Source: an optimization exercise on an open RTL-to-GDS flow (aim: small area). Production flows keep margins and buffers that such runs may drop.
At most, simulation tests tie the RTL to the original design; equivalence was not proved.
Some runs may be left out. An edit can pass the tests and still lose a function that they never use.
For run 2, only the layout was checked, not whether the RTL still works.

run_1/m2.png
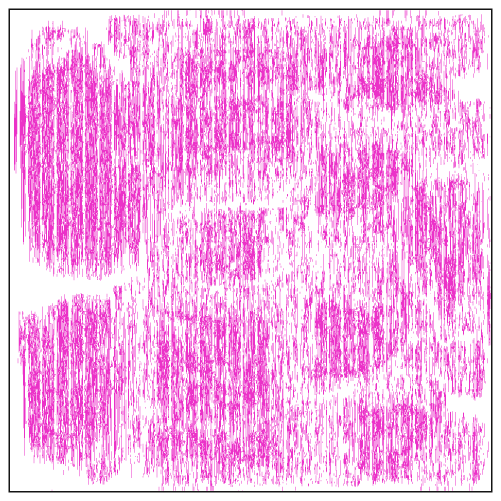
run_1/top_view.png
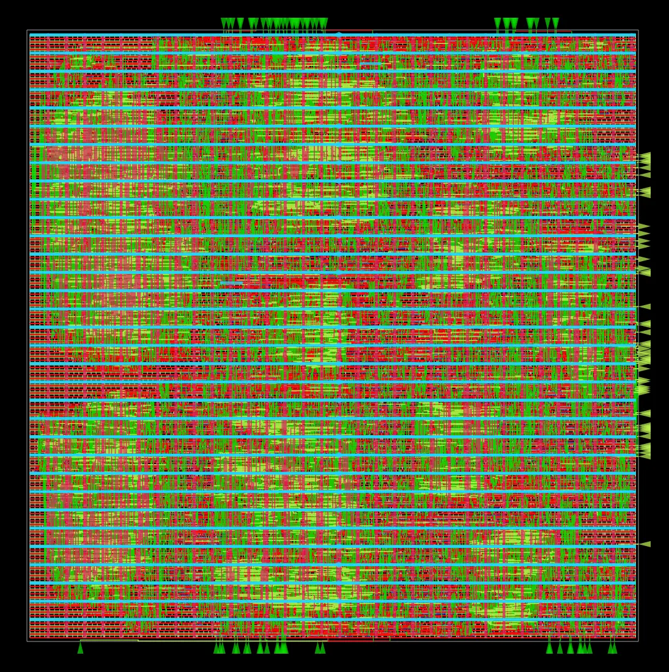
run_1/port_trees.png
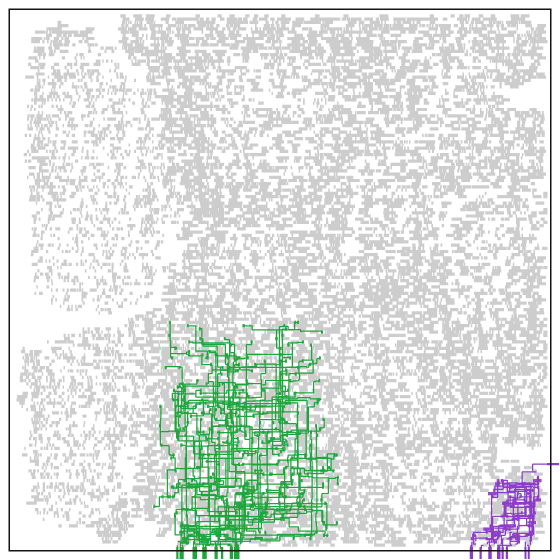
--- flow/design.v: outline only ---
// module eq_channel: 9123 lines
// module FA: 4 lines
// module HA: 4 lines
module eq_channel(clk, rst_n, seq_lo, smpl_lo, seq_hi, smpl_hi,
                  LP_pot, B1_pot, B2_pot, B3_pot, HP_pot, VOL_pot, aud_out);
  // ...
==> flow/run.sh <==
#!/bin/bash
# synth_recipe.tcl (not shown) runs the flow's synth.tcl, then flattens the netlist and writes it again
# the make line also repeats each setting of config.mk as NAME=value (left out here)
make -C /OpenROAD-flow-scripts/flow DESIGN_CONFIG=/design/flow/config.mk WORK_HOME=/design/flow/orfs CLKGATE_MAP_FILE= SYNTH_SCRIPT=/design/flow/synth_recipe.tcl finish
==> flow/config.mk <==
export PLATFORM = sky130hd
export DESIGN_NAME = eq_channel
export DESIGN_NICKNAME = eq_channel
export VERILOG_FILES = /design/flow/design.v
export SDC_FILE = /design/flow/constraint.sdc
export NUM_CORES = 4
export LEC_CHECK = 0
export ABC_AREA = 1
export CAP_MARGIN = 20
export CORE_MARGIN = 2
export CORE_UTILIZATION = 45
export SLEW_MARGIN = 20
export SYNTH_HIERARCHICAL = 1
export SYNTH_MEMORY_MAX_BITS = 65536
==> flow/constraint.sdc <==
create_clock -name core_clock -period 10.0 [get_ports {clk}]
set_input_delay 2.0000 -clock core_clock [delete_from_list [all_inputs] [get_ports {clk}]]
set_output_delay 2.0000 -clock core_clock [all_outputs]
set_load 0.01 [all_outputs]
==> impl_results.md, run 1 <==
- Met1 GRT Util: 46.1%
- Drt pass-1 iters: 8
- Largest area contributor in the netlist: fa_1
- Core box area: 202000 um^2
- Fill cell count: 19700
- Cell family with most CP delay: adder cells
- Most frequent cells in the layout: 2868 x nand2_1, 1654 x fa_1, 1463 x inv_1
- Seq area share: 10.7%
- Post-synthesis compound-gate area fraction: 15.3%
- Leading cell kind: multi-input combinational cells
- Cts-stage hold buffer count: 0
- Seq_cells: 511
- Post-layout min period: 9.80 ns
- Fin cells: 14000
- Worst Hold Class: reg -> reg
- Hold Path Cell Cnt: 3
- #MultiIn Comb: 8582
- Final setup violation count: 0
- R2R depth: 31
- Critical path depth: 31
- Final net count: 13600
- Non-clock buffer area fraction after layout: 4.58%
- Vias per inst: 6.13
- ANT cells: 9
- # resized after CTS: 0
- Sequential fraction of the synthesis area: 11.6%
- Crit path max-delay cell type: ha_1
- Met3 usage: 6.05%
- Post-Synth Simple-Gate Area: 18.4%
- Slew Limit Fails: 0
- Drc violations: 0
- DRT iter0 DRCs: 10400
- Unrepaired setup endpoints after global routing: false
- Tap cells: 2672
- Grt peak-use layer: met2
- H-tree levels: 3
- Layout cells sized above 1: 5.81%
- Commonest non-fill, non-tap cell in the layout: nand2_1
- Post-Syn Instances: 11200
- Worst-path maximum fanout: 12
- Non-Clock Buffer Count: 551
- Clock skew: 0.0694 ns
- Post-synthesis cell type count: 55
- Setup Crit Path Kind: reg -> reg
- Slew @ Worst Pin: 1.20 ns
- I/O Pins: 124
- Global router's overall resource usage: 34.9%
- Cell repeated most along the worst path: fa_1
- Buf/Inv on CP: 2
- Met1 Wirelength: 143000 um
- Slew headroom: 19.4%
- CTS tree: done
- Hold slack: 0.555 ns
- Clock Tree Buf Depth: 3
- Required @ worst endpoint: 10.60 ns
- Placed cells: 13800
- Pre-CTS WS: -0.455 ns
- Overflow after GRT: 0
- Vias in the first global route: 88200
- Critical Path AT: 10.40 ns
- Critical path's largest stage delay: 0.84 ns
- Ys flop type: dfxtp_1
- First-pass GRT wire length: 551000 um
- Main combinational cell family by area after synthesis: adder cells
- Synth Area in Adders: 44.7%
- Commonest cells in the netlist: 2870 x nand2_1, 1654 x fa_1, 1464 x inv_1, 915 x o221ai_1, 674 x nor2_1
- Starting Density: 45.3%
- DRT antenna net count: 0
- Register Area: 10600 um^2
- Num CTS Buffers: 70
- Final Hold Fails: 0
- Number of max-cap violations: 0
- EDFF count, synth: 0
- Async set-or-reset flop fraction in the synthesized netlist: 16.0%
- Design area: 99700 um^2
- Placement Cell Area: 97200 um^2
- CP Capture Type: flip-flop
- Area share of xor/xnor cells in the synthesized design: 1.08%
- Crit share post-route: 98.0%
- Post-CTS setup buffer count: 0
- Met3 routed WL: 35300 um
- Type of origin of the critical path: flip-flop
- P&R area growth vs syn: 8.87%
- Multi-input gate share of total cell area: 73.1%
- Final setup margin: 0.197 ns
- YS warnings: 7
- Status: no timing/DRC/antenna violations
- Top cell type's share of synthesized area: 36.2%
- Clock-cell share: 2.46%
- Number of synthesized register bits: 511
- Clock-pin transition on the worst setup and hold timing paths: 0.06 ns
- R2R Setup Slk: 0.20 ns
- Initial antenna violation count: 10
- Gpl congestion: 1.11
- Highest Signal Layer: met5
- PortBufs: 123
- Synth area leaders: fa_1 36%, nand2_1 12%, dfxtp_1 9.4%, o221ai_1 8.8%, ha_1 8.5%
About m2.png:
share of all routed wire: 45%
main direction: vertical
longest straight run: 107 um
nets with wire on the layer: 10925
wire length on this layer: 161 mm
vias: 85800
global routing usage on met2: 54.7%
WL final: 362000 um

About top_view.png:
FP Rows: 165
die height: 455 um
chip width: 455 um
fin util: 49.3%
die area: 207000 um^2

About port_trees.png:
[green] smpl_lo | bits: 16 | direction: input | edge: south | end cells: 389 | wire: 9380 um
[purple] LP_pot | bits: 12 | direction: input | edge: 11 south, 1 east | end cells: 78 | wire: 1560 um

run_1/layers.png
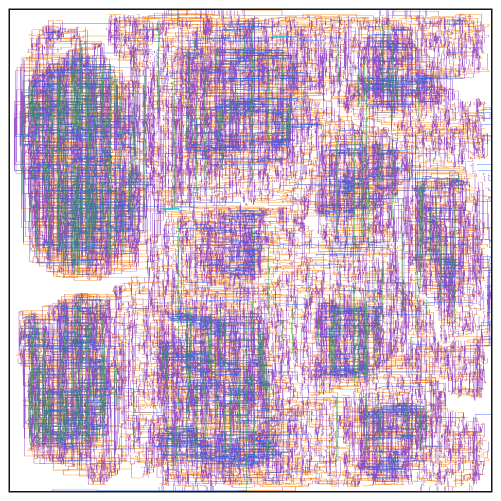

--- run 2: outline of the changes from run 1 ---
flow/design.v: 9131 -> 8934 lines; modules unchanged: 2
  eq_channel: edited, 9123 -> 8926 lines
--- a/flow/config.mk
+++ b/flow/config.mk
@@ -7,8 +7,9 @@
 export LEC_CHECK = 0
 export ABC_AREA = 1
-export CAP_MARGIN = 20
+export CAP_MARGIN = 0
 export CORE_MARGIN = 2
 export CORE_UTILIZATION = 45
-export SLEW_MARGIN = 20
+export CTS_BUF_LIST = sky130_fd_sc_hd__clkbuf_4 sky130_fd_sc_hd__clkbuf_8
+export SLEW_MARGIN = 0
 export SYNTH_HIERARCHICAL = 1
 export SYNTH_MEMORY_MAX_BITS = 65536
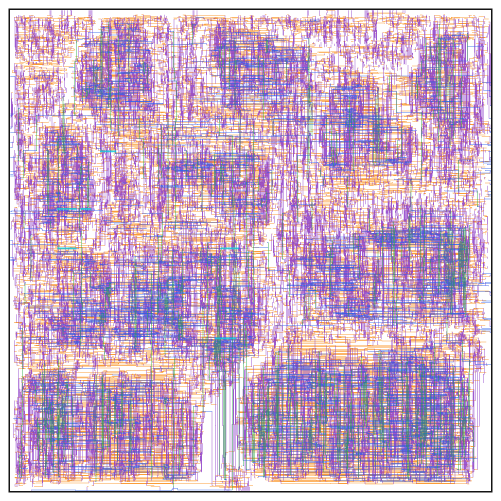
run_2/layers.png
[orange] M1 | wire length: 155 mm
[cyan] M5 | wire length: 89.2 um
[green] M4 | wire length: 17500 um
[purple] M2 | wire length: 165 mm
[blue] M3 | wire length: 40.7 mm
WL final: 378000 um
Avg WL per Cell: 26.9 um
vias: 86100
global router's overall resource usage: 36.7%

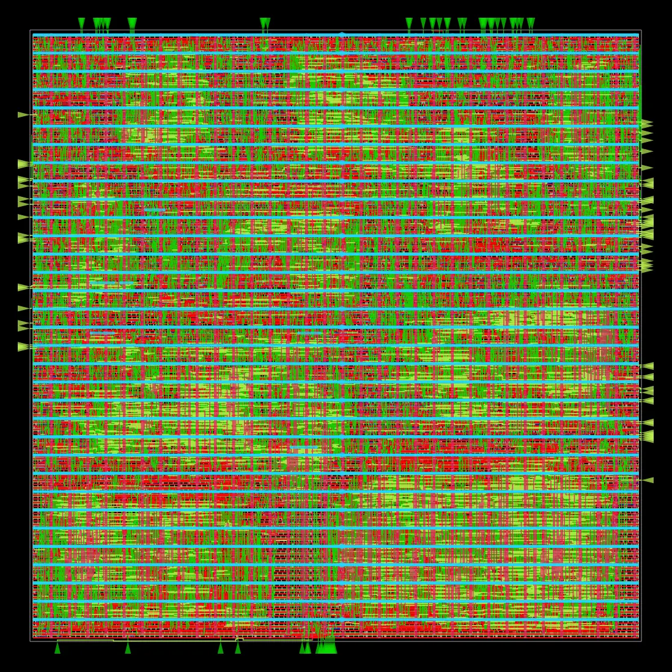
run_2/top_view.png
die area: 207000 um^2
die height: 455 um
I/O Pins: 124

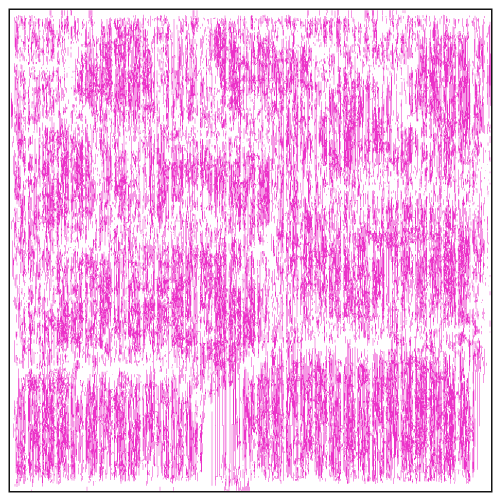
run_2/m2.png
main direction: vertical
wire length on this layer: 165 mm

==> run 2 against run 1 <==
Net effect: still clean on timing, DRC and antenna; wire length rose by 4.4%; clock skew rose by 0.054 ns; flip-flop and latch count did not move; utilization rose by 0.52 points; first-iteration DRC count fell by 3.5%; critical endpoint unchanged; highest routed layer unchanged.
==> impl_results.md, run 2 <==
- Slew headroom: 5.86% (-14 points)
- YS warnings: 7 (unchanged)
- Grt peak-use layer: met2
- Hold slack: 0.561 ns (+0.00557 ns)
- Vias in the first global route: 89100 (+1.1%)
- Hold Path Cell Cnt: 3 (unchanged)
- Num CTS Buffers: 108 (+54%)
- Pre-CTS WS: -0.470 ns (-0.0148 ns)
- Core box area: 202000 um^2 (unchanged)
- Post-synthesis compound-gate area fraction: 15.3% (about the same)
- Worst-path maximum fanout: 5 (-7)
- Final net count: 13700 (+0.65%)
- Highest Signal Layer: met5
- Clock skew: 0.124 ns (+0.0542 ns)
- Clock Tree Buf Depth: 3 (unchanged)
- Cell family with most CP delay: adder cells
- Cts-stage hold buffer count: 0 (unchanged)
- Area share of xor/xnor cells in the synthesized design: 1.14% (+0.057 points)
- Synth Area in Adders: 44.9% (+0.25 points)
- Placement Cell Area: 98200 um^2 (+0.97%)
- Critical Path AT: 10.39 ns (about the same)
- CTS tree: done
- Status: no timing/DRC/antenna violations
- Post-CTS setup buffer count: 0 (unchanged)
- Seq_cells: 511 (unchanged)
- Fill cell count: 19600 (-0.60%)
- Synth area leaders: fa_1 36%, nand2_1 11%, dfxtp_1 9.4%, ha_1 8.8%, o221ai_1 8.7%
- Layout cells sized above 1: 7.61% (+1.8 points)
- Slew Limit Fails: 0 (unchanged)
- Crit share post-route: 96.4% (-1.7 points)
- Final setup margin: 0.364 ns (+0.167 ns)
- Initial antenna violation count: 15 (+5)
- Chip width: 455 um (about the same)
- Overflow after GRT: 0 (unchanged)
- Commonest cells in the netlist: 2666 x nand2_1, 1652 x fa_1, 1503 x inv_1, 915 x o221ai_1, 707 x nor2_1
- Final Hold Fails: 0 (unchanged)
- Clock-cell share: 2.56% (+0.097 points)
- Post-Syn Instances: 11100 (-0.81%)
- Largest area contributor in the netlist: fa_1
- EDFF count, synth: 0 (unchanged)
- R2R Setup Slk: 0.36 ns (+0.17 ns)
- Post-synthesis cell type count: 64 (+16%)
- FP Rows: 165 (unchanged)
- Ys flop type: dfxtp_1
- Vias per inst: 6.11 (-0.42%)
run_2/class_map.png
The bar under the picture is 100 um long. Fill, decap, tap and diode cells in grey.
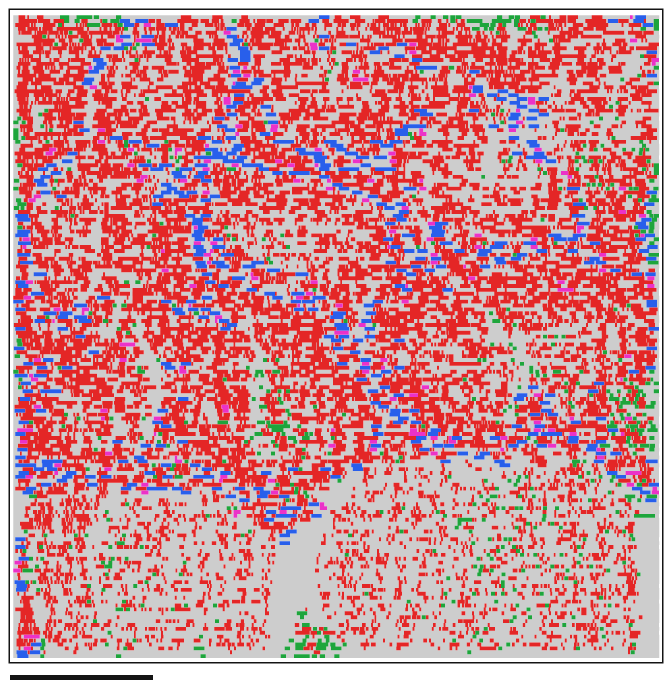

## Run 3: large edit since run 2, in outline
flow/design.v: 8934 -> 8798 lines; modules unchanged: 2
  eq_channel: edited, 8926 -> 8790 lines
--- a/flow/config.mk
+++ b/flow/config.mk
@@ -7,9 +7,9 @@
 export LEC_CHECK = 0
 export ABC_AREA = 1
-export CAP_MARGIN = 0
+export CAP_MARGIN = 20
 export CORE_MARGIN = 2
 export CORE_UTILIZATION = 45
-export CTS_BUF_LIST = sky130_fd_sc_hd__clkbuf_4 sky130_fd_sc_hd__clkbuf_8
-export SLEW_MARGIN = 0
+export GPL_TIMING_DRIVEN = 0
+export SLEW_MARGIN = 20
 export SYNTH_HIERARCHICAL = 1
 export SYNTH_MEMORY_MAX_BITS = 65536
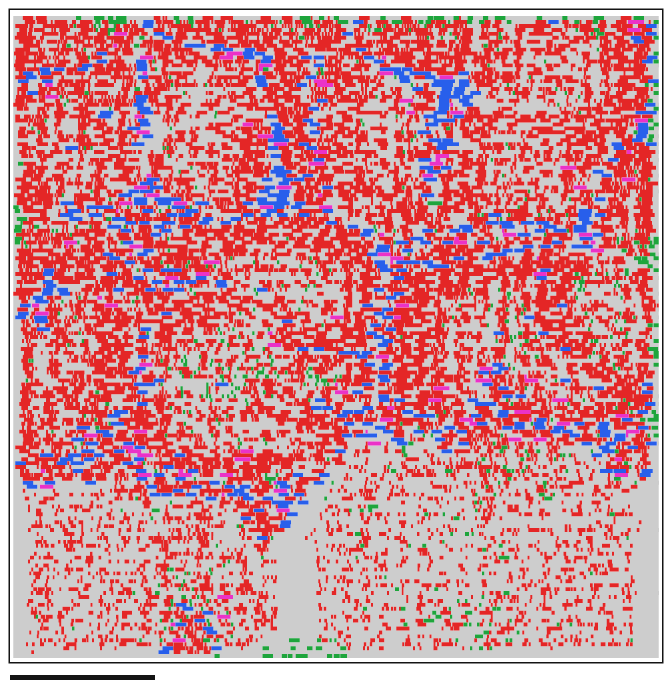
run_3/class_map.png
The bar under the picture is 100 um long. Fill, decap, tap and diode cells in grey.
[magenta] clock drivers and dummy loads | cells: 130
[blue] registers | cells: 511
[green] remaining buffers and delay cells | cells: 717
[red] remaining logic cells | cells: 9833
design area: 97900 um^2
Seq area share: 10.9%
core box area: 198000 um^2
FP Rows: 163

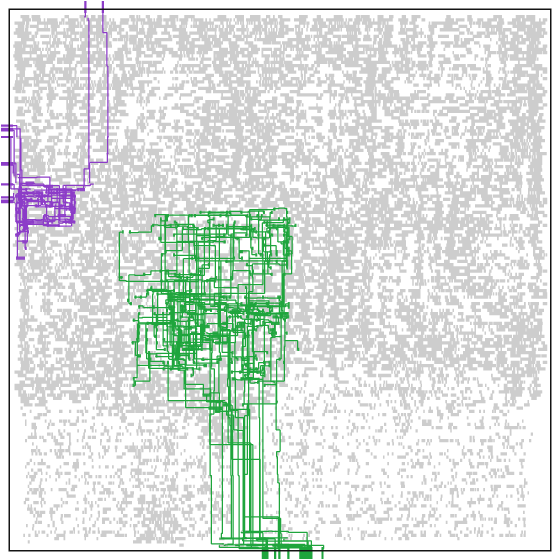
run_3/port_trees.png
[green] smpl_lo | bits: 16 | direction: input | edge: south | end cells: 384 | wire: 12100 um
[purple] LP_pot | bits: 12 | direction: input | edge: 10 west, 2 north | end cells: 78 | wire: 2240 um

==> run 3 against run 2 <==
Net effect: now fails the layout checks on negative setup slack; synthesized area is 2.1% lower; design area is 2.8% lower; register-to-register slack worse by 0.37 ns; setup slack worse by 0.37 ns; critical endpoint is now c_B3[13].
==> impl_results.md, run 3 <==
- Status: complete, but fails checks
- SO Viols: negative setup slack
- Commonest cells in the netlist: 2589 x nand2_1, 1582 x fa_1, 1450 x inv_1, 971 x o221ai_1, 722 x nor2_1
- Post-synthesis cell type count: 60 (-6.3%)
- Placement Cell Area: 94300 um^2 (-3.9%)
- Clock skew: 0.0527 ns (-0.0709 ns)
- Worst-path maximum fanout: 10 (+5)
- Chip width: 450 um (-1.1%)
- Clock-cell share: 2.60% (+0.046 points)
- Cell family with most CP delay: adder cells
- Synth area leaders: fa_1 35%, nand2_1 11%, dfxtp_1 9.6%, o221ai_1 9.5%, ha_1 8.8%
- Post-Syn Instances: 10900 (-1.8%)
- Layout cells sized above 1: 4.15% (-3.5 points)
- Area share of xor/xnor cells in the synthesized design: 1.16% (+0.025 points)
- Seq_cells: 511 (unchanged)
- Overflow after GRT: 0 (unchanged)
- Slew headroom: 14.9% (+9.1 points)
- Synth Area in Adders: 44.1% (-0.78 points)
- Cts-stage hold buffer count: 0 (unchanged)
- Hold slack: 0.560 ns (-0.000600 ns)
- Hold Path Cell Cnt: 3 (unchanged)
- Avg WL per Cell: 29.1 um (+8.5%)
- WL final: 403000 um (+6.6%)
- CTS tree: done
- Final setup margin: -0.00627 ns (-0.370 ns)
- Crit share post-route: 100% (+3.7 points)
- Post-CTS setup buffer count: 17 (+17)
- Pre-CTS WS: -2.42 ns (-1.95 ns)
- Grt peak-use layer: met2
- YS warnings: 7 (unchanged)
- Final setup violation count: 1
- Highest Signal Layer: met5
- Final net count: 13500 (-2.0%)
- R2R Setup Slk: -0.006 ns (-0.37 ns)
- Die area: 203000 um^2 (-2.1%)
- Clock Tree Buf Depth: 3 (unchanged)
- Vias in the first global route: 88300 (-0.97%)
- Vias: 86900 (+0.94%)
- Global router's overall resource usage: 39.5% (+2.8 points)
- Ys flop type: dfxtp_1
- EDFF count, synth: 0 (unchanged)
- Final Hold Fails: 0 (unchanged)
- Initial antenna violation count: 14 (-1)
- Fill cell count: 19200 (-1.9%)
- Num CTS Buffers: 70 (-35%)
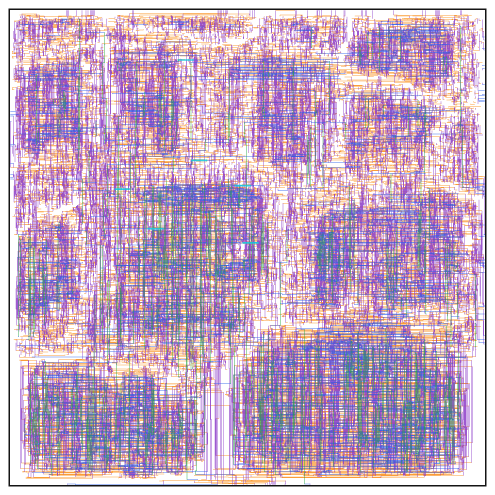
run_3/layers.png
[orange] M1 | wire length: 163 mm
[blue] M3 | wire length: 44.9 mm
[cyan] M5 | wire length: 81.9 um
[purple] M2 | wire length: 173 mm
[green] M4 | wire length: 22.6 mm

run_3/top_view.png
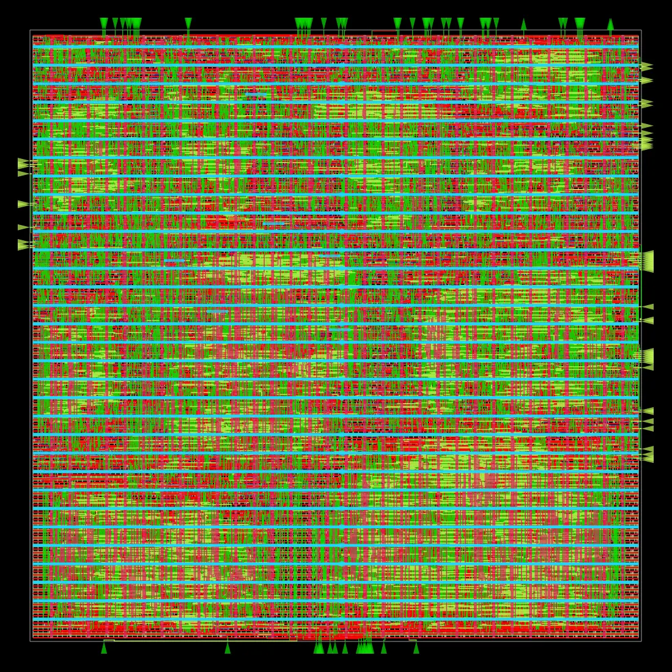

==> run 4, diff against run 3 <==
--- a/flow/config.mk
+++ b/flow/config.mk
@@ -9,7 +9,6 @@
 export CAP_MARGIN = 20
 export CORE_MARGIN = 2
 export CORE_UTILIZATION = 45
-export GPL_TIMING_DRIVEN = 0
 export SLEW_MARGIN = 20
 export SYNTH_HIERARCHICAL = 1
 export SYNTH_MEMORY_MAX_BITS = 65536
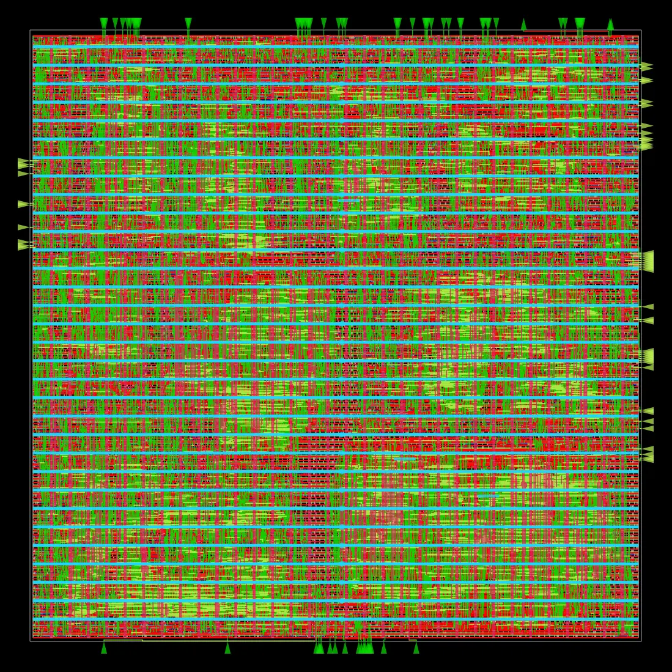
run_4/top_view.png
design area: 98600 um^2
chip width: 450 um
die area: 203000 um^2
WL final: 364000 um
fin util: 49.9%

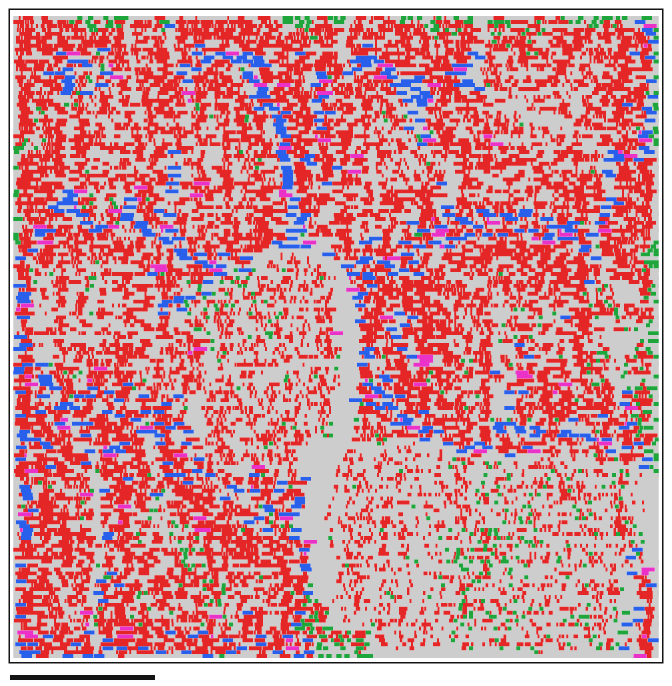
run_4/class_map.png
The bar under the picture is 100 um long. Fill, decap, tap and diode cells in grey.
[magenta] clock drivers and dummy loads | cells: 131
[blue] registers | cells: 511
[red] remaining logic cells | cells: 9833
[green] remaining buffers and delay cells | cells: 652
Seq area share: 10.8%

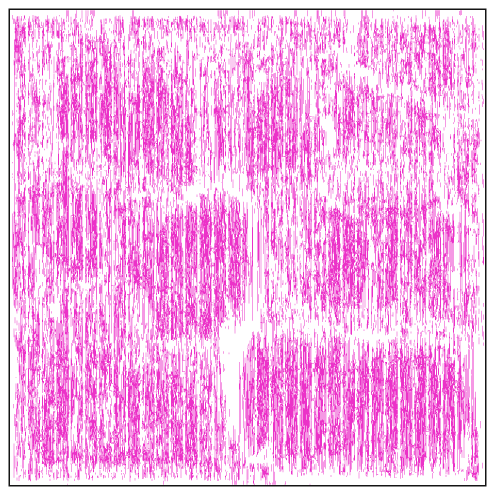
run_4/m2.png
nets with wire on the layer: 10842
main direction: vertical
share of all routed wire: 45%
longest straight run: 146 um
wire length on this layer: 163 mm
vias: 84500
global routing usage on met2: 55.7%

==> run 4 against run 3 <==
Net effect: hold slack improved by 0.0021 ns; synthesized area unchanged; sequential share of layout area decreased by 0.090 points; the run now finishes clean; die area unchanged.
==> impl_results.md, run 4 <==
- Overflow after GRT: 0 (unchanged)
- Tap cells: 2640
- R2R depth: 33
- Multi-input gate share of total cell area: 72.1%
- Commonest cells in the netlist: 2589 x nand2_1, 1582 x fa_1, 1450 x inv_1, 971 x o221ai_1, 722 x nor2_1
- Final setup violation count: 0 (-1)
- P&R area growth vs syn: 9.97%
- Highest Signal Layer: met5
- Cell repeated most along the worst path: fa_1
- Drc violations: 0
- Crit path max-delay cell type: fa_1
- Post-layout min period: 9.65 ns
- Worst-path maximum fanout: 4 (-6)
- Num CTS Buffers: 72 (+2.9%)
- Met2 WL: 163000 um
- Synth Area in Adders: 44.1% (unchanged)
- Clock-cell share: 2.53% (-0.068 points)
- Slew @ Worst Pin: 1.05 ns
- Placed cells: 13600
- Sum Neg Setup Slack: 0 ns
- Most frequent cells in the layout: 2585 x nand2_1, 1582 x fa_1, 1449 x inv_1
- Hold Path Cell Cnt: 3 (unchanged)
- Vias in the first global route: 86700 (-1.8%)
- Seq_cells: 511 (unchanged)
- Main combinational cell family by area after synthesis: adder cells
- Netlist Area Pre-Place: 89600 um^2
- Top cell type's share of synthesized area: 35.3%
- Worst-skew pair later-pin latency: 0.74 ns
- YS warnings: 7 (unchanged)
- Clock Tree Buf Depth: 3 (unchanged)
- Slew headroom: 29.5% (+15 points)
- Initial antenna violation count: 13 (-1)
- Setup Crit Path Kind: in -> reg
- ANT cells: 8
- DP HPWL: 286000 um
- Post-Syn Instances: 10900 (unchanged)
- R2R Setup Slk: 0.36 ns (+0.37 ns)
- Required @ worst endpoint: 10.66 ns
- Area share of xor/xnor cells in the synthesized design: 1.16% (unchanged)
- Grt peak-use layer: met2
- Met3 usage: 6.28%
- Fill cell count: 19100 (-0.46%)
- Final Hold Fails: 0 (unchanged)
- Cell family with most CP delay: adder cells
- Vias per inst: 6.13
- Avg WL per Cell: 26.4 um (-9.3%)
- Post-synthesis cell type count: 60 (unchanged)
- Global router's overall resource usage: 35.9% (-3.6 points)
- CTS Sinks: 511
- Number of max-cap violations: 0
- Hold slack: 0.562 ns (+0.00213 ns)
- Non-clock buffer area fraction after layout: 5.36%
- CTS tree: done
- CTS root buf: clkbuf_16
- Slew Limit Fails: 0
- DRT iter0 DRCs: 9752
- Post-Synth Simple-Gate Area: 17.5%
- Placement Cell Area: 96000 um^2 (+1.8%)
- Ys flop type: dfxtp_1
- Cts-stage hold buffer count: 0 (unchanged)
- Final setup margin: 0.354 ns (+0.360 ns)
- Fin cells: 13800
- Non-Clock Buffer Count: 652
- Largest area contributor in the netlist: fa_1
- Starting Density: 45.4%
- Core box area: 198000 um^2 (unchanged)
- Most common cell in the netlist: nand2_1
- Met1 GRT Util: 49.5%
- DRT antenna net count: 0
- Critical path's largest stage delay: 0.58 ns
- Post-synthesis compound-gate area fraction: 16.4%
- Commonest non-fill, non-tap cell in the layout: nand2_1
- Critical Path AT: 10.30 ns
- Worst Hold Class: reg -> reg
- H-tree levels: 3
- PortBufs: 123
- Mean post-synth cell area: 8.22 um^2
- Layout cells sized above 1: 6.68% (+2.5 points)
- Synth area leaders: fa_1 35%, nand2_1 11%, dfxtp_1 9.6%, o221ai_1 9.5%, ha_1 8.8%
- Clock skew: 0.0436 ns (-0.00910 ns)
- Met3 routed WL: 33200 um
- Status: no timing/DRC/antenna violations
- Mux share of post-synthesis cell area: 0.0628%
- # resized after CTS: 0
- Pre-CTS WS: -0.300 ns (+2.12 ns)
- Final net count: 13400 (-0.47%)
- Crit share post-route: 96.5% (-3.6 points)
- Unrepaired setup endpoints after global routing: false
- Sequential fraction of the synthesis area: 11.9%
- FP Rows: 163 (unchanged)
- EDFF count, synth: 0 (unchanged)
- Post-CTS setup buffer count: 0 (-17)
run_4/port_trees.png
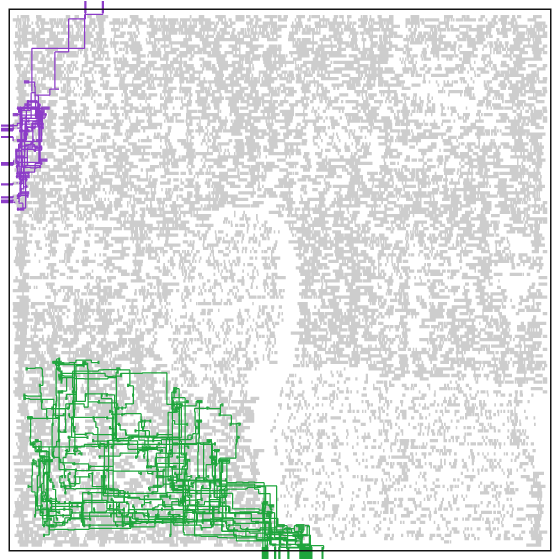

==> run 5, diff against run 4 <==
--- a/flow/design.v
+++ b/flow/design.v
@@ -5378,15 +5378,42 @@
 wire cu_B3_18s, cu_B3_18c; FA u_cu_B3_18 (c_B3[5], cu_B3_7, cu_B3_17c, cu_B3_18s, cu_B3_18c);
 wire cu_B3_19s, cu_B3_19c; FA u_cu_B3_19 (c_B3[6], cu_B3_8, cu_B3_18c, cu_B3_19s, cu_B3_19c);
 wire cu_B3_20s, cu_B3_20c; FA u_cu_B3_20 (c_B3[7], cu_B3_9, cu_B3_19c, cu_B3_20s, cu_B3_20c);
-wire cu_B3_21s, cu_B3_21c; FA u_cu_B3_21 (c_B3[8], cu_B3_10, cu_B3_20c, cu_B3_21s, cu_B3_21c);
-wire cu_B3_22s, cu_B3_22c; FA u_cu_B3_22 (c_B3[9], cu_B3_11, cu_B3_21c, cu_B3_22s, cu_B3_22c);
-wire cu_B3_23s, cu_B3_23c; FA u_cu_B3_23 (c_B3[10], cu_B3_12, cu_B3_22c, cu_B3_23s, cu_B3_23c);
-wire cu_B3_24s, cu_B3_24c; FA u_cu_B3_24 (c_B3[11], cu_B3_1, cu_B3_23c, cu_B3_24s, cu_B3_24c);
-wire cu_B3_25s, cu_B3_25c; FA u_cu_B3_25 (c_B3[12], cu_B3_1, cu_B3_24c, cu_B3_25s, cu_B3_25c);
-wire cu_B3_26s, cu_B3_26c; FA u_cu_B3_26 (c_B3[13], cu_B3_1, cu_B3_25c, cu_B3_26s, cu_B3_26c);
+wire cu_B3_21 = c_B3[8] & cu_B3_10;
+wire cu_B3_22 = c_B3[8] ^ cu_B3_10;
+wire cu_B3_23 = c_B3[9] & cu_B3_11;
+wire cu_B3_24 = c_B3[9] ^ cu_B3_11;
+wire cu_B3_25 = c_B3[10] & cu_B3_12;
+wire cu_B3_26 = c_B3[10] ^ cu_B3_12;
+wire cu_B3_27 = c_B3[11] & cu_B3_1;
+wire cu_B3_28 = c_B3[11] ^ cu_B3_1;
+wire cu_B3_29 = c_B3[12] & cu_B3_1;
+wire cu_B3_30 = c_B3[12] ^ cu_B3_1;
+wire cu_B3_31 = c_B3[13] & cu_B3_1;
+wire cu_B3_32 = c_B3[13] ^ cu_B3_1;
+wire cu_B3_33 = cu_B3_21 | (cu_B3_22 & cu_B3_20c);
+wire cu_B3_34 = cu_B3_23 | (cu_B3_24 & cu_B3_33);
+wire cu_B3_35 = cu_B3_24 & cu_B3_22;
+wire cu_B3_36 = cu_B3_27 | (cu_B3_28 & cu_B3_25);
+wire cu_B3_37 = cu_B3_28 & cu_B3_26;
+wire cu_B3_38 = cu_B3_31 | (cu_B3_32 & cu_B3_29);
+wire cu_B3_39 = cu_B3_32 & cu_B3_30;
+wire cu_B3_40 = cu_B3_36 | (cu_B3_37 & cu_B3_34);
+wire cu_B3_41 = cu_B3_37 & cu_B3_35;
+wire cu_B3_42 = cu_B3_38 | (cu_B3_39 & cu_B3_40);
+wire cu_B3_43 = cu_B3_39 & cu_B3_41;
+wire cu_B3_44 = cu_B3_25 | (cu_B3_26 & cu_B3_34);
+wire cu_B3_45 = cu_B3_26 & cu_B3_35;
+wire cu_B3_46 = cu_B3_29 | (cu_B3_30 & cu_B3_40);
+wire cu_B3_47 = cu_B3_30 & cu_B3_41;
+wire cu_B3_48 = cu_B3_22 ^ cu_B3_20c;
+wire cu_B3_49 = cu_B3_24 ^ cu_B3_33;
+wire cu_B3_50 = cu_B3_26 ^ cu_B3_34;
+wire cu_B3_51 = cu_B3_28 ^ cu_B3_44;
+wire cu_B3_52 = cu_B3_30 ^ cu_B3_40;
+wire cu_B3_53 = cu_B3_32 ^ cu_B3_46;
 always @(posedge clk)
   if (start_hi) c_B3 <= 14'h549;
-  else c_B3 <= {cu_B3_26s, cu_B3_25s, cu_B3_24s, cu_B3_23s, cu_B3_22s, cu_B3_21s, cu_B3_20s, cu_B3_19s, cu_B3_18s, cu_B3_17s, cu_B3_16s, cu_B3_15s, cu_B3_14s, cu_B3_13s};
+  else c_B3 <= {cu_B3_53, cu_B3_52, cu_B3_51, cu_B3_50, cu_B3_49, cu_B3_48, cu_B3_20s, cu_B3_19s, cu_B3_18s, cu_B3_17s, cu_B3_16s, cu_B3_15s, cu_B3_14s, cu_B3_13s};
 reg [30:0] acc_B3;
 reg [2:0] cy_B3;
 wire mac_B3_1 = ~c_B3[1] & c_B3[0];
@@ -7271,17 +7298,56 @@
 wire cu_HP_22s, cu_HP_22c; FA u_cu_HP_22 (c_HP[5], cu_HP_7, cu_HP_21c, cu_HP_22s, cu_HP_22c);
 wire cu_HP_23s, cu_HP_23c; FA u_cu_HP_23 (c_HP[6], cu_HP_8, cu_HP_22c, cu_HP_23s, cu_HP_23c);
 wire cu_HP_24s, cu_HP_24c; FA u_cu_HP_24 (c_HP[7], cu_HP_9, cu_HP_23c, cu_HP_24s, cu_HP_24c);
-wire cu_HP_25s, cu_HP_25c; FA u_cu_HP_25 (c_HP[8], cu_HP_10, cu_HP_24c, cu_HP_25s, cu_HP_25c);
-wire cu_HP_26s, cu_HP_26c; FA u_cu_HP_26 (c_HP[9], cu_HP_11, cu_HP_25c, cu_HP_26s, cu_HP_26c);
-wire cu_HP_27s, cu_HP_27c; FA u_cu_HP_27 (c_HP[10], cu_HP_12, cu_HP_26c, cu_HP_27s, cu_HP_27c);
-wire cu_HP_28s, cu_HP_28c; FA u_cu_HP_28 (c_HP[11], cu_HP_13, cu_HP_27c, cu_HP_28s, cu_HP_28c);
-wire cu_HP_29s, cu_HP_29c; FA u_cu_HP_29 (c_HP[12], cu_HP_14, cu_HP_28c, cu_HP_29s, cu_HP_29c);
-wire cu_HP_30s, cu_HP_30c; FA u_cu_HP_30 (c_HP[13], cu_HP_15, cu_HP_29c, cu_HP_30s, cu_HP_30c);
-wire cu_HP_31s, cu_HP_31c; FA u_cu_HP_31 (c_HP[14], cu_HP_16, cu_HP_30c, cu_HP_31s, cu_HP_31c);
-wire cu_HP_32s, cu_HP_32c; FA u_cu_HP_32 (c_HP[15], cu_HP_1, cu_HP_31c, cu_HP_32s, cu_HP_32c);
+wire cu_HP_25 = c_HP[8] & cu_HP_10;
+wire cu_HP_26 = c_HP[8] ^ cu_HP_10;
+wire cu_HP_27 = c_HP[9] & cu_HP_11;
+wire cu_HP_28 = c_HP[9] ^ cu_HP_11;
+wire cu_HP_29 = c_HP[10] & cu_HP_12;
+wire cu_HP_30 = c_HP[10] ^ cu_HP_12;
+wire cu_HP_31 = c_HP[11] & cu_HP_13;
+wire cu_HP_32 = c_HP[11] ^ cu_HP_13;
+wire cu_HP_33 = c_HP[12] & cu_HP_14;
+wire cu_HP_34 = c_HP[12] ^ cu_HP_14;
+wire cu_HP_35 = c_HP[13] & cu_HP_15;
+wire cu_HP_36 = c_HP[13] ^ cu_HP_15;
+wire cu_HP_37 = c_HP[14] & cu_HP_16;
+wire cu_HP_38 = c_HP[14] ^ cu_HP_16;
+wire cu_HP_39 = c_HP[15] & cu_HP_1;
+wire cu_HP_40 = c_HP[15] ^ cu_HP_1;
+wire cu_HP_41 = cu_HP_25 | (cu_HP_26 & cu_HP_24c);
+wire cu_HP_42 = cu_HP_27 | (cu_HP_28 & cu_HP_41);
+wire cu_HP_43 = cu_HP_28 & cu_HP_26;
+wire cu_HP_44 = cu_HP_31 | (cu_HP_32 & cu_HP_29);
+wire cu_HP_45 = cu_HP_32 & cu_HP_30;
+wire cu_HP_46 = cu_HP_35 | (cu_HP_36 & cu_HP_33);
+wire cu_HP_47 = cu_HP_36 & cu_HP_34;
+wire cu_HP_48 = cu_HP_39 | (cu_HP_40 & cu_HP_37);
+wire cu_HP_49 = cu_HP_40 & cu_HP_38;
+wire cu_HP_50 = cu_HP_44 | (cu_HP_45 & cu_HP_42);
+wire cu_HP_51 = cu_HP_45 & cu_HP_43;
+wire cu_HP_52 = cu_HP_48 | (cu_HP_49 & cu_HP_46);
+wire cu_HP_53 = cu_HP_49 & cu_HP_47;
+wire cu_HP_54 = cu_HP_52 | (cu_HP_53 & cu_HP_50);
+wire cu_HP_55 = cu_HP_53 & cu_HP_51;
+wire cu_HP_56 = cu_HP_46 | (cu_HP_47 & cu_HP_50);
+wire cu_HP_57 = cu_HP_47 & cu_HP_51;
+wire cu_HP_58 = cu_HP_29 | (cu_HP_30 & cu_HP_42);
+wire cu_HP_59 = cu_HP_30 & cu_HP_43;
+wire cu_HP_60 = cu_HP_33 | (cu_HP_34 & cu_HP_50);
+wire cu_HP_61 = cu_HP_34 & cu_HP_51;
+wire cu_HP_62 = cu_HP_37 | (cu_HP_38 & cu_HP_56);
+wire cu_HP_63 = cu_HP_38 & cu_HP_57;
+wire cu_HP_64 = cu_HP_26 ^ cu_HP_24c;
+wire cu_HP_65 = cu_HP_28 ^ cu_HP_41;
+wire cu_HP_66 = cu_HP_30 ^ cu_HP_42;
+wire cu_HP_67 = cu_HP_32 ^ cu_HP_58;
+wire cu_HP_68 = cu_HP_34 ^ cu_HP_50;
+wire cu_HP_69 = cu_HP_36 ^ cu_HP_60;
+wire cu_HP_70 = cu_HP_38 ^ cu_HP_56;
+wire cu_HP_71 = cu_HP_40 ^ cu_HP_62;
 always @(posedge clk)
   if (start_hi) c_HP <= 16'he1;
-  else c_HP <= {cu_HP_32s, cu_HP_31s, cu_HP_30s, cu_HP_29s, cu_HP_28s, cu_HP_27s, cu_HP_26s, cu_HP_25s, cu_HP_24s, cu_HP_23s, cu_HP_22s, cu_HP_21s, cu_HP_20s, cu_HP_19s, cu_HP_18s, cu_HP_17s};
+  else c_HP <= {cu_HP_71, cu_HP_70, cu_HP_69, cu_HP_68, cu_HP_67, cu_HP_66, cu_HP_65, cu_HP_64, cu_HP_24s, cu_HP_23s, cu_HP_22s, cu_HP_21s, cu_HP_20s, cu_HP_19s, cu_HP_18s, cu_HP_17s};
 reg [30:0] acc_HP;
 reg [2:0] cy_HP;
 wire mac_HP_1 = ~c_HP[1] & c_HP[0];
@@ -8695,97 +8761,121 @@
 wire vm_305s, vm_305c; FA u_vm_305 (vm_280s, vm_279c, vm_304c, vm_305s, vm_305c);
 wire vm_306s, vm_306c; FA u_vm_306 (vm_281s, vm_280c, vm_305c, vm_306s, vm_306c);
 wire vm_307s, vm_307c; FA u_vm_307 (vm_282s, vm_281c, vm_306c, vm_307s, vm_307c);
-wire vm_308s, vm_308c; FA u_vm_308 (vm_283s, vm_282c, vm_307c, vm_308s, vm_308c);
-wire vm_309s, vm_309c; FA u_vm_309 (vm_284s, vm_283c, vm_308c, vm_309s, vm_309c);
-wire vm_310s, vm_310c; FA u_vm_310 (vm_285s, vm_284c, vm_309c, vm_310s, vm_310c);
-wire vm_311s, vm_311c; FA u_vm_311 (vm_286s, vm_285c, vm_310c, vm_311s, vm_311c);
-wire vm_312 = vm_287s & vm_286c;
-wire vm_313 = vm_287s ^ vm_286c;
-wire vm_314 = vm_288s & vm_287c;
-wire vm_315 = vm_288s ^ vm_287c;
-wire vm_316 = vm_289s & vm_288c;
-wire vm_317 = vm_289s ^ vm_288c;
-wire vm_318 = vm_290s & vm_289c;
-wire vm_319 = vm_290s ^ vm_289c;
-wire vm_320 = vm_291s & vm_290c;
-wire vm_321 = vm_291s ^ vm_290c;
-wire vm_322 = vm_292s & vm_291c;
-wire vm_323 = vm_292s ^ vm_291c;
-wire vm_324 = vm_293s & vm_292c;
-wire vm_325 = vm_293s ^ vm_292c;
-wire vm_326 = vm_294s & vm_293c;
-wire vm_327 = vm_294s ^ vm_293c;
-wire vm_328 = vm_295s & vm_294c;
-wire vm_329 = vm_295s ^ vm_294c;
-wire vm_330 = vm_296s & vm_295c;
-wire vm_331 = vm_296s ^ vm_295c;
-wire vm_332 = vm_297s & vm_296c;
-wire vm_333 = vm_297s ^ vm_296c;
-wire vm_334 = vm_298s & vm_297c;
-wire vm_335 = vm_298s ^ vm_297c;
-wire vm_336 = vm_299s & vm_298c;
-wire vm_337 = vm_299s ^ vm_298c;
-wire vm_338 = (~vm_220) & vm_299c;
-wire vm_339 = (~vm_220) ^ vm_299c;
-wire vm_340 = vm_312 | (vm_313 & vm_311c);
-wire vm_341 = vm_314 | (vm_315 & vm_340);
-wire vm_342 = vm_315 & vm_313;
-wire vm_343 = vm_318 | (vm_319 & vm_316);
-wire vm_344 = vm_319 & vm_317;
-wire vm_345 = vm_322 | (vm_323 & vm_320);
-wire vm_346 = vm_323 & vm_321;
-wire vm_347 = vm_326 | (vm_327 & vm_324);
-wire vm_348 = vm_327 & vm_325;
-wire vm_349 = vm_330 | (vm_331 & vm_328);
-wire vm_350 = vm_331 & vm_329;
-wire vm_351 = vm_334 | (vm_335 & vm_332);
-wire vm_352 = vm_335 & vm_333;
-wire vm_353 = vm_338 | (vm_339 & vm_336);
-wire vm_354 = vm_339 & vm_337;
-wire vm_355 = vm_343 | (vm_344 & vm_341);
-wire vm_356 = vm_344 & vm_342;
-wire vm_357 = vm_347 | (vm_348 & vm_345);
-wire vm_358 = vm_348 & vm_346;
-wire vm_359 = vm_351 | (vm_352 & vm_349);
-wire vm_360 = vm_352 & vm_350;
-wire vm_361 = vm_357 | (vm_358 & vm_355);
-wire vm_362 = vm_358 & vm_356;
-wire vm_363 = vm_359 | (vm_360 & vm_361);
-wire vm_364 = vm_360 & vm_362;
-wire vm_365 = vm_345 | (vm_346 & vm_355);
-wire vm_366 = vm_346 & vm_356;
-wire vm_367 = vm_349 | (vm_350 & vm_361);
-wire vm_368 = vm_350 & vm_362;
-wire vm_369 = vm_353 | (vm_354 & vm_363);
-wire vm_370 = vm_354 & vm_364;
-wire vm_371 = vm_316 | (vm_317 & vm_341);
-wire vm_372 = vm_317 & vm_342;
-wire vm_373 = vm_320 | (vm_321 & vm_355);
-wire vm_374 = vm_321 & vm_356;
-wire vm_375 = vm_324 | (vm_325 & vm_365);
-wire vm_376 = vm_325 & vm_366;
-wire vm_377 = vm_328 | (vm_329 & vm_361);
-wire vm_378 = vm_329 & vm_362;
-wire vm_379 = vm_332 | (vm_333 & vm_367);
-wire vm_380 = vm_333 & vm_368;
-wire vm_381 = vm_336 | (vm_337 & vm_363);
-wire vm_382 = vm_337 & vm_364;
-wire vm_383 = vm_313 ^ vm_311c;
-wire vm_384 = vm_315 ^ vm_340;
-wire vm_385 = vm_317 ^ vm_341;
-wire vm_386 = vm_319 ^ vm_371;
-wire vm_387 = vm_321 ^ vm_355;
-wire vm_388 = vm_323 ^ vm_373;
-wire vm_389 = vm_325 ^ vm_365;
-wire vm_390 = vm_327 ^ vm_375;
-wire vm_391 = vm_329 ^ vm_361;
-wire vm_392 = vm_331 ^ vm_377;
-wire vm_393 = vm_333 ^ vm_367;
-wire vm_394 = vm_335 ^ vm_379;
-wire vm_395 = vm_337 ^ vm_363;
-wire vm_396 = vm_339 ^ vm_381;
+wire vm_308 = vm_283s & vm_282c;
+wire vm_309 = vm_283s ^ vm_282c;
+wire vm_310 = vm_284s & vm_283c;
+wire vm_311 = vm_284s ^ vm_283c;
+wire vm_312 = vm_285s & vm_284c;
+wire vm_313 = vm_285s ^ vm_284c;
+wire vm_314 = vm_286s & vm_285c;
+wire vm_315 = vm_286s ^ vm_285c;
+wire vm_316 = vm_287s & vm_286c;
+wire vm_317 = vm_287s ^ vm_286c;
+wire vm_318 = vm_288s & vm_287c;
+wire vm_319 = vm_288s ^ vm_287c;
+wire vm_320 = vm_289s & vm_288c;
+wire vm_321 = vm_289s ^ vm_288c;
+wire vm_322 = vm_290s & vm_289c;
+wire vm_323 = vm_290s ^ vm_289c;
+wire vm_324 = vm_291s & vm_290c;
+wire vm_325 = vm_291s ^ vm_290c;
+wire vm_326 = vm_292s & vm_291c;
+wire vm_327 = vm_292s ^ vm_291c;
+wire vm_328 = vm_293s & vm_292c;
+wire vm_329 = vm_293s ^ vm_292c;
+wire vm_330 = vm_294s & vm_293c;
+wire vm_331 = vm_294s ^ vm_293c;
+wire vm_332 = vm_295s & vm_294c;
+wire vm_333 = vm_295s ^ vm_294c;
+wire vm_334 = vm_296s & vm_295c;
+wire vm_335 = vm_296s ^ vm_295c;
+wire vm_336 = vm_297s & vm_296c;
+wire vm_337 = vm_297s ^ vm_296c;
+wire vm_338 = vm_298s & vm_297c;
+wire vm_339 = vm_298s ^ vm_297c;
+wire vm_340 = vm_299s & vm_298c;
+wire vm_341 = vm_299s ^ vm_298c;
+wire vm_342 = (~vm_220) & vm_299c;
+wire vm_343 = (~vm_220) ^ vm_299c;
+wire vm_344 = vm_308 | (vm_309 & vm_307c);
+wire vm_345 = vm_310 | (vm_311 & vm_344);
+wire vm_346 = vm_311 & vm_309;
+wire vm_347 = vm_314 | (vm_315 & vm_312);
+wire vm_348 = vm_315 & vm_313;
+wire vm_349 = vm_318 | (vm_319 & vm_316);
+wire vm_350 = vm_319 & vm_317;
+wire vm_351 = vm_322 | (vm_323 & vm_320);
+wire vm_352 = vm_323 & vm_321;
+wire vm_353 = vm_326 | (vm_327 & vm_324);
+wire vm_354 = vm_327 & vm_325;
+wire vm_355 = vm_330 | (vm_331 & vm_328);
+wire vm_356 = vm_331 & vm_329;
+wire vm_357 = vm_334 | (vm_335 & vm_332);
+wire vm_358 = vm_335 & vm_333;
+wire vm_359 = vm_338 | (vm_339 & vm_336);
+wire vm_360 = vm_339 & vm_337;
+wire vm_361 = vm_342 | (vm_343 & vm_340);
+wire vm_362 = vm_343 & vm_341;
+wire vm_363 = vm_347 | (vm_348 & vm_345);
+wire vm_364 = vm_348 & vm_346;
+wire vm_365 = vm_351 | (vm_352 & vm_349);
+wire vm_366 = vm_352 & vm_350;
+wire vm_367 = vm_355 | (vm_356 & vm_353);
+wire vm_368 = vm_356 & vm_354;
+wire vm_369 = vm_359 | (vm_360 & vm_357);
+wire vm_370 = vm_360 & vm_358;
+wire vm_371 = vm_365 | (vm_366 & vm_363);
+wire vm_372 = vm_366 & vm_364;
+wire vm_373 = vm_369 | (vm_370 & vm_367);
+wire vm_374 = vm_370 & vm_368;
+wire vm_375 = vm_373 | (vm_374 & vm_371);
+wire vm_376 = vm_374 & vm_372;
+wire vm_377 = vm_367 | (vm_368 & vm_371);
+wire vm_378 = vm_368 & vm_372;
+wire vm_379 = vm_349 | (vm_350 & vm_363);
+wire vm_380 = vm_350 & vm_364;
+wire vm_381 = vm_353 | (vm_354 & vm_371);
+wire vm_382 = vm_354 & vm_372;
+wire vm_383 = vm_357 | (vm_358 & vm_377);
+wire vm_384 = vm_358 & vm_378;
+wire vm_385 = vm_361 | (vm_362 & vm_375);
+wire vm_386 = vm_362 & vm_376;
+wire vm_387 = vm_312 | (vm_313 & vm_345);
+wire vm_388 = vm_313 & vm_346;
+wire vm_389 = vm_316 | (vm_317 & vm_363);
+wire vm_390 = vm_317 & vm_364;
+wire vm_391 = vm_320 | (vm_321 & vm_379);
+wire vm_392 = vm_321 & vm_380;
+wire vm_393 = vm_324 | (vm_325 & vm_371);
+wire vm_394 = vm_325 & vm_372;
+wire vm_395 = vm_328 | (vm_329 & vm_381);
+wire vm_396 = vm_329 & vm_382;
+wire vm_397 = vm_332 | (vm_333 & vm_377);
+wire vm_398 = vm_333 & vm_378;
+wire vm_399 = vm_336 | (vm_337 & vm_383);
+wire vm_400 = vm_337 & vm_384;
+wire vm_401 = vm_340 | (vm_341 & vm_375);
+wire vm_402 = vm_341 & vm_376;
+wire vm_403 = vm_309 ^ vm_307c;
+wire vm_404 = vm_311 ^ vm_344;
+wire vm_405 = vm_313 ^ vm_345;
+wire vm_406 = vm_315 ^ vm_387;
+wire vm_407 = vm_317 ^ vm_363;
+wire vm_408 = vm_319 ^ vm_389;
+wire vm_409 = vm_321 ^ vm_379;
+wire vm_410 = vm_323 ^ vm_391;
+wire vm_411 = vm_325 ^ vm_371;
+wire vm_412 = vm_327 ^ vm_393;
+wire vm_413 = vm_329 ^ vm_381;
+wire vm_414 = vm_331 ^ vm_395;
+wire vm_415 = vm_333 ^ vm_377;
+wire vm_416 = vm_335 ^ vm_397;
+wire vm_417 = vm_337 ^ vm_383;
+wire vm_418 = vm_339 ^ vm_399;
+wire vm_419 = vm_341 ^ vm_375;
+wire vm_420 = vm_343 ^ vm_401;
 reg [15:0] vol_q;
-always @(posedge clk) vol_q <= {vm_396, vm_395, vm_394, vm_393, vm_392, vm_391, vm_390, vm_389, vm_388, vm_387, vm_386, vm_385, vm_384, vm_383, vm_311s, vm_310s};
+always @(posedge clk) vol_q <= {vm_420, vm_419, vm_418, vm_417, vm_416, vm_415, vm_414, vm_413, vm_412, vm_411, vm_410, vm_409, vm_408, vm_407, vm_406, vm_405};
 assign aud_out = vol_q;
 endmodule
 module FA(input a, input b, input c, output s, output co);
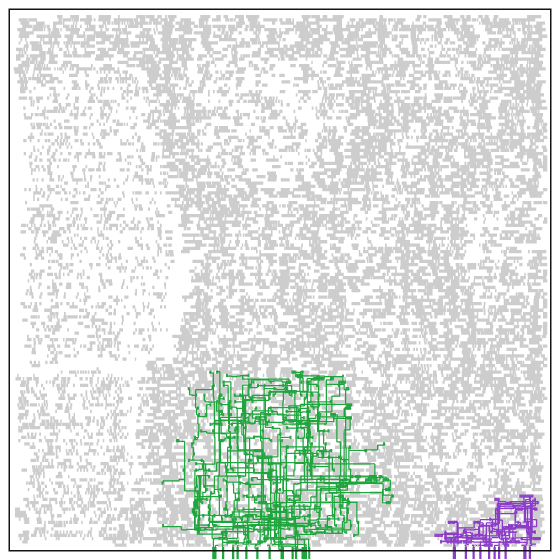
run_5/port_trees.png
[purple] LP_pot | bits: 12 | direction: input | edge: south | end cells: 78 | wire: 1580 um
[green] smpl_lo | bits: 16 | direction: input | edge: south | end cells: 384 | wire: 8650 um

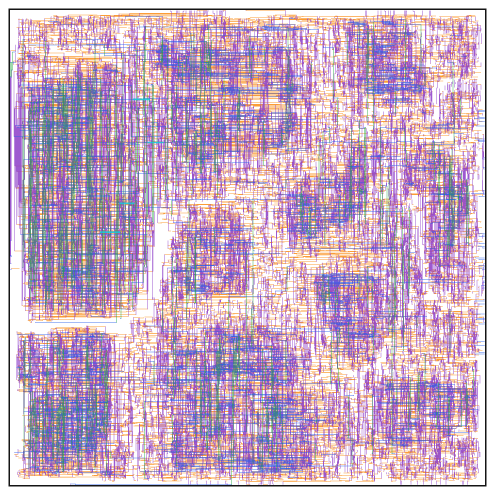
run_5/layers.png
[cyan] M5 | wire length: 58.9 um
[orange] M1 | wire length: 148 mm
[purple] M2 | wire length: 165 mm
[green] M4 | wire length: 22.4 mm
[blue] M3 | wire length: 34.6 mm

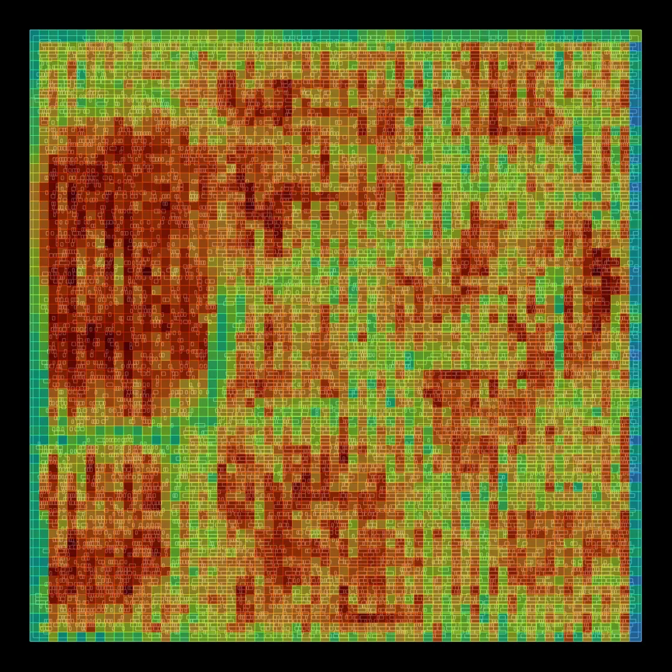
run_5/congestion_map.png
met1 GRT Util: 48.4%
fin util: 49.6%
global router's overall resource usage: 36.3%
Avg WL per Cell: 27.2 um

==> run 5 against run 4 <==
Net effect: clock skew fell by 0.011 ns; non-clock buffer count fell by 72; utilization fell by 0.29 points; clock-buffer cell count rose by 4; via count barely moved; setup slack got worse by 0.033 ns; hold slack got worse by 0.0049 ns; first-iteration DRC count fell by 4.7%; wire length rose by 1.8%; synthesized area barely moved.
==> impl_results.md, run 5 <==
- YS warnings: 7 (unchanged)
- Non-Clock Buffer Count: 580 (-11%)
- Async set-or-reset flop fraction in the synthesized netlist: 16.0%
- Clock-cell share: 2.58% (+0.047 points)
- ANT cells: 3 (-5)
- Sequential fraction of the synthesis area: 11.9% (about the same)
- Num CTS Buffers: 72 (unchanged)
- Drc violations: 0 (unchanged)
- Required @ worst endpoint: 10.64 ns (-0.02 ns)
- Critical Path AT: 10.31 ns (about the same)
- Highest Signal Layer: met5
- R2R depth: 34 (+3.0%)
- Seq_cells: 511 (unchanged)
- Post-CTS setup buffer count: 0 (unchanged)
- Status: no timing/DRC/antenna violations
- Met2 WL: 165000 um (+1.5%)
- Chip width: 450 um (about the same)
- H-tree levels: 3 (unchanged)
- Mux share of post-synthesis cell area: 0.0628% (about the same)
- CTS root buf: clkbuf_16
- PortBufs: 123 (unchanged)
- Unrepaired setup endpoints after global routing: false
- Worst-skew pair later-pin latency: 0.71 ns (-0.03 ns)
- Layout cells sized above 1: 6.27% (-0.40 points)
- Pre-CTS WS: -0.277 ns (+0.0233 ns)
- Met3 usage: 7.00% (+0.72 points)
- Fin cells: 13600 (-1.1%)
- Cell family with most CP delay: adder cells
- DP HPWL: 288000 um (+0.84%)
- Commonest cells in the netlist: 2594 x nand2_1, 1573 x fa_1, 1360 x inv_1, 971 x o221ai_1, 711 x nor2_1
- Register Area: 10600 um^2
- Placed cells: 13500 (-1.1%)
- FP Rows: 163 (unchanged)
- Post-Synth Simple-Gate Area: 17.8% (+0.24 points)
- Sum Neg Setup Slack: 0 ns (unchanged)
- R2R Setup Slk: 0.56 ns (+0.20 ns)
- DRT antenna net count: 0 (unchanged)
- Slew headroom: 23.0% (-6.5 points)
- WL final: 371000 um (+1.8%)
- Grt peak-use layer: met2
- Clock Tree Buf Depth: 3 (unchanged)
- Post-synthesis cell type count: 62 (+3.3%)
- Worst Hold Class: reg -> reg
- DRT iter0 DRCs: 9292 (-4.7%)
- Number of max-cap violations: 0 (unchanged)
- Post-Syn Instances: 10800 (-0.72%)
- Area share of xor/xnor cells in the synthesized design: 1.36% (+0.20 points)
- Post-layout min period: 9.68 ns (+0.0332 ns)
- Core box area: 198000 um^2 (unchanged)
- Most frequent cells in the layout: 2592 x nand2_1, 1573 x fa_1, 1360 x inv_1
- Ys flop type: dfxtp_1
- Post-synthesis compound-gate area fraction: 16.4% (-0.025 points)
- Vias: 84400 (-0.040%)
- Mean post-synth cell area: 8.28 um^2 (+0.71%)
- Critical path depth: 27
- Clock skew: 0.0322 ns (-0.0114 ns)
- Critical path's largest stage delay: 0.57 ns (about the same)
- Most common cell in the netlist: nand2_1
- Placement Cell Area: 95400 um^2 (-0.61%)
- Worst-path maximum fanout: 4 (unchanged)
- Global routing usage on met2: 56.5% (+0.75 points)
- Slew @ Worst Pin: 1.15 ns (+0.103 ns)
- Largest area contributor in the netlist: fa_1
- Crit share post-route: 96.8% (+0.33 points)
- Final setup margin: 0.321 ns (-0.0332 ns)
- Cts-stage hold buffer count: 0 (unchanged)
- Slew Limit Fails: 0 (unchanged)
- Fill cell count: 19100 (-0.35%)
- Tap cells: 2640 (unchanged)
- Met3 routed WL: 34600 um (+4.1%)
- Vias in the first global route: 86700 (-0.018%)
- Final setup violation count: 0 (unchanged)
- Hold Path Cell Cnt: 3 (unchanged)
- Synth area leaders: fa_1 35%, nand2_1 11%, dfxtp_1 9.6%, o221ai_1 9.5%, ha_1 9.0%
- Hold slack: 0.557 ns (-0.00492 ns)
- Design area: 98000 um^2 (-0.58%)
- Cell repeated most along the worst path: fa_1
- Netlist Area Pre-Place: 89600 um^2 (about the same)
- Gpl congestion: 1.04
run_5/class_map.png
The bar under the picture is 100 um long. Fill, decap, tap and diode cells in grey.
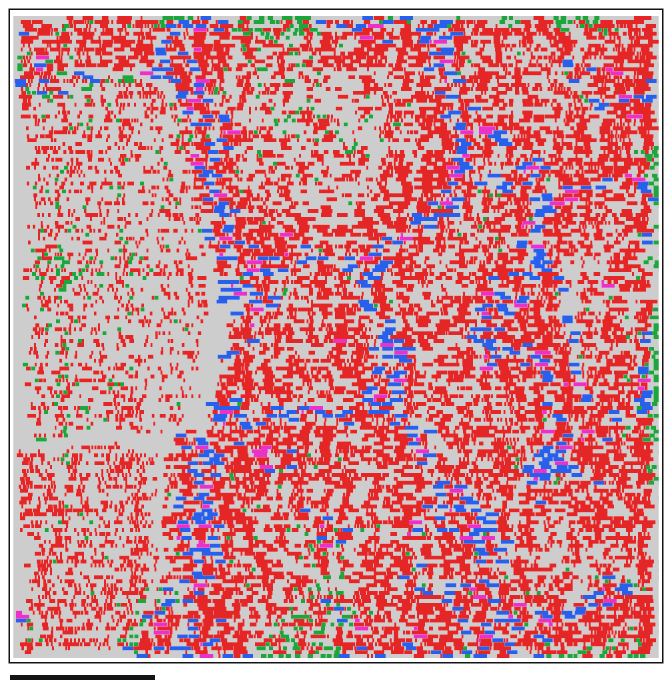

--- run 6: outline of the changes from run 5 ---
flow/design.v: 8888 -> 8998 lines; modules unchanged: 2
  eq_channel: edited, 8880 -> 8990 lines
--- a/flow/config.mk
+++ b/flow/config.mk
@@ -9,5 +9,7 @@
 export CAP_MARGIN = 20
 export CORE_MARGIN = 2
-export CORE_UTILIZATION = 45
+export CORE_UTILIZATION = 55
+export CTS_CLUSTER_DIAMETER = 100
+export CTS_CLUSTER_SIZE = 30
 export SLEW_MARGIN = 20
 export SYNTH_HIERARCHICAL = 1
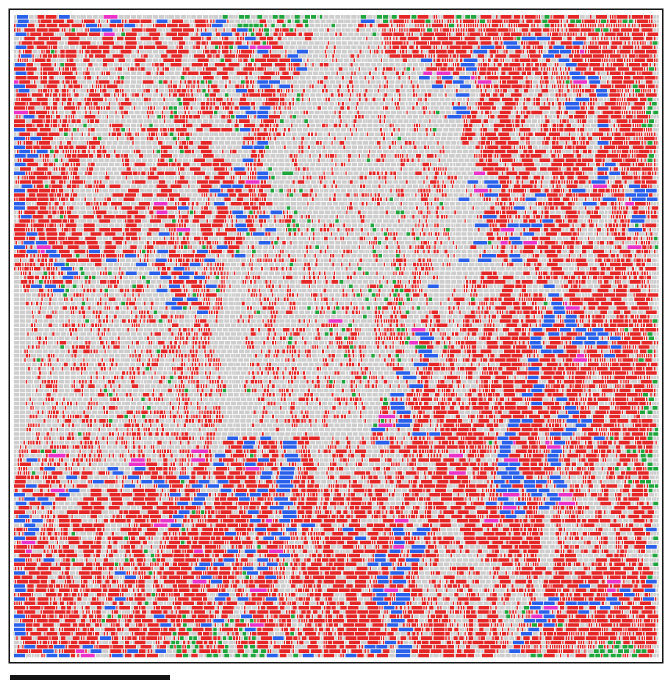
run_6/class_map.png
The bar under the picture is 100 um long. Fill, decap, tap and diode cells in grey.
[blue] registers | cells: 516
[green] remaining buffers and delay cells | cells: 412
[red] remaining logic cells | cells: 9816
[magenta] clock drivers and dummy loads | cells: 72
FP Rows: 148
core box area: 163000 um^2

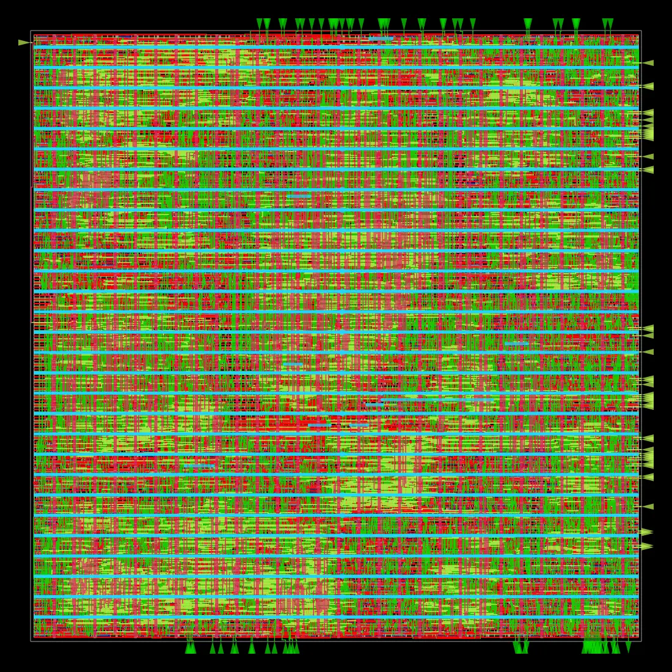
run_6/top_view.png
design area: 95500 um^2
fin util: 58.7%

==> run 6 against run 5 <==
Net effect: still clean; die area is 18% lower; maximum frequency is 1.5% higher; synthesized cell count is 0.53% higher; register-to-register slack worse by 0.09 ns; flip-flop and latch count is 5 higher; clock-buffer cell count is 55 lower; non-clock buffer count is 168 lower; critical path depth is 6 higher; critical path type is now reg -> reg; largest cell class unchanged; highest routed layer unchanged.
==> impl_results.md, run 6 <==
- Status: no timing/DRC/antenna violations
- Clock-cell share: 1.65% (-0.93 points)
- Clock skew: 0.0375 ns (+0.00528 ns)
- Mean post-synth cell area: 8.25 um^2 (-0.26%)
- Cell family with most CP delay: adder cells
- Sum Neg Setup Slack: 0 ns (unchanged)
- Layout cells sized above 1: 4.34% (-1.9 points)
- YS warnings: 7 (unchanged)
- Worst Hold Class: reg -> reg
- Seq_cells: 516 (+0.98%)
- Fin cells: 13000 (-4.6%)
- Non-Clock Buffer Count: 412 (-29%)
- Highest Signal Layer: met5
- Global routing usage on met2: 65.8% (+9.3 points)
- H-tree levels: 2 (-1)
- Area share of xor/xnor cells in the synthesized design: 1.45% (+0.094 points)
- DRT antenna net count: 0 (unchanged)
- Ys flop type: dfxtp_1
- DRT iter0 DRCs: 12200 (+31%)
- Placement Cell Area: 93900 um^2 (-1.7%)
- Hold Path Cell Cnt: 3 (unchanged)
- Met3 usage: 12.7% (+5.7 points)
- Vias in the first global route: 88000 (+1.5%)
- Post-synthesis compound-gate area fraction: 16.4% (+0.044 points)
- Met2 WL: 158000 um (-4.1%)
- Post-Syn Instances: 10900 (+0.53%)
- Drc violations: 0 (unchanged)
- Met3 routed WL: 46300 um (+34%)
- Placed cells: 12900 (-4.3%)
- Async set-or-reset flop fraction in the synthesized netlist: 15.9% (-0.16 points)
- Tap cells: 2175 (-18%)
- Post-synthesis cell type count: 60 (-3.2%)
- Crit share post-route: 95.3% (-1.4 points)
- Required @ worst endpoint: 10.55 ns (-0.09 ns)
- Post-CTS setup buffer count: 0 (unchanged)
- Cts-stage hold buffer count: 0 (unchanged)
- Sequential fraction of the synthesis area: 12.0% (+0.080 points)
- Fill cell count: 14300 (-25%)
- Chip width: 408 um (-9.3%)
- Post-Synth Simple-Gate Area: 17.6% (-0.16 points)
- Most frequent cells in the layout: 2573 x nand2_1, 1568 x fa_1, 1379 x inv_1
- Unrepaired setup endpoints after global routing: false
- Most common cell in the netlist: nand2_1
- Slew Limit Fails: 0 (unchanged)
- Commonest cells in the netlist: 2575 x nand2_1, 1568 x fa_1, 1379 x inv_1, 970 x o221ai_1, 716 x nor2_1
- Critical path's largest stage delay: 0.81 ns (+0.24 ns)
- Clock Tree Buf Depth: 3 (unchanged)
- R2R depth: 33 (-2.9%)
- Critical path depth: 33 (+22%)
- Slew @ Worst Pin: 1.21 ns (+0.0575 ns)
- DP HPWL: 283000 um (-2.0%)
- Number of max-cap violations: 0 (unchanged)
- Cell repeated most along the worst path: fa_1
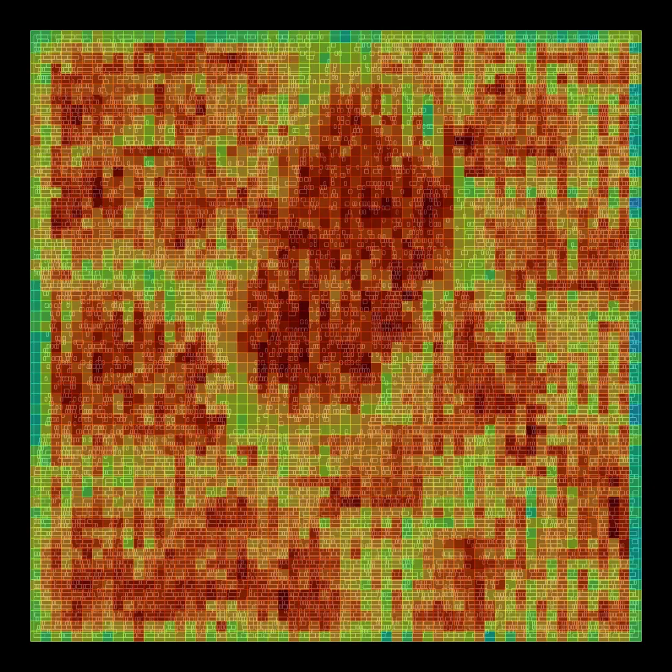
run_6/congestion_map.png
grt peak-use layer: met2
met1 GRT Util: 57.2%

run_6/port_trees.png
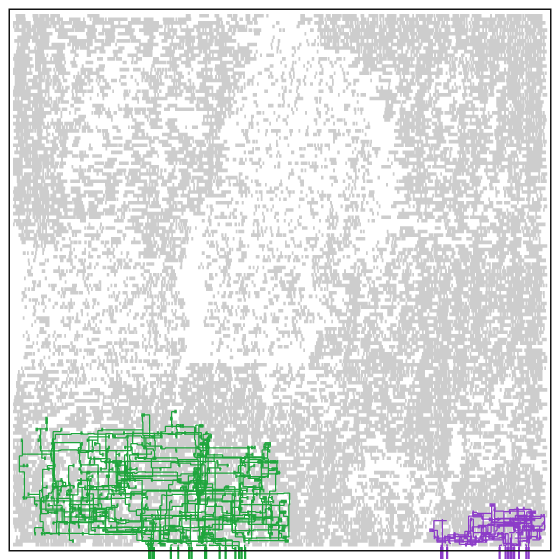

==> run 7, diff against run 6 <==
--- a/flow/config.mk
+++ b/flow/config.mk
@@ -8,9 +8,10 @@
 export ABC_AREA = 1
 export CAP_MARGIN = 20
 export CORE_MARGIN = 2
-export CORE_UTILIZATION = 55
+export CORE_UTILIZATION = 50
 export CTS_CLUSTER_DIAMETER = 100
 export CTS_CLUSTER_SIZE = 30
+export GPL_TIMING_DRIVEN = 0
 export SLEW_MARGIN = 20
 export SYNTH_HIERARCHICAL = 1
 export SYNTH_MEMORY_MAX_BITS = 65536
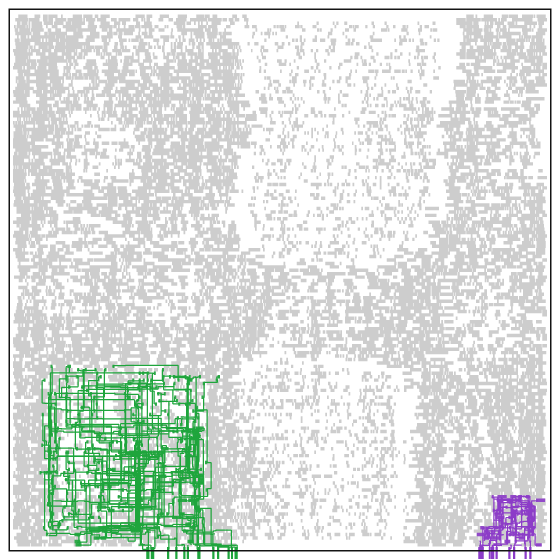
run_7/port_trees.png
[purple] LP_pot | bits: 12 | direction: input | edge: south | end cells: 78 | wire: 1390 um
[green] smpl_lo | bits: 16 | direction: input | edge: south | end cells: 384 | wire: 10200 um
PortBufs: 123

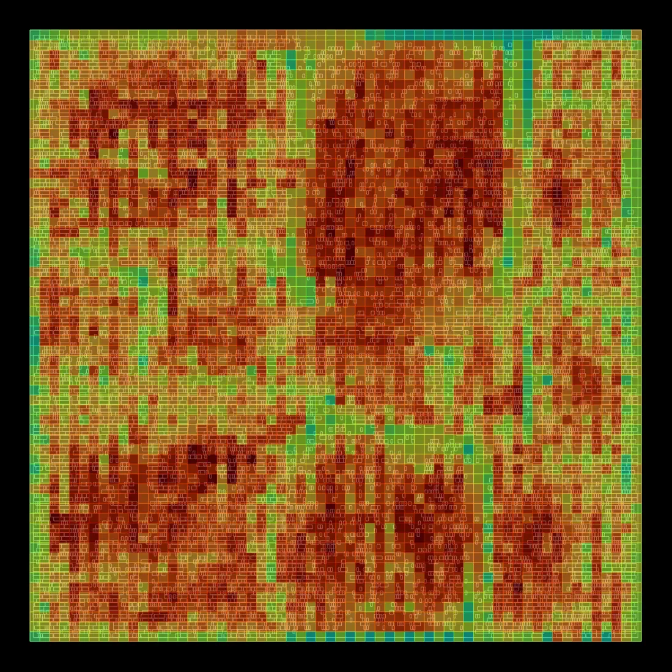
run_7/congestion_map.png
global routing usage on met2: 63.8%
met1 GRT Util: 56.8%
met3 usage: 14.5%
fin util: 53.8%
Avg WL per Cell: 30.0 um

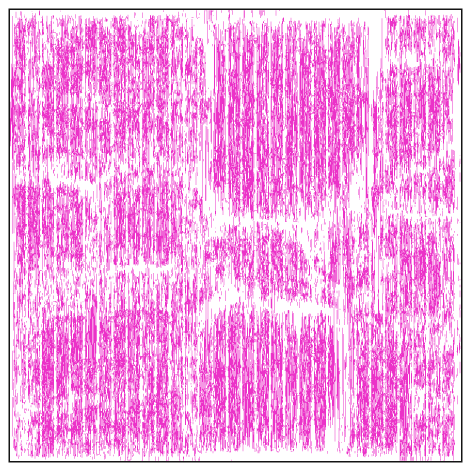
run_7/m2.png
main direction: vertical
wire length on this layer: 170 mm
nets with wire on the layer: 11156
longest straight run: 149 um
WL final: 403000 um
vias: 88400

==> run 7 against run 6 <==
Net effect: now fails the layout checks on negative setup slack; synthesized cell count did not move; first-iteration DRC count grew 3.3%; sequential share of layout area fell by 0.051 points; cell count is 3.5% higher; non-clock buffer count grew 274; critical path depth decreased by 11; synthesized area unchanged; flip-flop and latch count did not move; clock skew increased by 0.064 ns; critical path type is now in -> reg; critical endpoint is now acc_B2[23]; largest cell class unchanged.
==> impl_results.md, run 7 <==
- Final net count: 13400
- Critical path's largest stage delay: 0.86 ns (+0.05 ns)
- Clock-cell share: 1.62% (-0.032 points)
- Register Area: 10800 um^2
- Most common cell in the netlist: nand2_1
- Design area: 96100 um^2 (+0.60%)
- Drc violations: 0 (unchanged)
- Met2 WL: 170000 um (+7.2%)
- Ys flop type: dfxtp_1
- Worst Hold Class: reg -> reg
- Post-synthesis cell type count: 60 (unchanged)
- Chip width: 428 um (+4.8%)
- Leading cell kind: multi-input combinational cells
- Met3 routed WL: 53300 um (+15%)
- Top cell type's share of synthesized area: 34.9%
- Slew Limit Fails: 0 (unchanged)
- Mux share of post-synthesis cell area: 0.0627%
- Tap cells: 2355 (+8.3%)
- Highest Signal Layer: met5
- Clock Tree Buf Depth: 3 (unchanged)
- Fin cells: 13500 (+3.5%)
- DRT antenna net count: 0 (unchanged)
- Area share of xor/xnor cells in the synthesized design: 1.45% (unchanged)
- Largest area contributor in the netlist: fa_1
- Placed cells: 13400 (+3.6%)
- Pre-CTS WS: -1.34 ns
- Worst-skew pair later-pin latency: 0.73 ns
- Final setup violation count: 2
- Setup Crit Path Kind: in -> reg
- Cell family with most CP delay: adder cells
- FP Rows: 155 (+4.7%)
- Vias in the first global route: 89000 (+1.1%)
- Clock-pin transition on the worst setup and hold timing paths: 0.10 ns
- Core box area: 178000 um^2 (+9.7%)
- Hold Path Cell Cnt: 1 (-2)
- Placement Cell Area: 94200 um^2 (+0.32%)
- Layout cells sized above 1: 2.72% (-1.6 points)
- SO Viols: negative setup slack
- Drt pass-1 iters: 7
- Sum Neg Setup Slack: -0.147 ns (-0.147 ns)
- Commonest non-fill, non-tap cell in the layout: nand2_1
- Post-synthesis compound-gate area fraction: 16.4% (unchanged)
- Non-Clock Buffer Count: 686 (+67%)
- Cts-stage hold buffer count: 0 (unchanged)
- Crit path max-delay cell type: clkdlybuf4s50_1
- Commonest cells in the netlist: 2575 x nand2_1, 1568 x fa_1, 1379 x inv_1, 970 x o221ai_1, 716 x nor2_1
- Fill cell count: 16600 (+16%)
- Critical path depth: 22 (-33%)
- Main combinational cell family by area after synthesis: adder cells
- Async set-or-reset flop fraction in the synthesized netlist: 15.9% (unchanged)
- Number of max-cap violations: 0 (unchanged)
- Post-Synth Simple-Gate Area: 17.6% (unchanged)
- Post-Syn Instances: 10900 (unchanged)
- Synth area leaders: fa_1 35%, nand2_1 11%, dfxtp_1 9.7%, o221ai_1 9.5%, ha_1 9.1%
- Seq_cells: 516 (unchanged)
- CTS Sinks: 516
- DRT iter0 DRCs: 12600 (+3.3%)
- Mean post-synth cell area: 8.25 um^2 (unchanged)
- R2R depth: 30 (-9.1%)
- YS warnings: 7 (unchanged)
- Status: complete, but fails checks
- Die height: 428 um
- DP HPWL: 321000 um (+14%)
- CTS root buf: clkbuf_16
- Synth Area in Adders: 44.1%
- Clock skew: 0.102 ns (+0.0643 ns)
- Netlist Area Pre-Place: 89900 um^2
- Largest net degree at the start of global routing: 52
- Sequential fraction of the synthesis area: 12.0% (unchanged)
- Post-CTS setup buffer count: 0 (unchanged)
- Starting Density: 50.4%
- Final setup margin: -0.104 ns
- Required @ worst endpoint: 10.68 ns (+0.13 ns)
- H-tree levels: 2 (unchanged)
- Most frequent cells in the layout: 2572 x nand2_1, 1568 x fa_1, 1378 x inv_1
- Number of synthesized register bits: 516
- Grt peak-use layer: met2
- Clock buf count: 40
- Crit share post-route: 101% (+5.7 points)
- Multi-input gate share of total cell area: 74.7%
- Cell repeated most along the worst path: fa_1
- Critical Path AT: 10.78 ns
- Buf/Inv on CP: 3
- Slew @ Worst Pin: 1.38 ns (+0.168 ns)
- P&R area growth vs syn: 6.88%
run_7/top_view.png
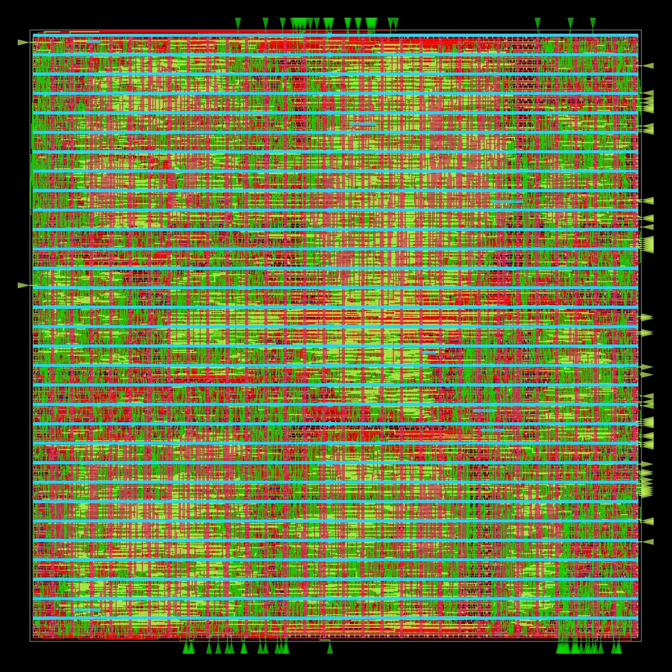

==> run 8, diff against run 7 <==
--- a/flow/config.mk
+++ b/flow/config.mk
@@ -8,10 +8,9 @@
 export ABC_AREA = 1
 export CAP_MARGIN = 20
 export CORE_MARGIN = 2
-export CORE_UTILIZATION = 50
+export CORE_UTILIZATION = 45
 export CTS_CLUSTER_DIAMETER = 100
 export CTS_CLUSTER_SIZE = 30
-export GPL_TIMING_DRIVEN = 0
 export SLEW_MARGIN = 20
 export SYNTH_HIERARCHICAL = 1
 export SYNTH_MEMORY_MAX_BITS = 65536
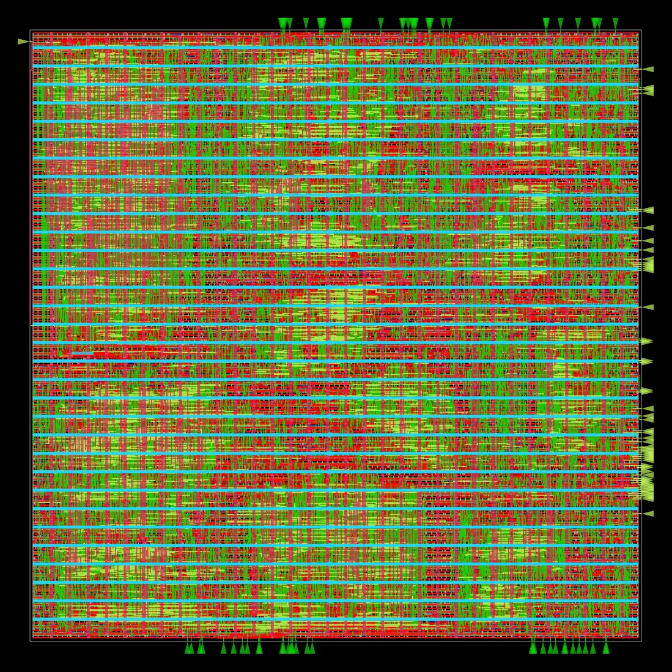
run_8/top_view.png
die area: 203000 um^2
chip width: 451 um
die height: 451 um
fin cells: 13500

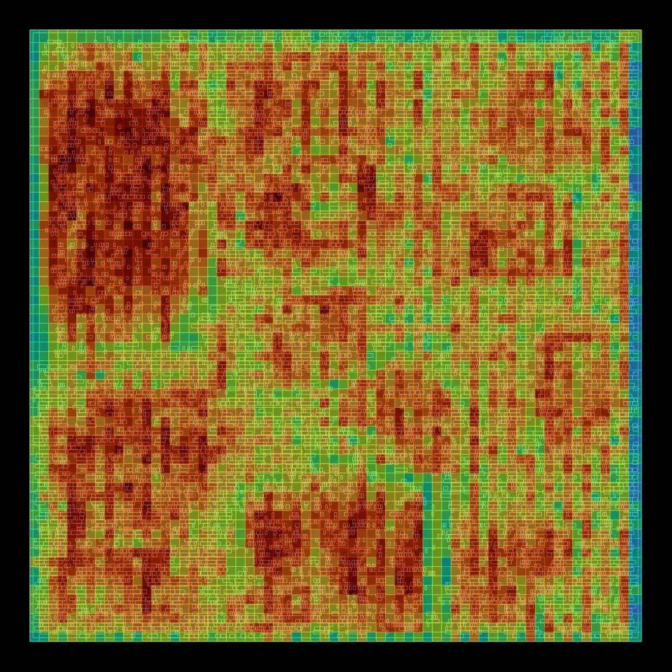
run_8/congestion_map.png
global routing usage on met2: 56.3%
Avg WL per Cell: 27.8 um

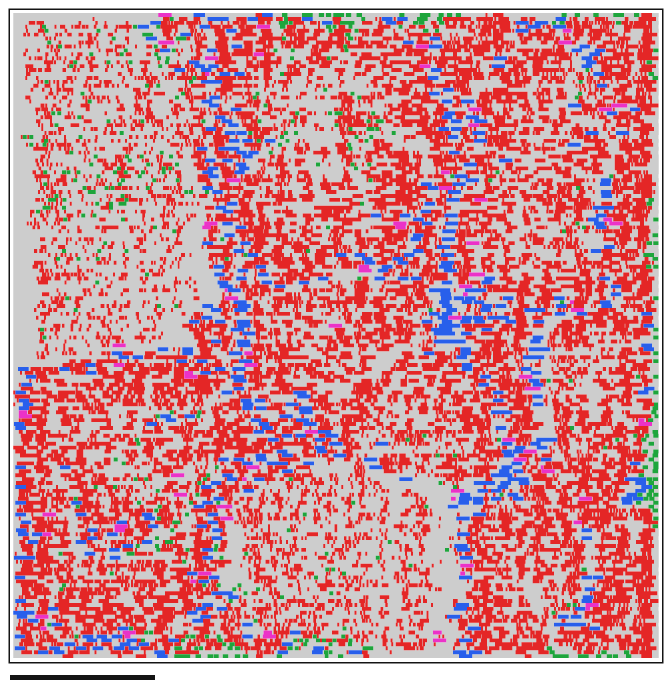
run_8/class_map.png
The bar under the picture is 100 um long. Fill, decap, tap and diode cells in grey.
[red] remaining logic cells | cells: 9816
[blue] registers | cells: 516
[green] remaining buffers and delay cells | cells: 451
[magenta] clock drivers and dummy loads | cells: 82

==> run 8 against run 7 <==
Net effect: critical path depth increased by 12; design area increased by 0.49%; hold slack got worse by 0.00051 ns; synthesized cell count unchanged; flip-flop and latch count unchanged; now clean on timing, DRC and antenna; first-iteration DRC count decreased by 15%; synthesized area unchanged; setup slack improved by 0.66 ns; global-route usage decreased by 6.6 points; cell count increased by 0.52%; clock-buffer cell count increased by 6; critical path type is now reg -> reg.
==> impl_results.md, run 8 <==
- DRT iter0 DRCs: 10700 (-15%)
- Number of max-cap violations: 0 (unchanged)
- Slew @ Worst Pin: 1.21 ns (-0.170 ns)
- Multi-input gate share of total cell area: 74.1% (-0.55 points)
- Met3 usage: 7.26% (-7.2 points)
- Seq_cells: 516 (unchanged)
- Post-synthesis compound-gate area fraction: 16.4% (unchanged)
- Main combinational cell family by area after synthesis: adder cells
- H-tree levels: 2 (unchanged)
- Worst-skew pair later-pin latency: 0.72 ns (about the same)
- Number of synthesized register bits: 516 (unchanged)
- YS warnings: 7 (unchanged)
- Register Area: 10700 um^2 (-0.14%)
- Clock Tree Buf Depth: 3 (unchanged)
- Met2 WL: 165000 um (-2.9%)
- Setup Crit Path Kind: reg -> reg
- Mux share of post-synthesis cell area: 0.0627% (unchanged)
- Post-synthesis cell type count: 60 (unchanged)
- Netlist Area Pre-Place: 89900 um^2 (unchanged)
- Synth area leaders: fa_1 35%, nand2_1 11%, dfxtp_1 9.7%, o221ai_1 9.5%, ha_1 9.1%
- Post-Synth Simple-Gate Area: 17.6% (unchanged)
- Core box area: 199000 um^2 (+12%)
- Crit path max-delay cell type: dfrtp_1
- Cell repeated most along the worst path: fa_1
- Seq area share: 11.1%
- Final setup violation count: 0 (-2)
- Largest net degree at the start of global routing: 146 (+180%)
- Hold Path Cell Cnt: 3 (+2)
- Post-Syn Instances: 10900 (unchanged)
- Slew Limit Fails: 0 (unchanged)
- Vias per inst: 6.24
- P&R area growth vs syn: 7.40%
- Grt peak-use layer: met2
- Commonest cells in the netlist: 2575 x nand2_1, 1568 x fa_1, 1379 x inv_1, 970 x o221ai_1, 716 x nor2_1
- Mean post-synth cell area: 8.25 um^2 (unchanged)
- Post-CTS setup buffer count: 0 (unchanged)
- Ys flop type: dfxtp_1
- Critical path depth: 34 (+55%)
- Cell family with most CP delay: adder cells
- Fill cell count: 19500 (+17%)
- Layout cells sized above 1: 4.70% (+2.0 points)
- Sum Neg Setup Slack: 0 ns (+0.147 ns)
- Met3 routed WL: 36500 um (-32%)
- Vias in the first global route: 86400 (-2.9%)
- Top cell type's share of synthesized area: 34.9% (unchanged)
- Placed cells: 13400 (+0.48%)
- Clock-pin transition on the worst setup and hold timing paths: 0.10 ns (about the same)
- CTS Sinks: 516 (unchanged)
- Largest area contributor in the netlist: fa_1
- Design area: 96500 um^2 (+0.49%)
- Clock-cell share: 1.80% (+0.18 points)
- Crit share post-route: 94.4% (-6.6 points)
- Critical path's largest stage delay: 0.58 ns (-0.28 ns)
- Non-Clock Buffer Count: 451 (-34%)
- Type of origin of the critical path: flip-flop
- Buf/Inv on CP: 2 (-1)
- R2R depth: 34 (+13%)
- EDFF count, synth: 0
- Required @ worst endpoint: 10.54 ns (-0.14 ns)
- FP Rows: 164 (+5.8%)
- Unrepaired setup endpoints after global routing: false
- DP HPWL: 289000 um (-9.9%)
- Met1 GRT Util: 50.2% (-6.7 points)
- Vias: 84400 (-4.5%)
- CTS root buf: clkbuf_16
- Drt pass-1 iters: 7 (unchanged)
- Most frequent cells in the layout: 2573 x nand2_1, 1568 x fa_1, 1379 x inv_1
- WL final: 377000 um (-6.6%)
- Cts-stage hold buffer count: 0 (unchanged)
- Fin util: 48.5% (-5.3 points)
- ANT cells: 3
- Highest Signal Layer: met5
- Pre-CTS WS: 0.408 ns (+1.75 ns)
- DRT antenna net count: 0 (unchanged)
- Status: no timing/DRC/antenna violations
- I/O Pins: 124
- Critical Path AT: 9.99 ns (-0.79 ns)
- Drc violations: 0 (unchanged)
- Leading cell kind: multi-input combinational cells
- Most common cell in the netlist: nand2_1
- Sequential fraction of the synthesis area: 12.0% (unchanged)
- Tap cells: 2656 (+13%)
- Synth Area in Adders: 44.1% (unchanged)
- Final net count: 13200 (-1.7%)
- Clock skew: 0.0495 ns (-0.0523 ns)
- Clock buf count: 46 (+15%)
- Placement Cell Area: 94800 um^2 (+0.67%)
- PortBufs: 123 (unchanged)
- Starting Density: 45.2% (-5.2 points)
- Worst Hold Class: reg -> reg
- Async set-or-reset flop fraction in the synthesized netlist: 15.9% (unchanged)
- Final setup margin: 0.558 ns (+0.662 ns)
- Area share of xor/xnor cells in the synthesized design: 1.45% (unchanged)
- Commonest non-fill, non-tap cell in the layout: nand2_1

afterwards: timing with drivers on the ports:
Ports are ideal in the flow. The routed layouts listed here were re-timed in OpenROAD.
Step 1, drivers: a clkbuf_16 drives clk and a buf_2 each remaining input, both assumed.
Step 2 moves the port delays by t, midway between the first and last clock arrival at a register: inputs arrive t later, outputs are due t later. That takes back most of the time a late clock gives input paths.
Slacks: no drivers / after step 1 / after step 2; pairs: no drivers / after step 1.
| run | shift t [ns] | slack for setup (ns) | hold slack, ns | worst register clock-pin slew, ns | cell pins on the clock port's net |
|---|---|---|---|---|---|
| run 1 | 0.787 | 0.197 / 0.197 / -0.306 | 0.555 / 0.555 / 0.555 | 0.08 / 0.08 | 1 |
| run 2 | 0.937 | 0.364 / 0.364 / -0.413 | 0.561 / 0.561 / 0.561 | 0.08 / 0.08 | 1 |
| run 3 | 0.803 | -0.006 / -0.006 / -0.737 | 0.560 / 0.560 / 0.560 | 0.08 / 0.08 | 1 |
| run 4 | 0.800 | 0.354 / 0.362 / -0.394 | 0.562 / 0.562 / 0.562 | 0.07 / 0.07 | 1 |
| run 5 | 0.782 | 0.321 / 0.372 / -0.410 | 0.557 / 0.557 / 0.557 | 0.07 / 0.07 | 1 |
| run 6 | 0.782 | 0.465 / 0.465 / -0.032 | 0.586 / 0.586 / 0.586 | 0.12 / 0.12 | 1 |
| run 7 | 0.778 | -0.104 / -0.052 / -0.830 | 0.569 / 0.569 / 0.569 | 0.12 / 0.12 | 1 |
| run 8 | 0.775 | 0.558 / 0.558 / 0.385 | 0.569 / 0.569 / 0.569 | 0.11 / 0.11 | 1 |
With both steps, setup timing fails in 5 of these runs, where it was met with ideal ports. The setup slack of run 2, which loses most, moves by 0.000 ns with the drivers and by -0.777 ns with both steps.
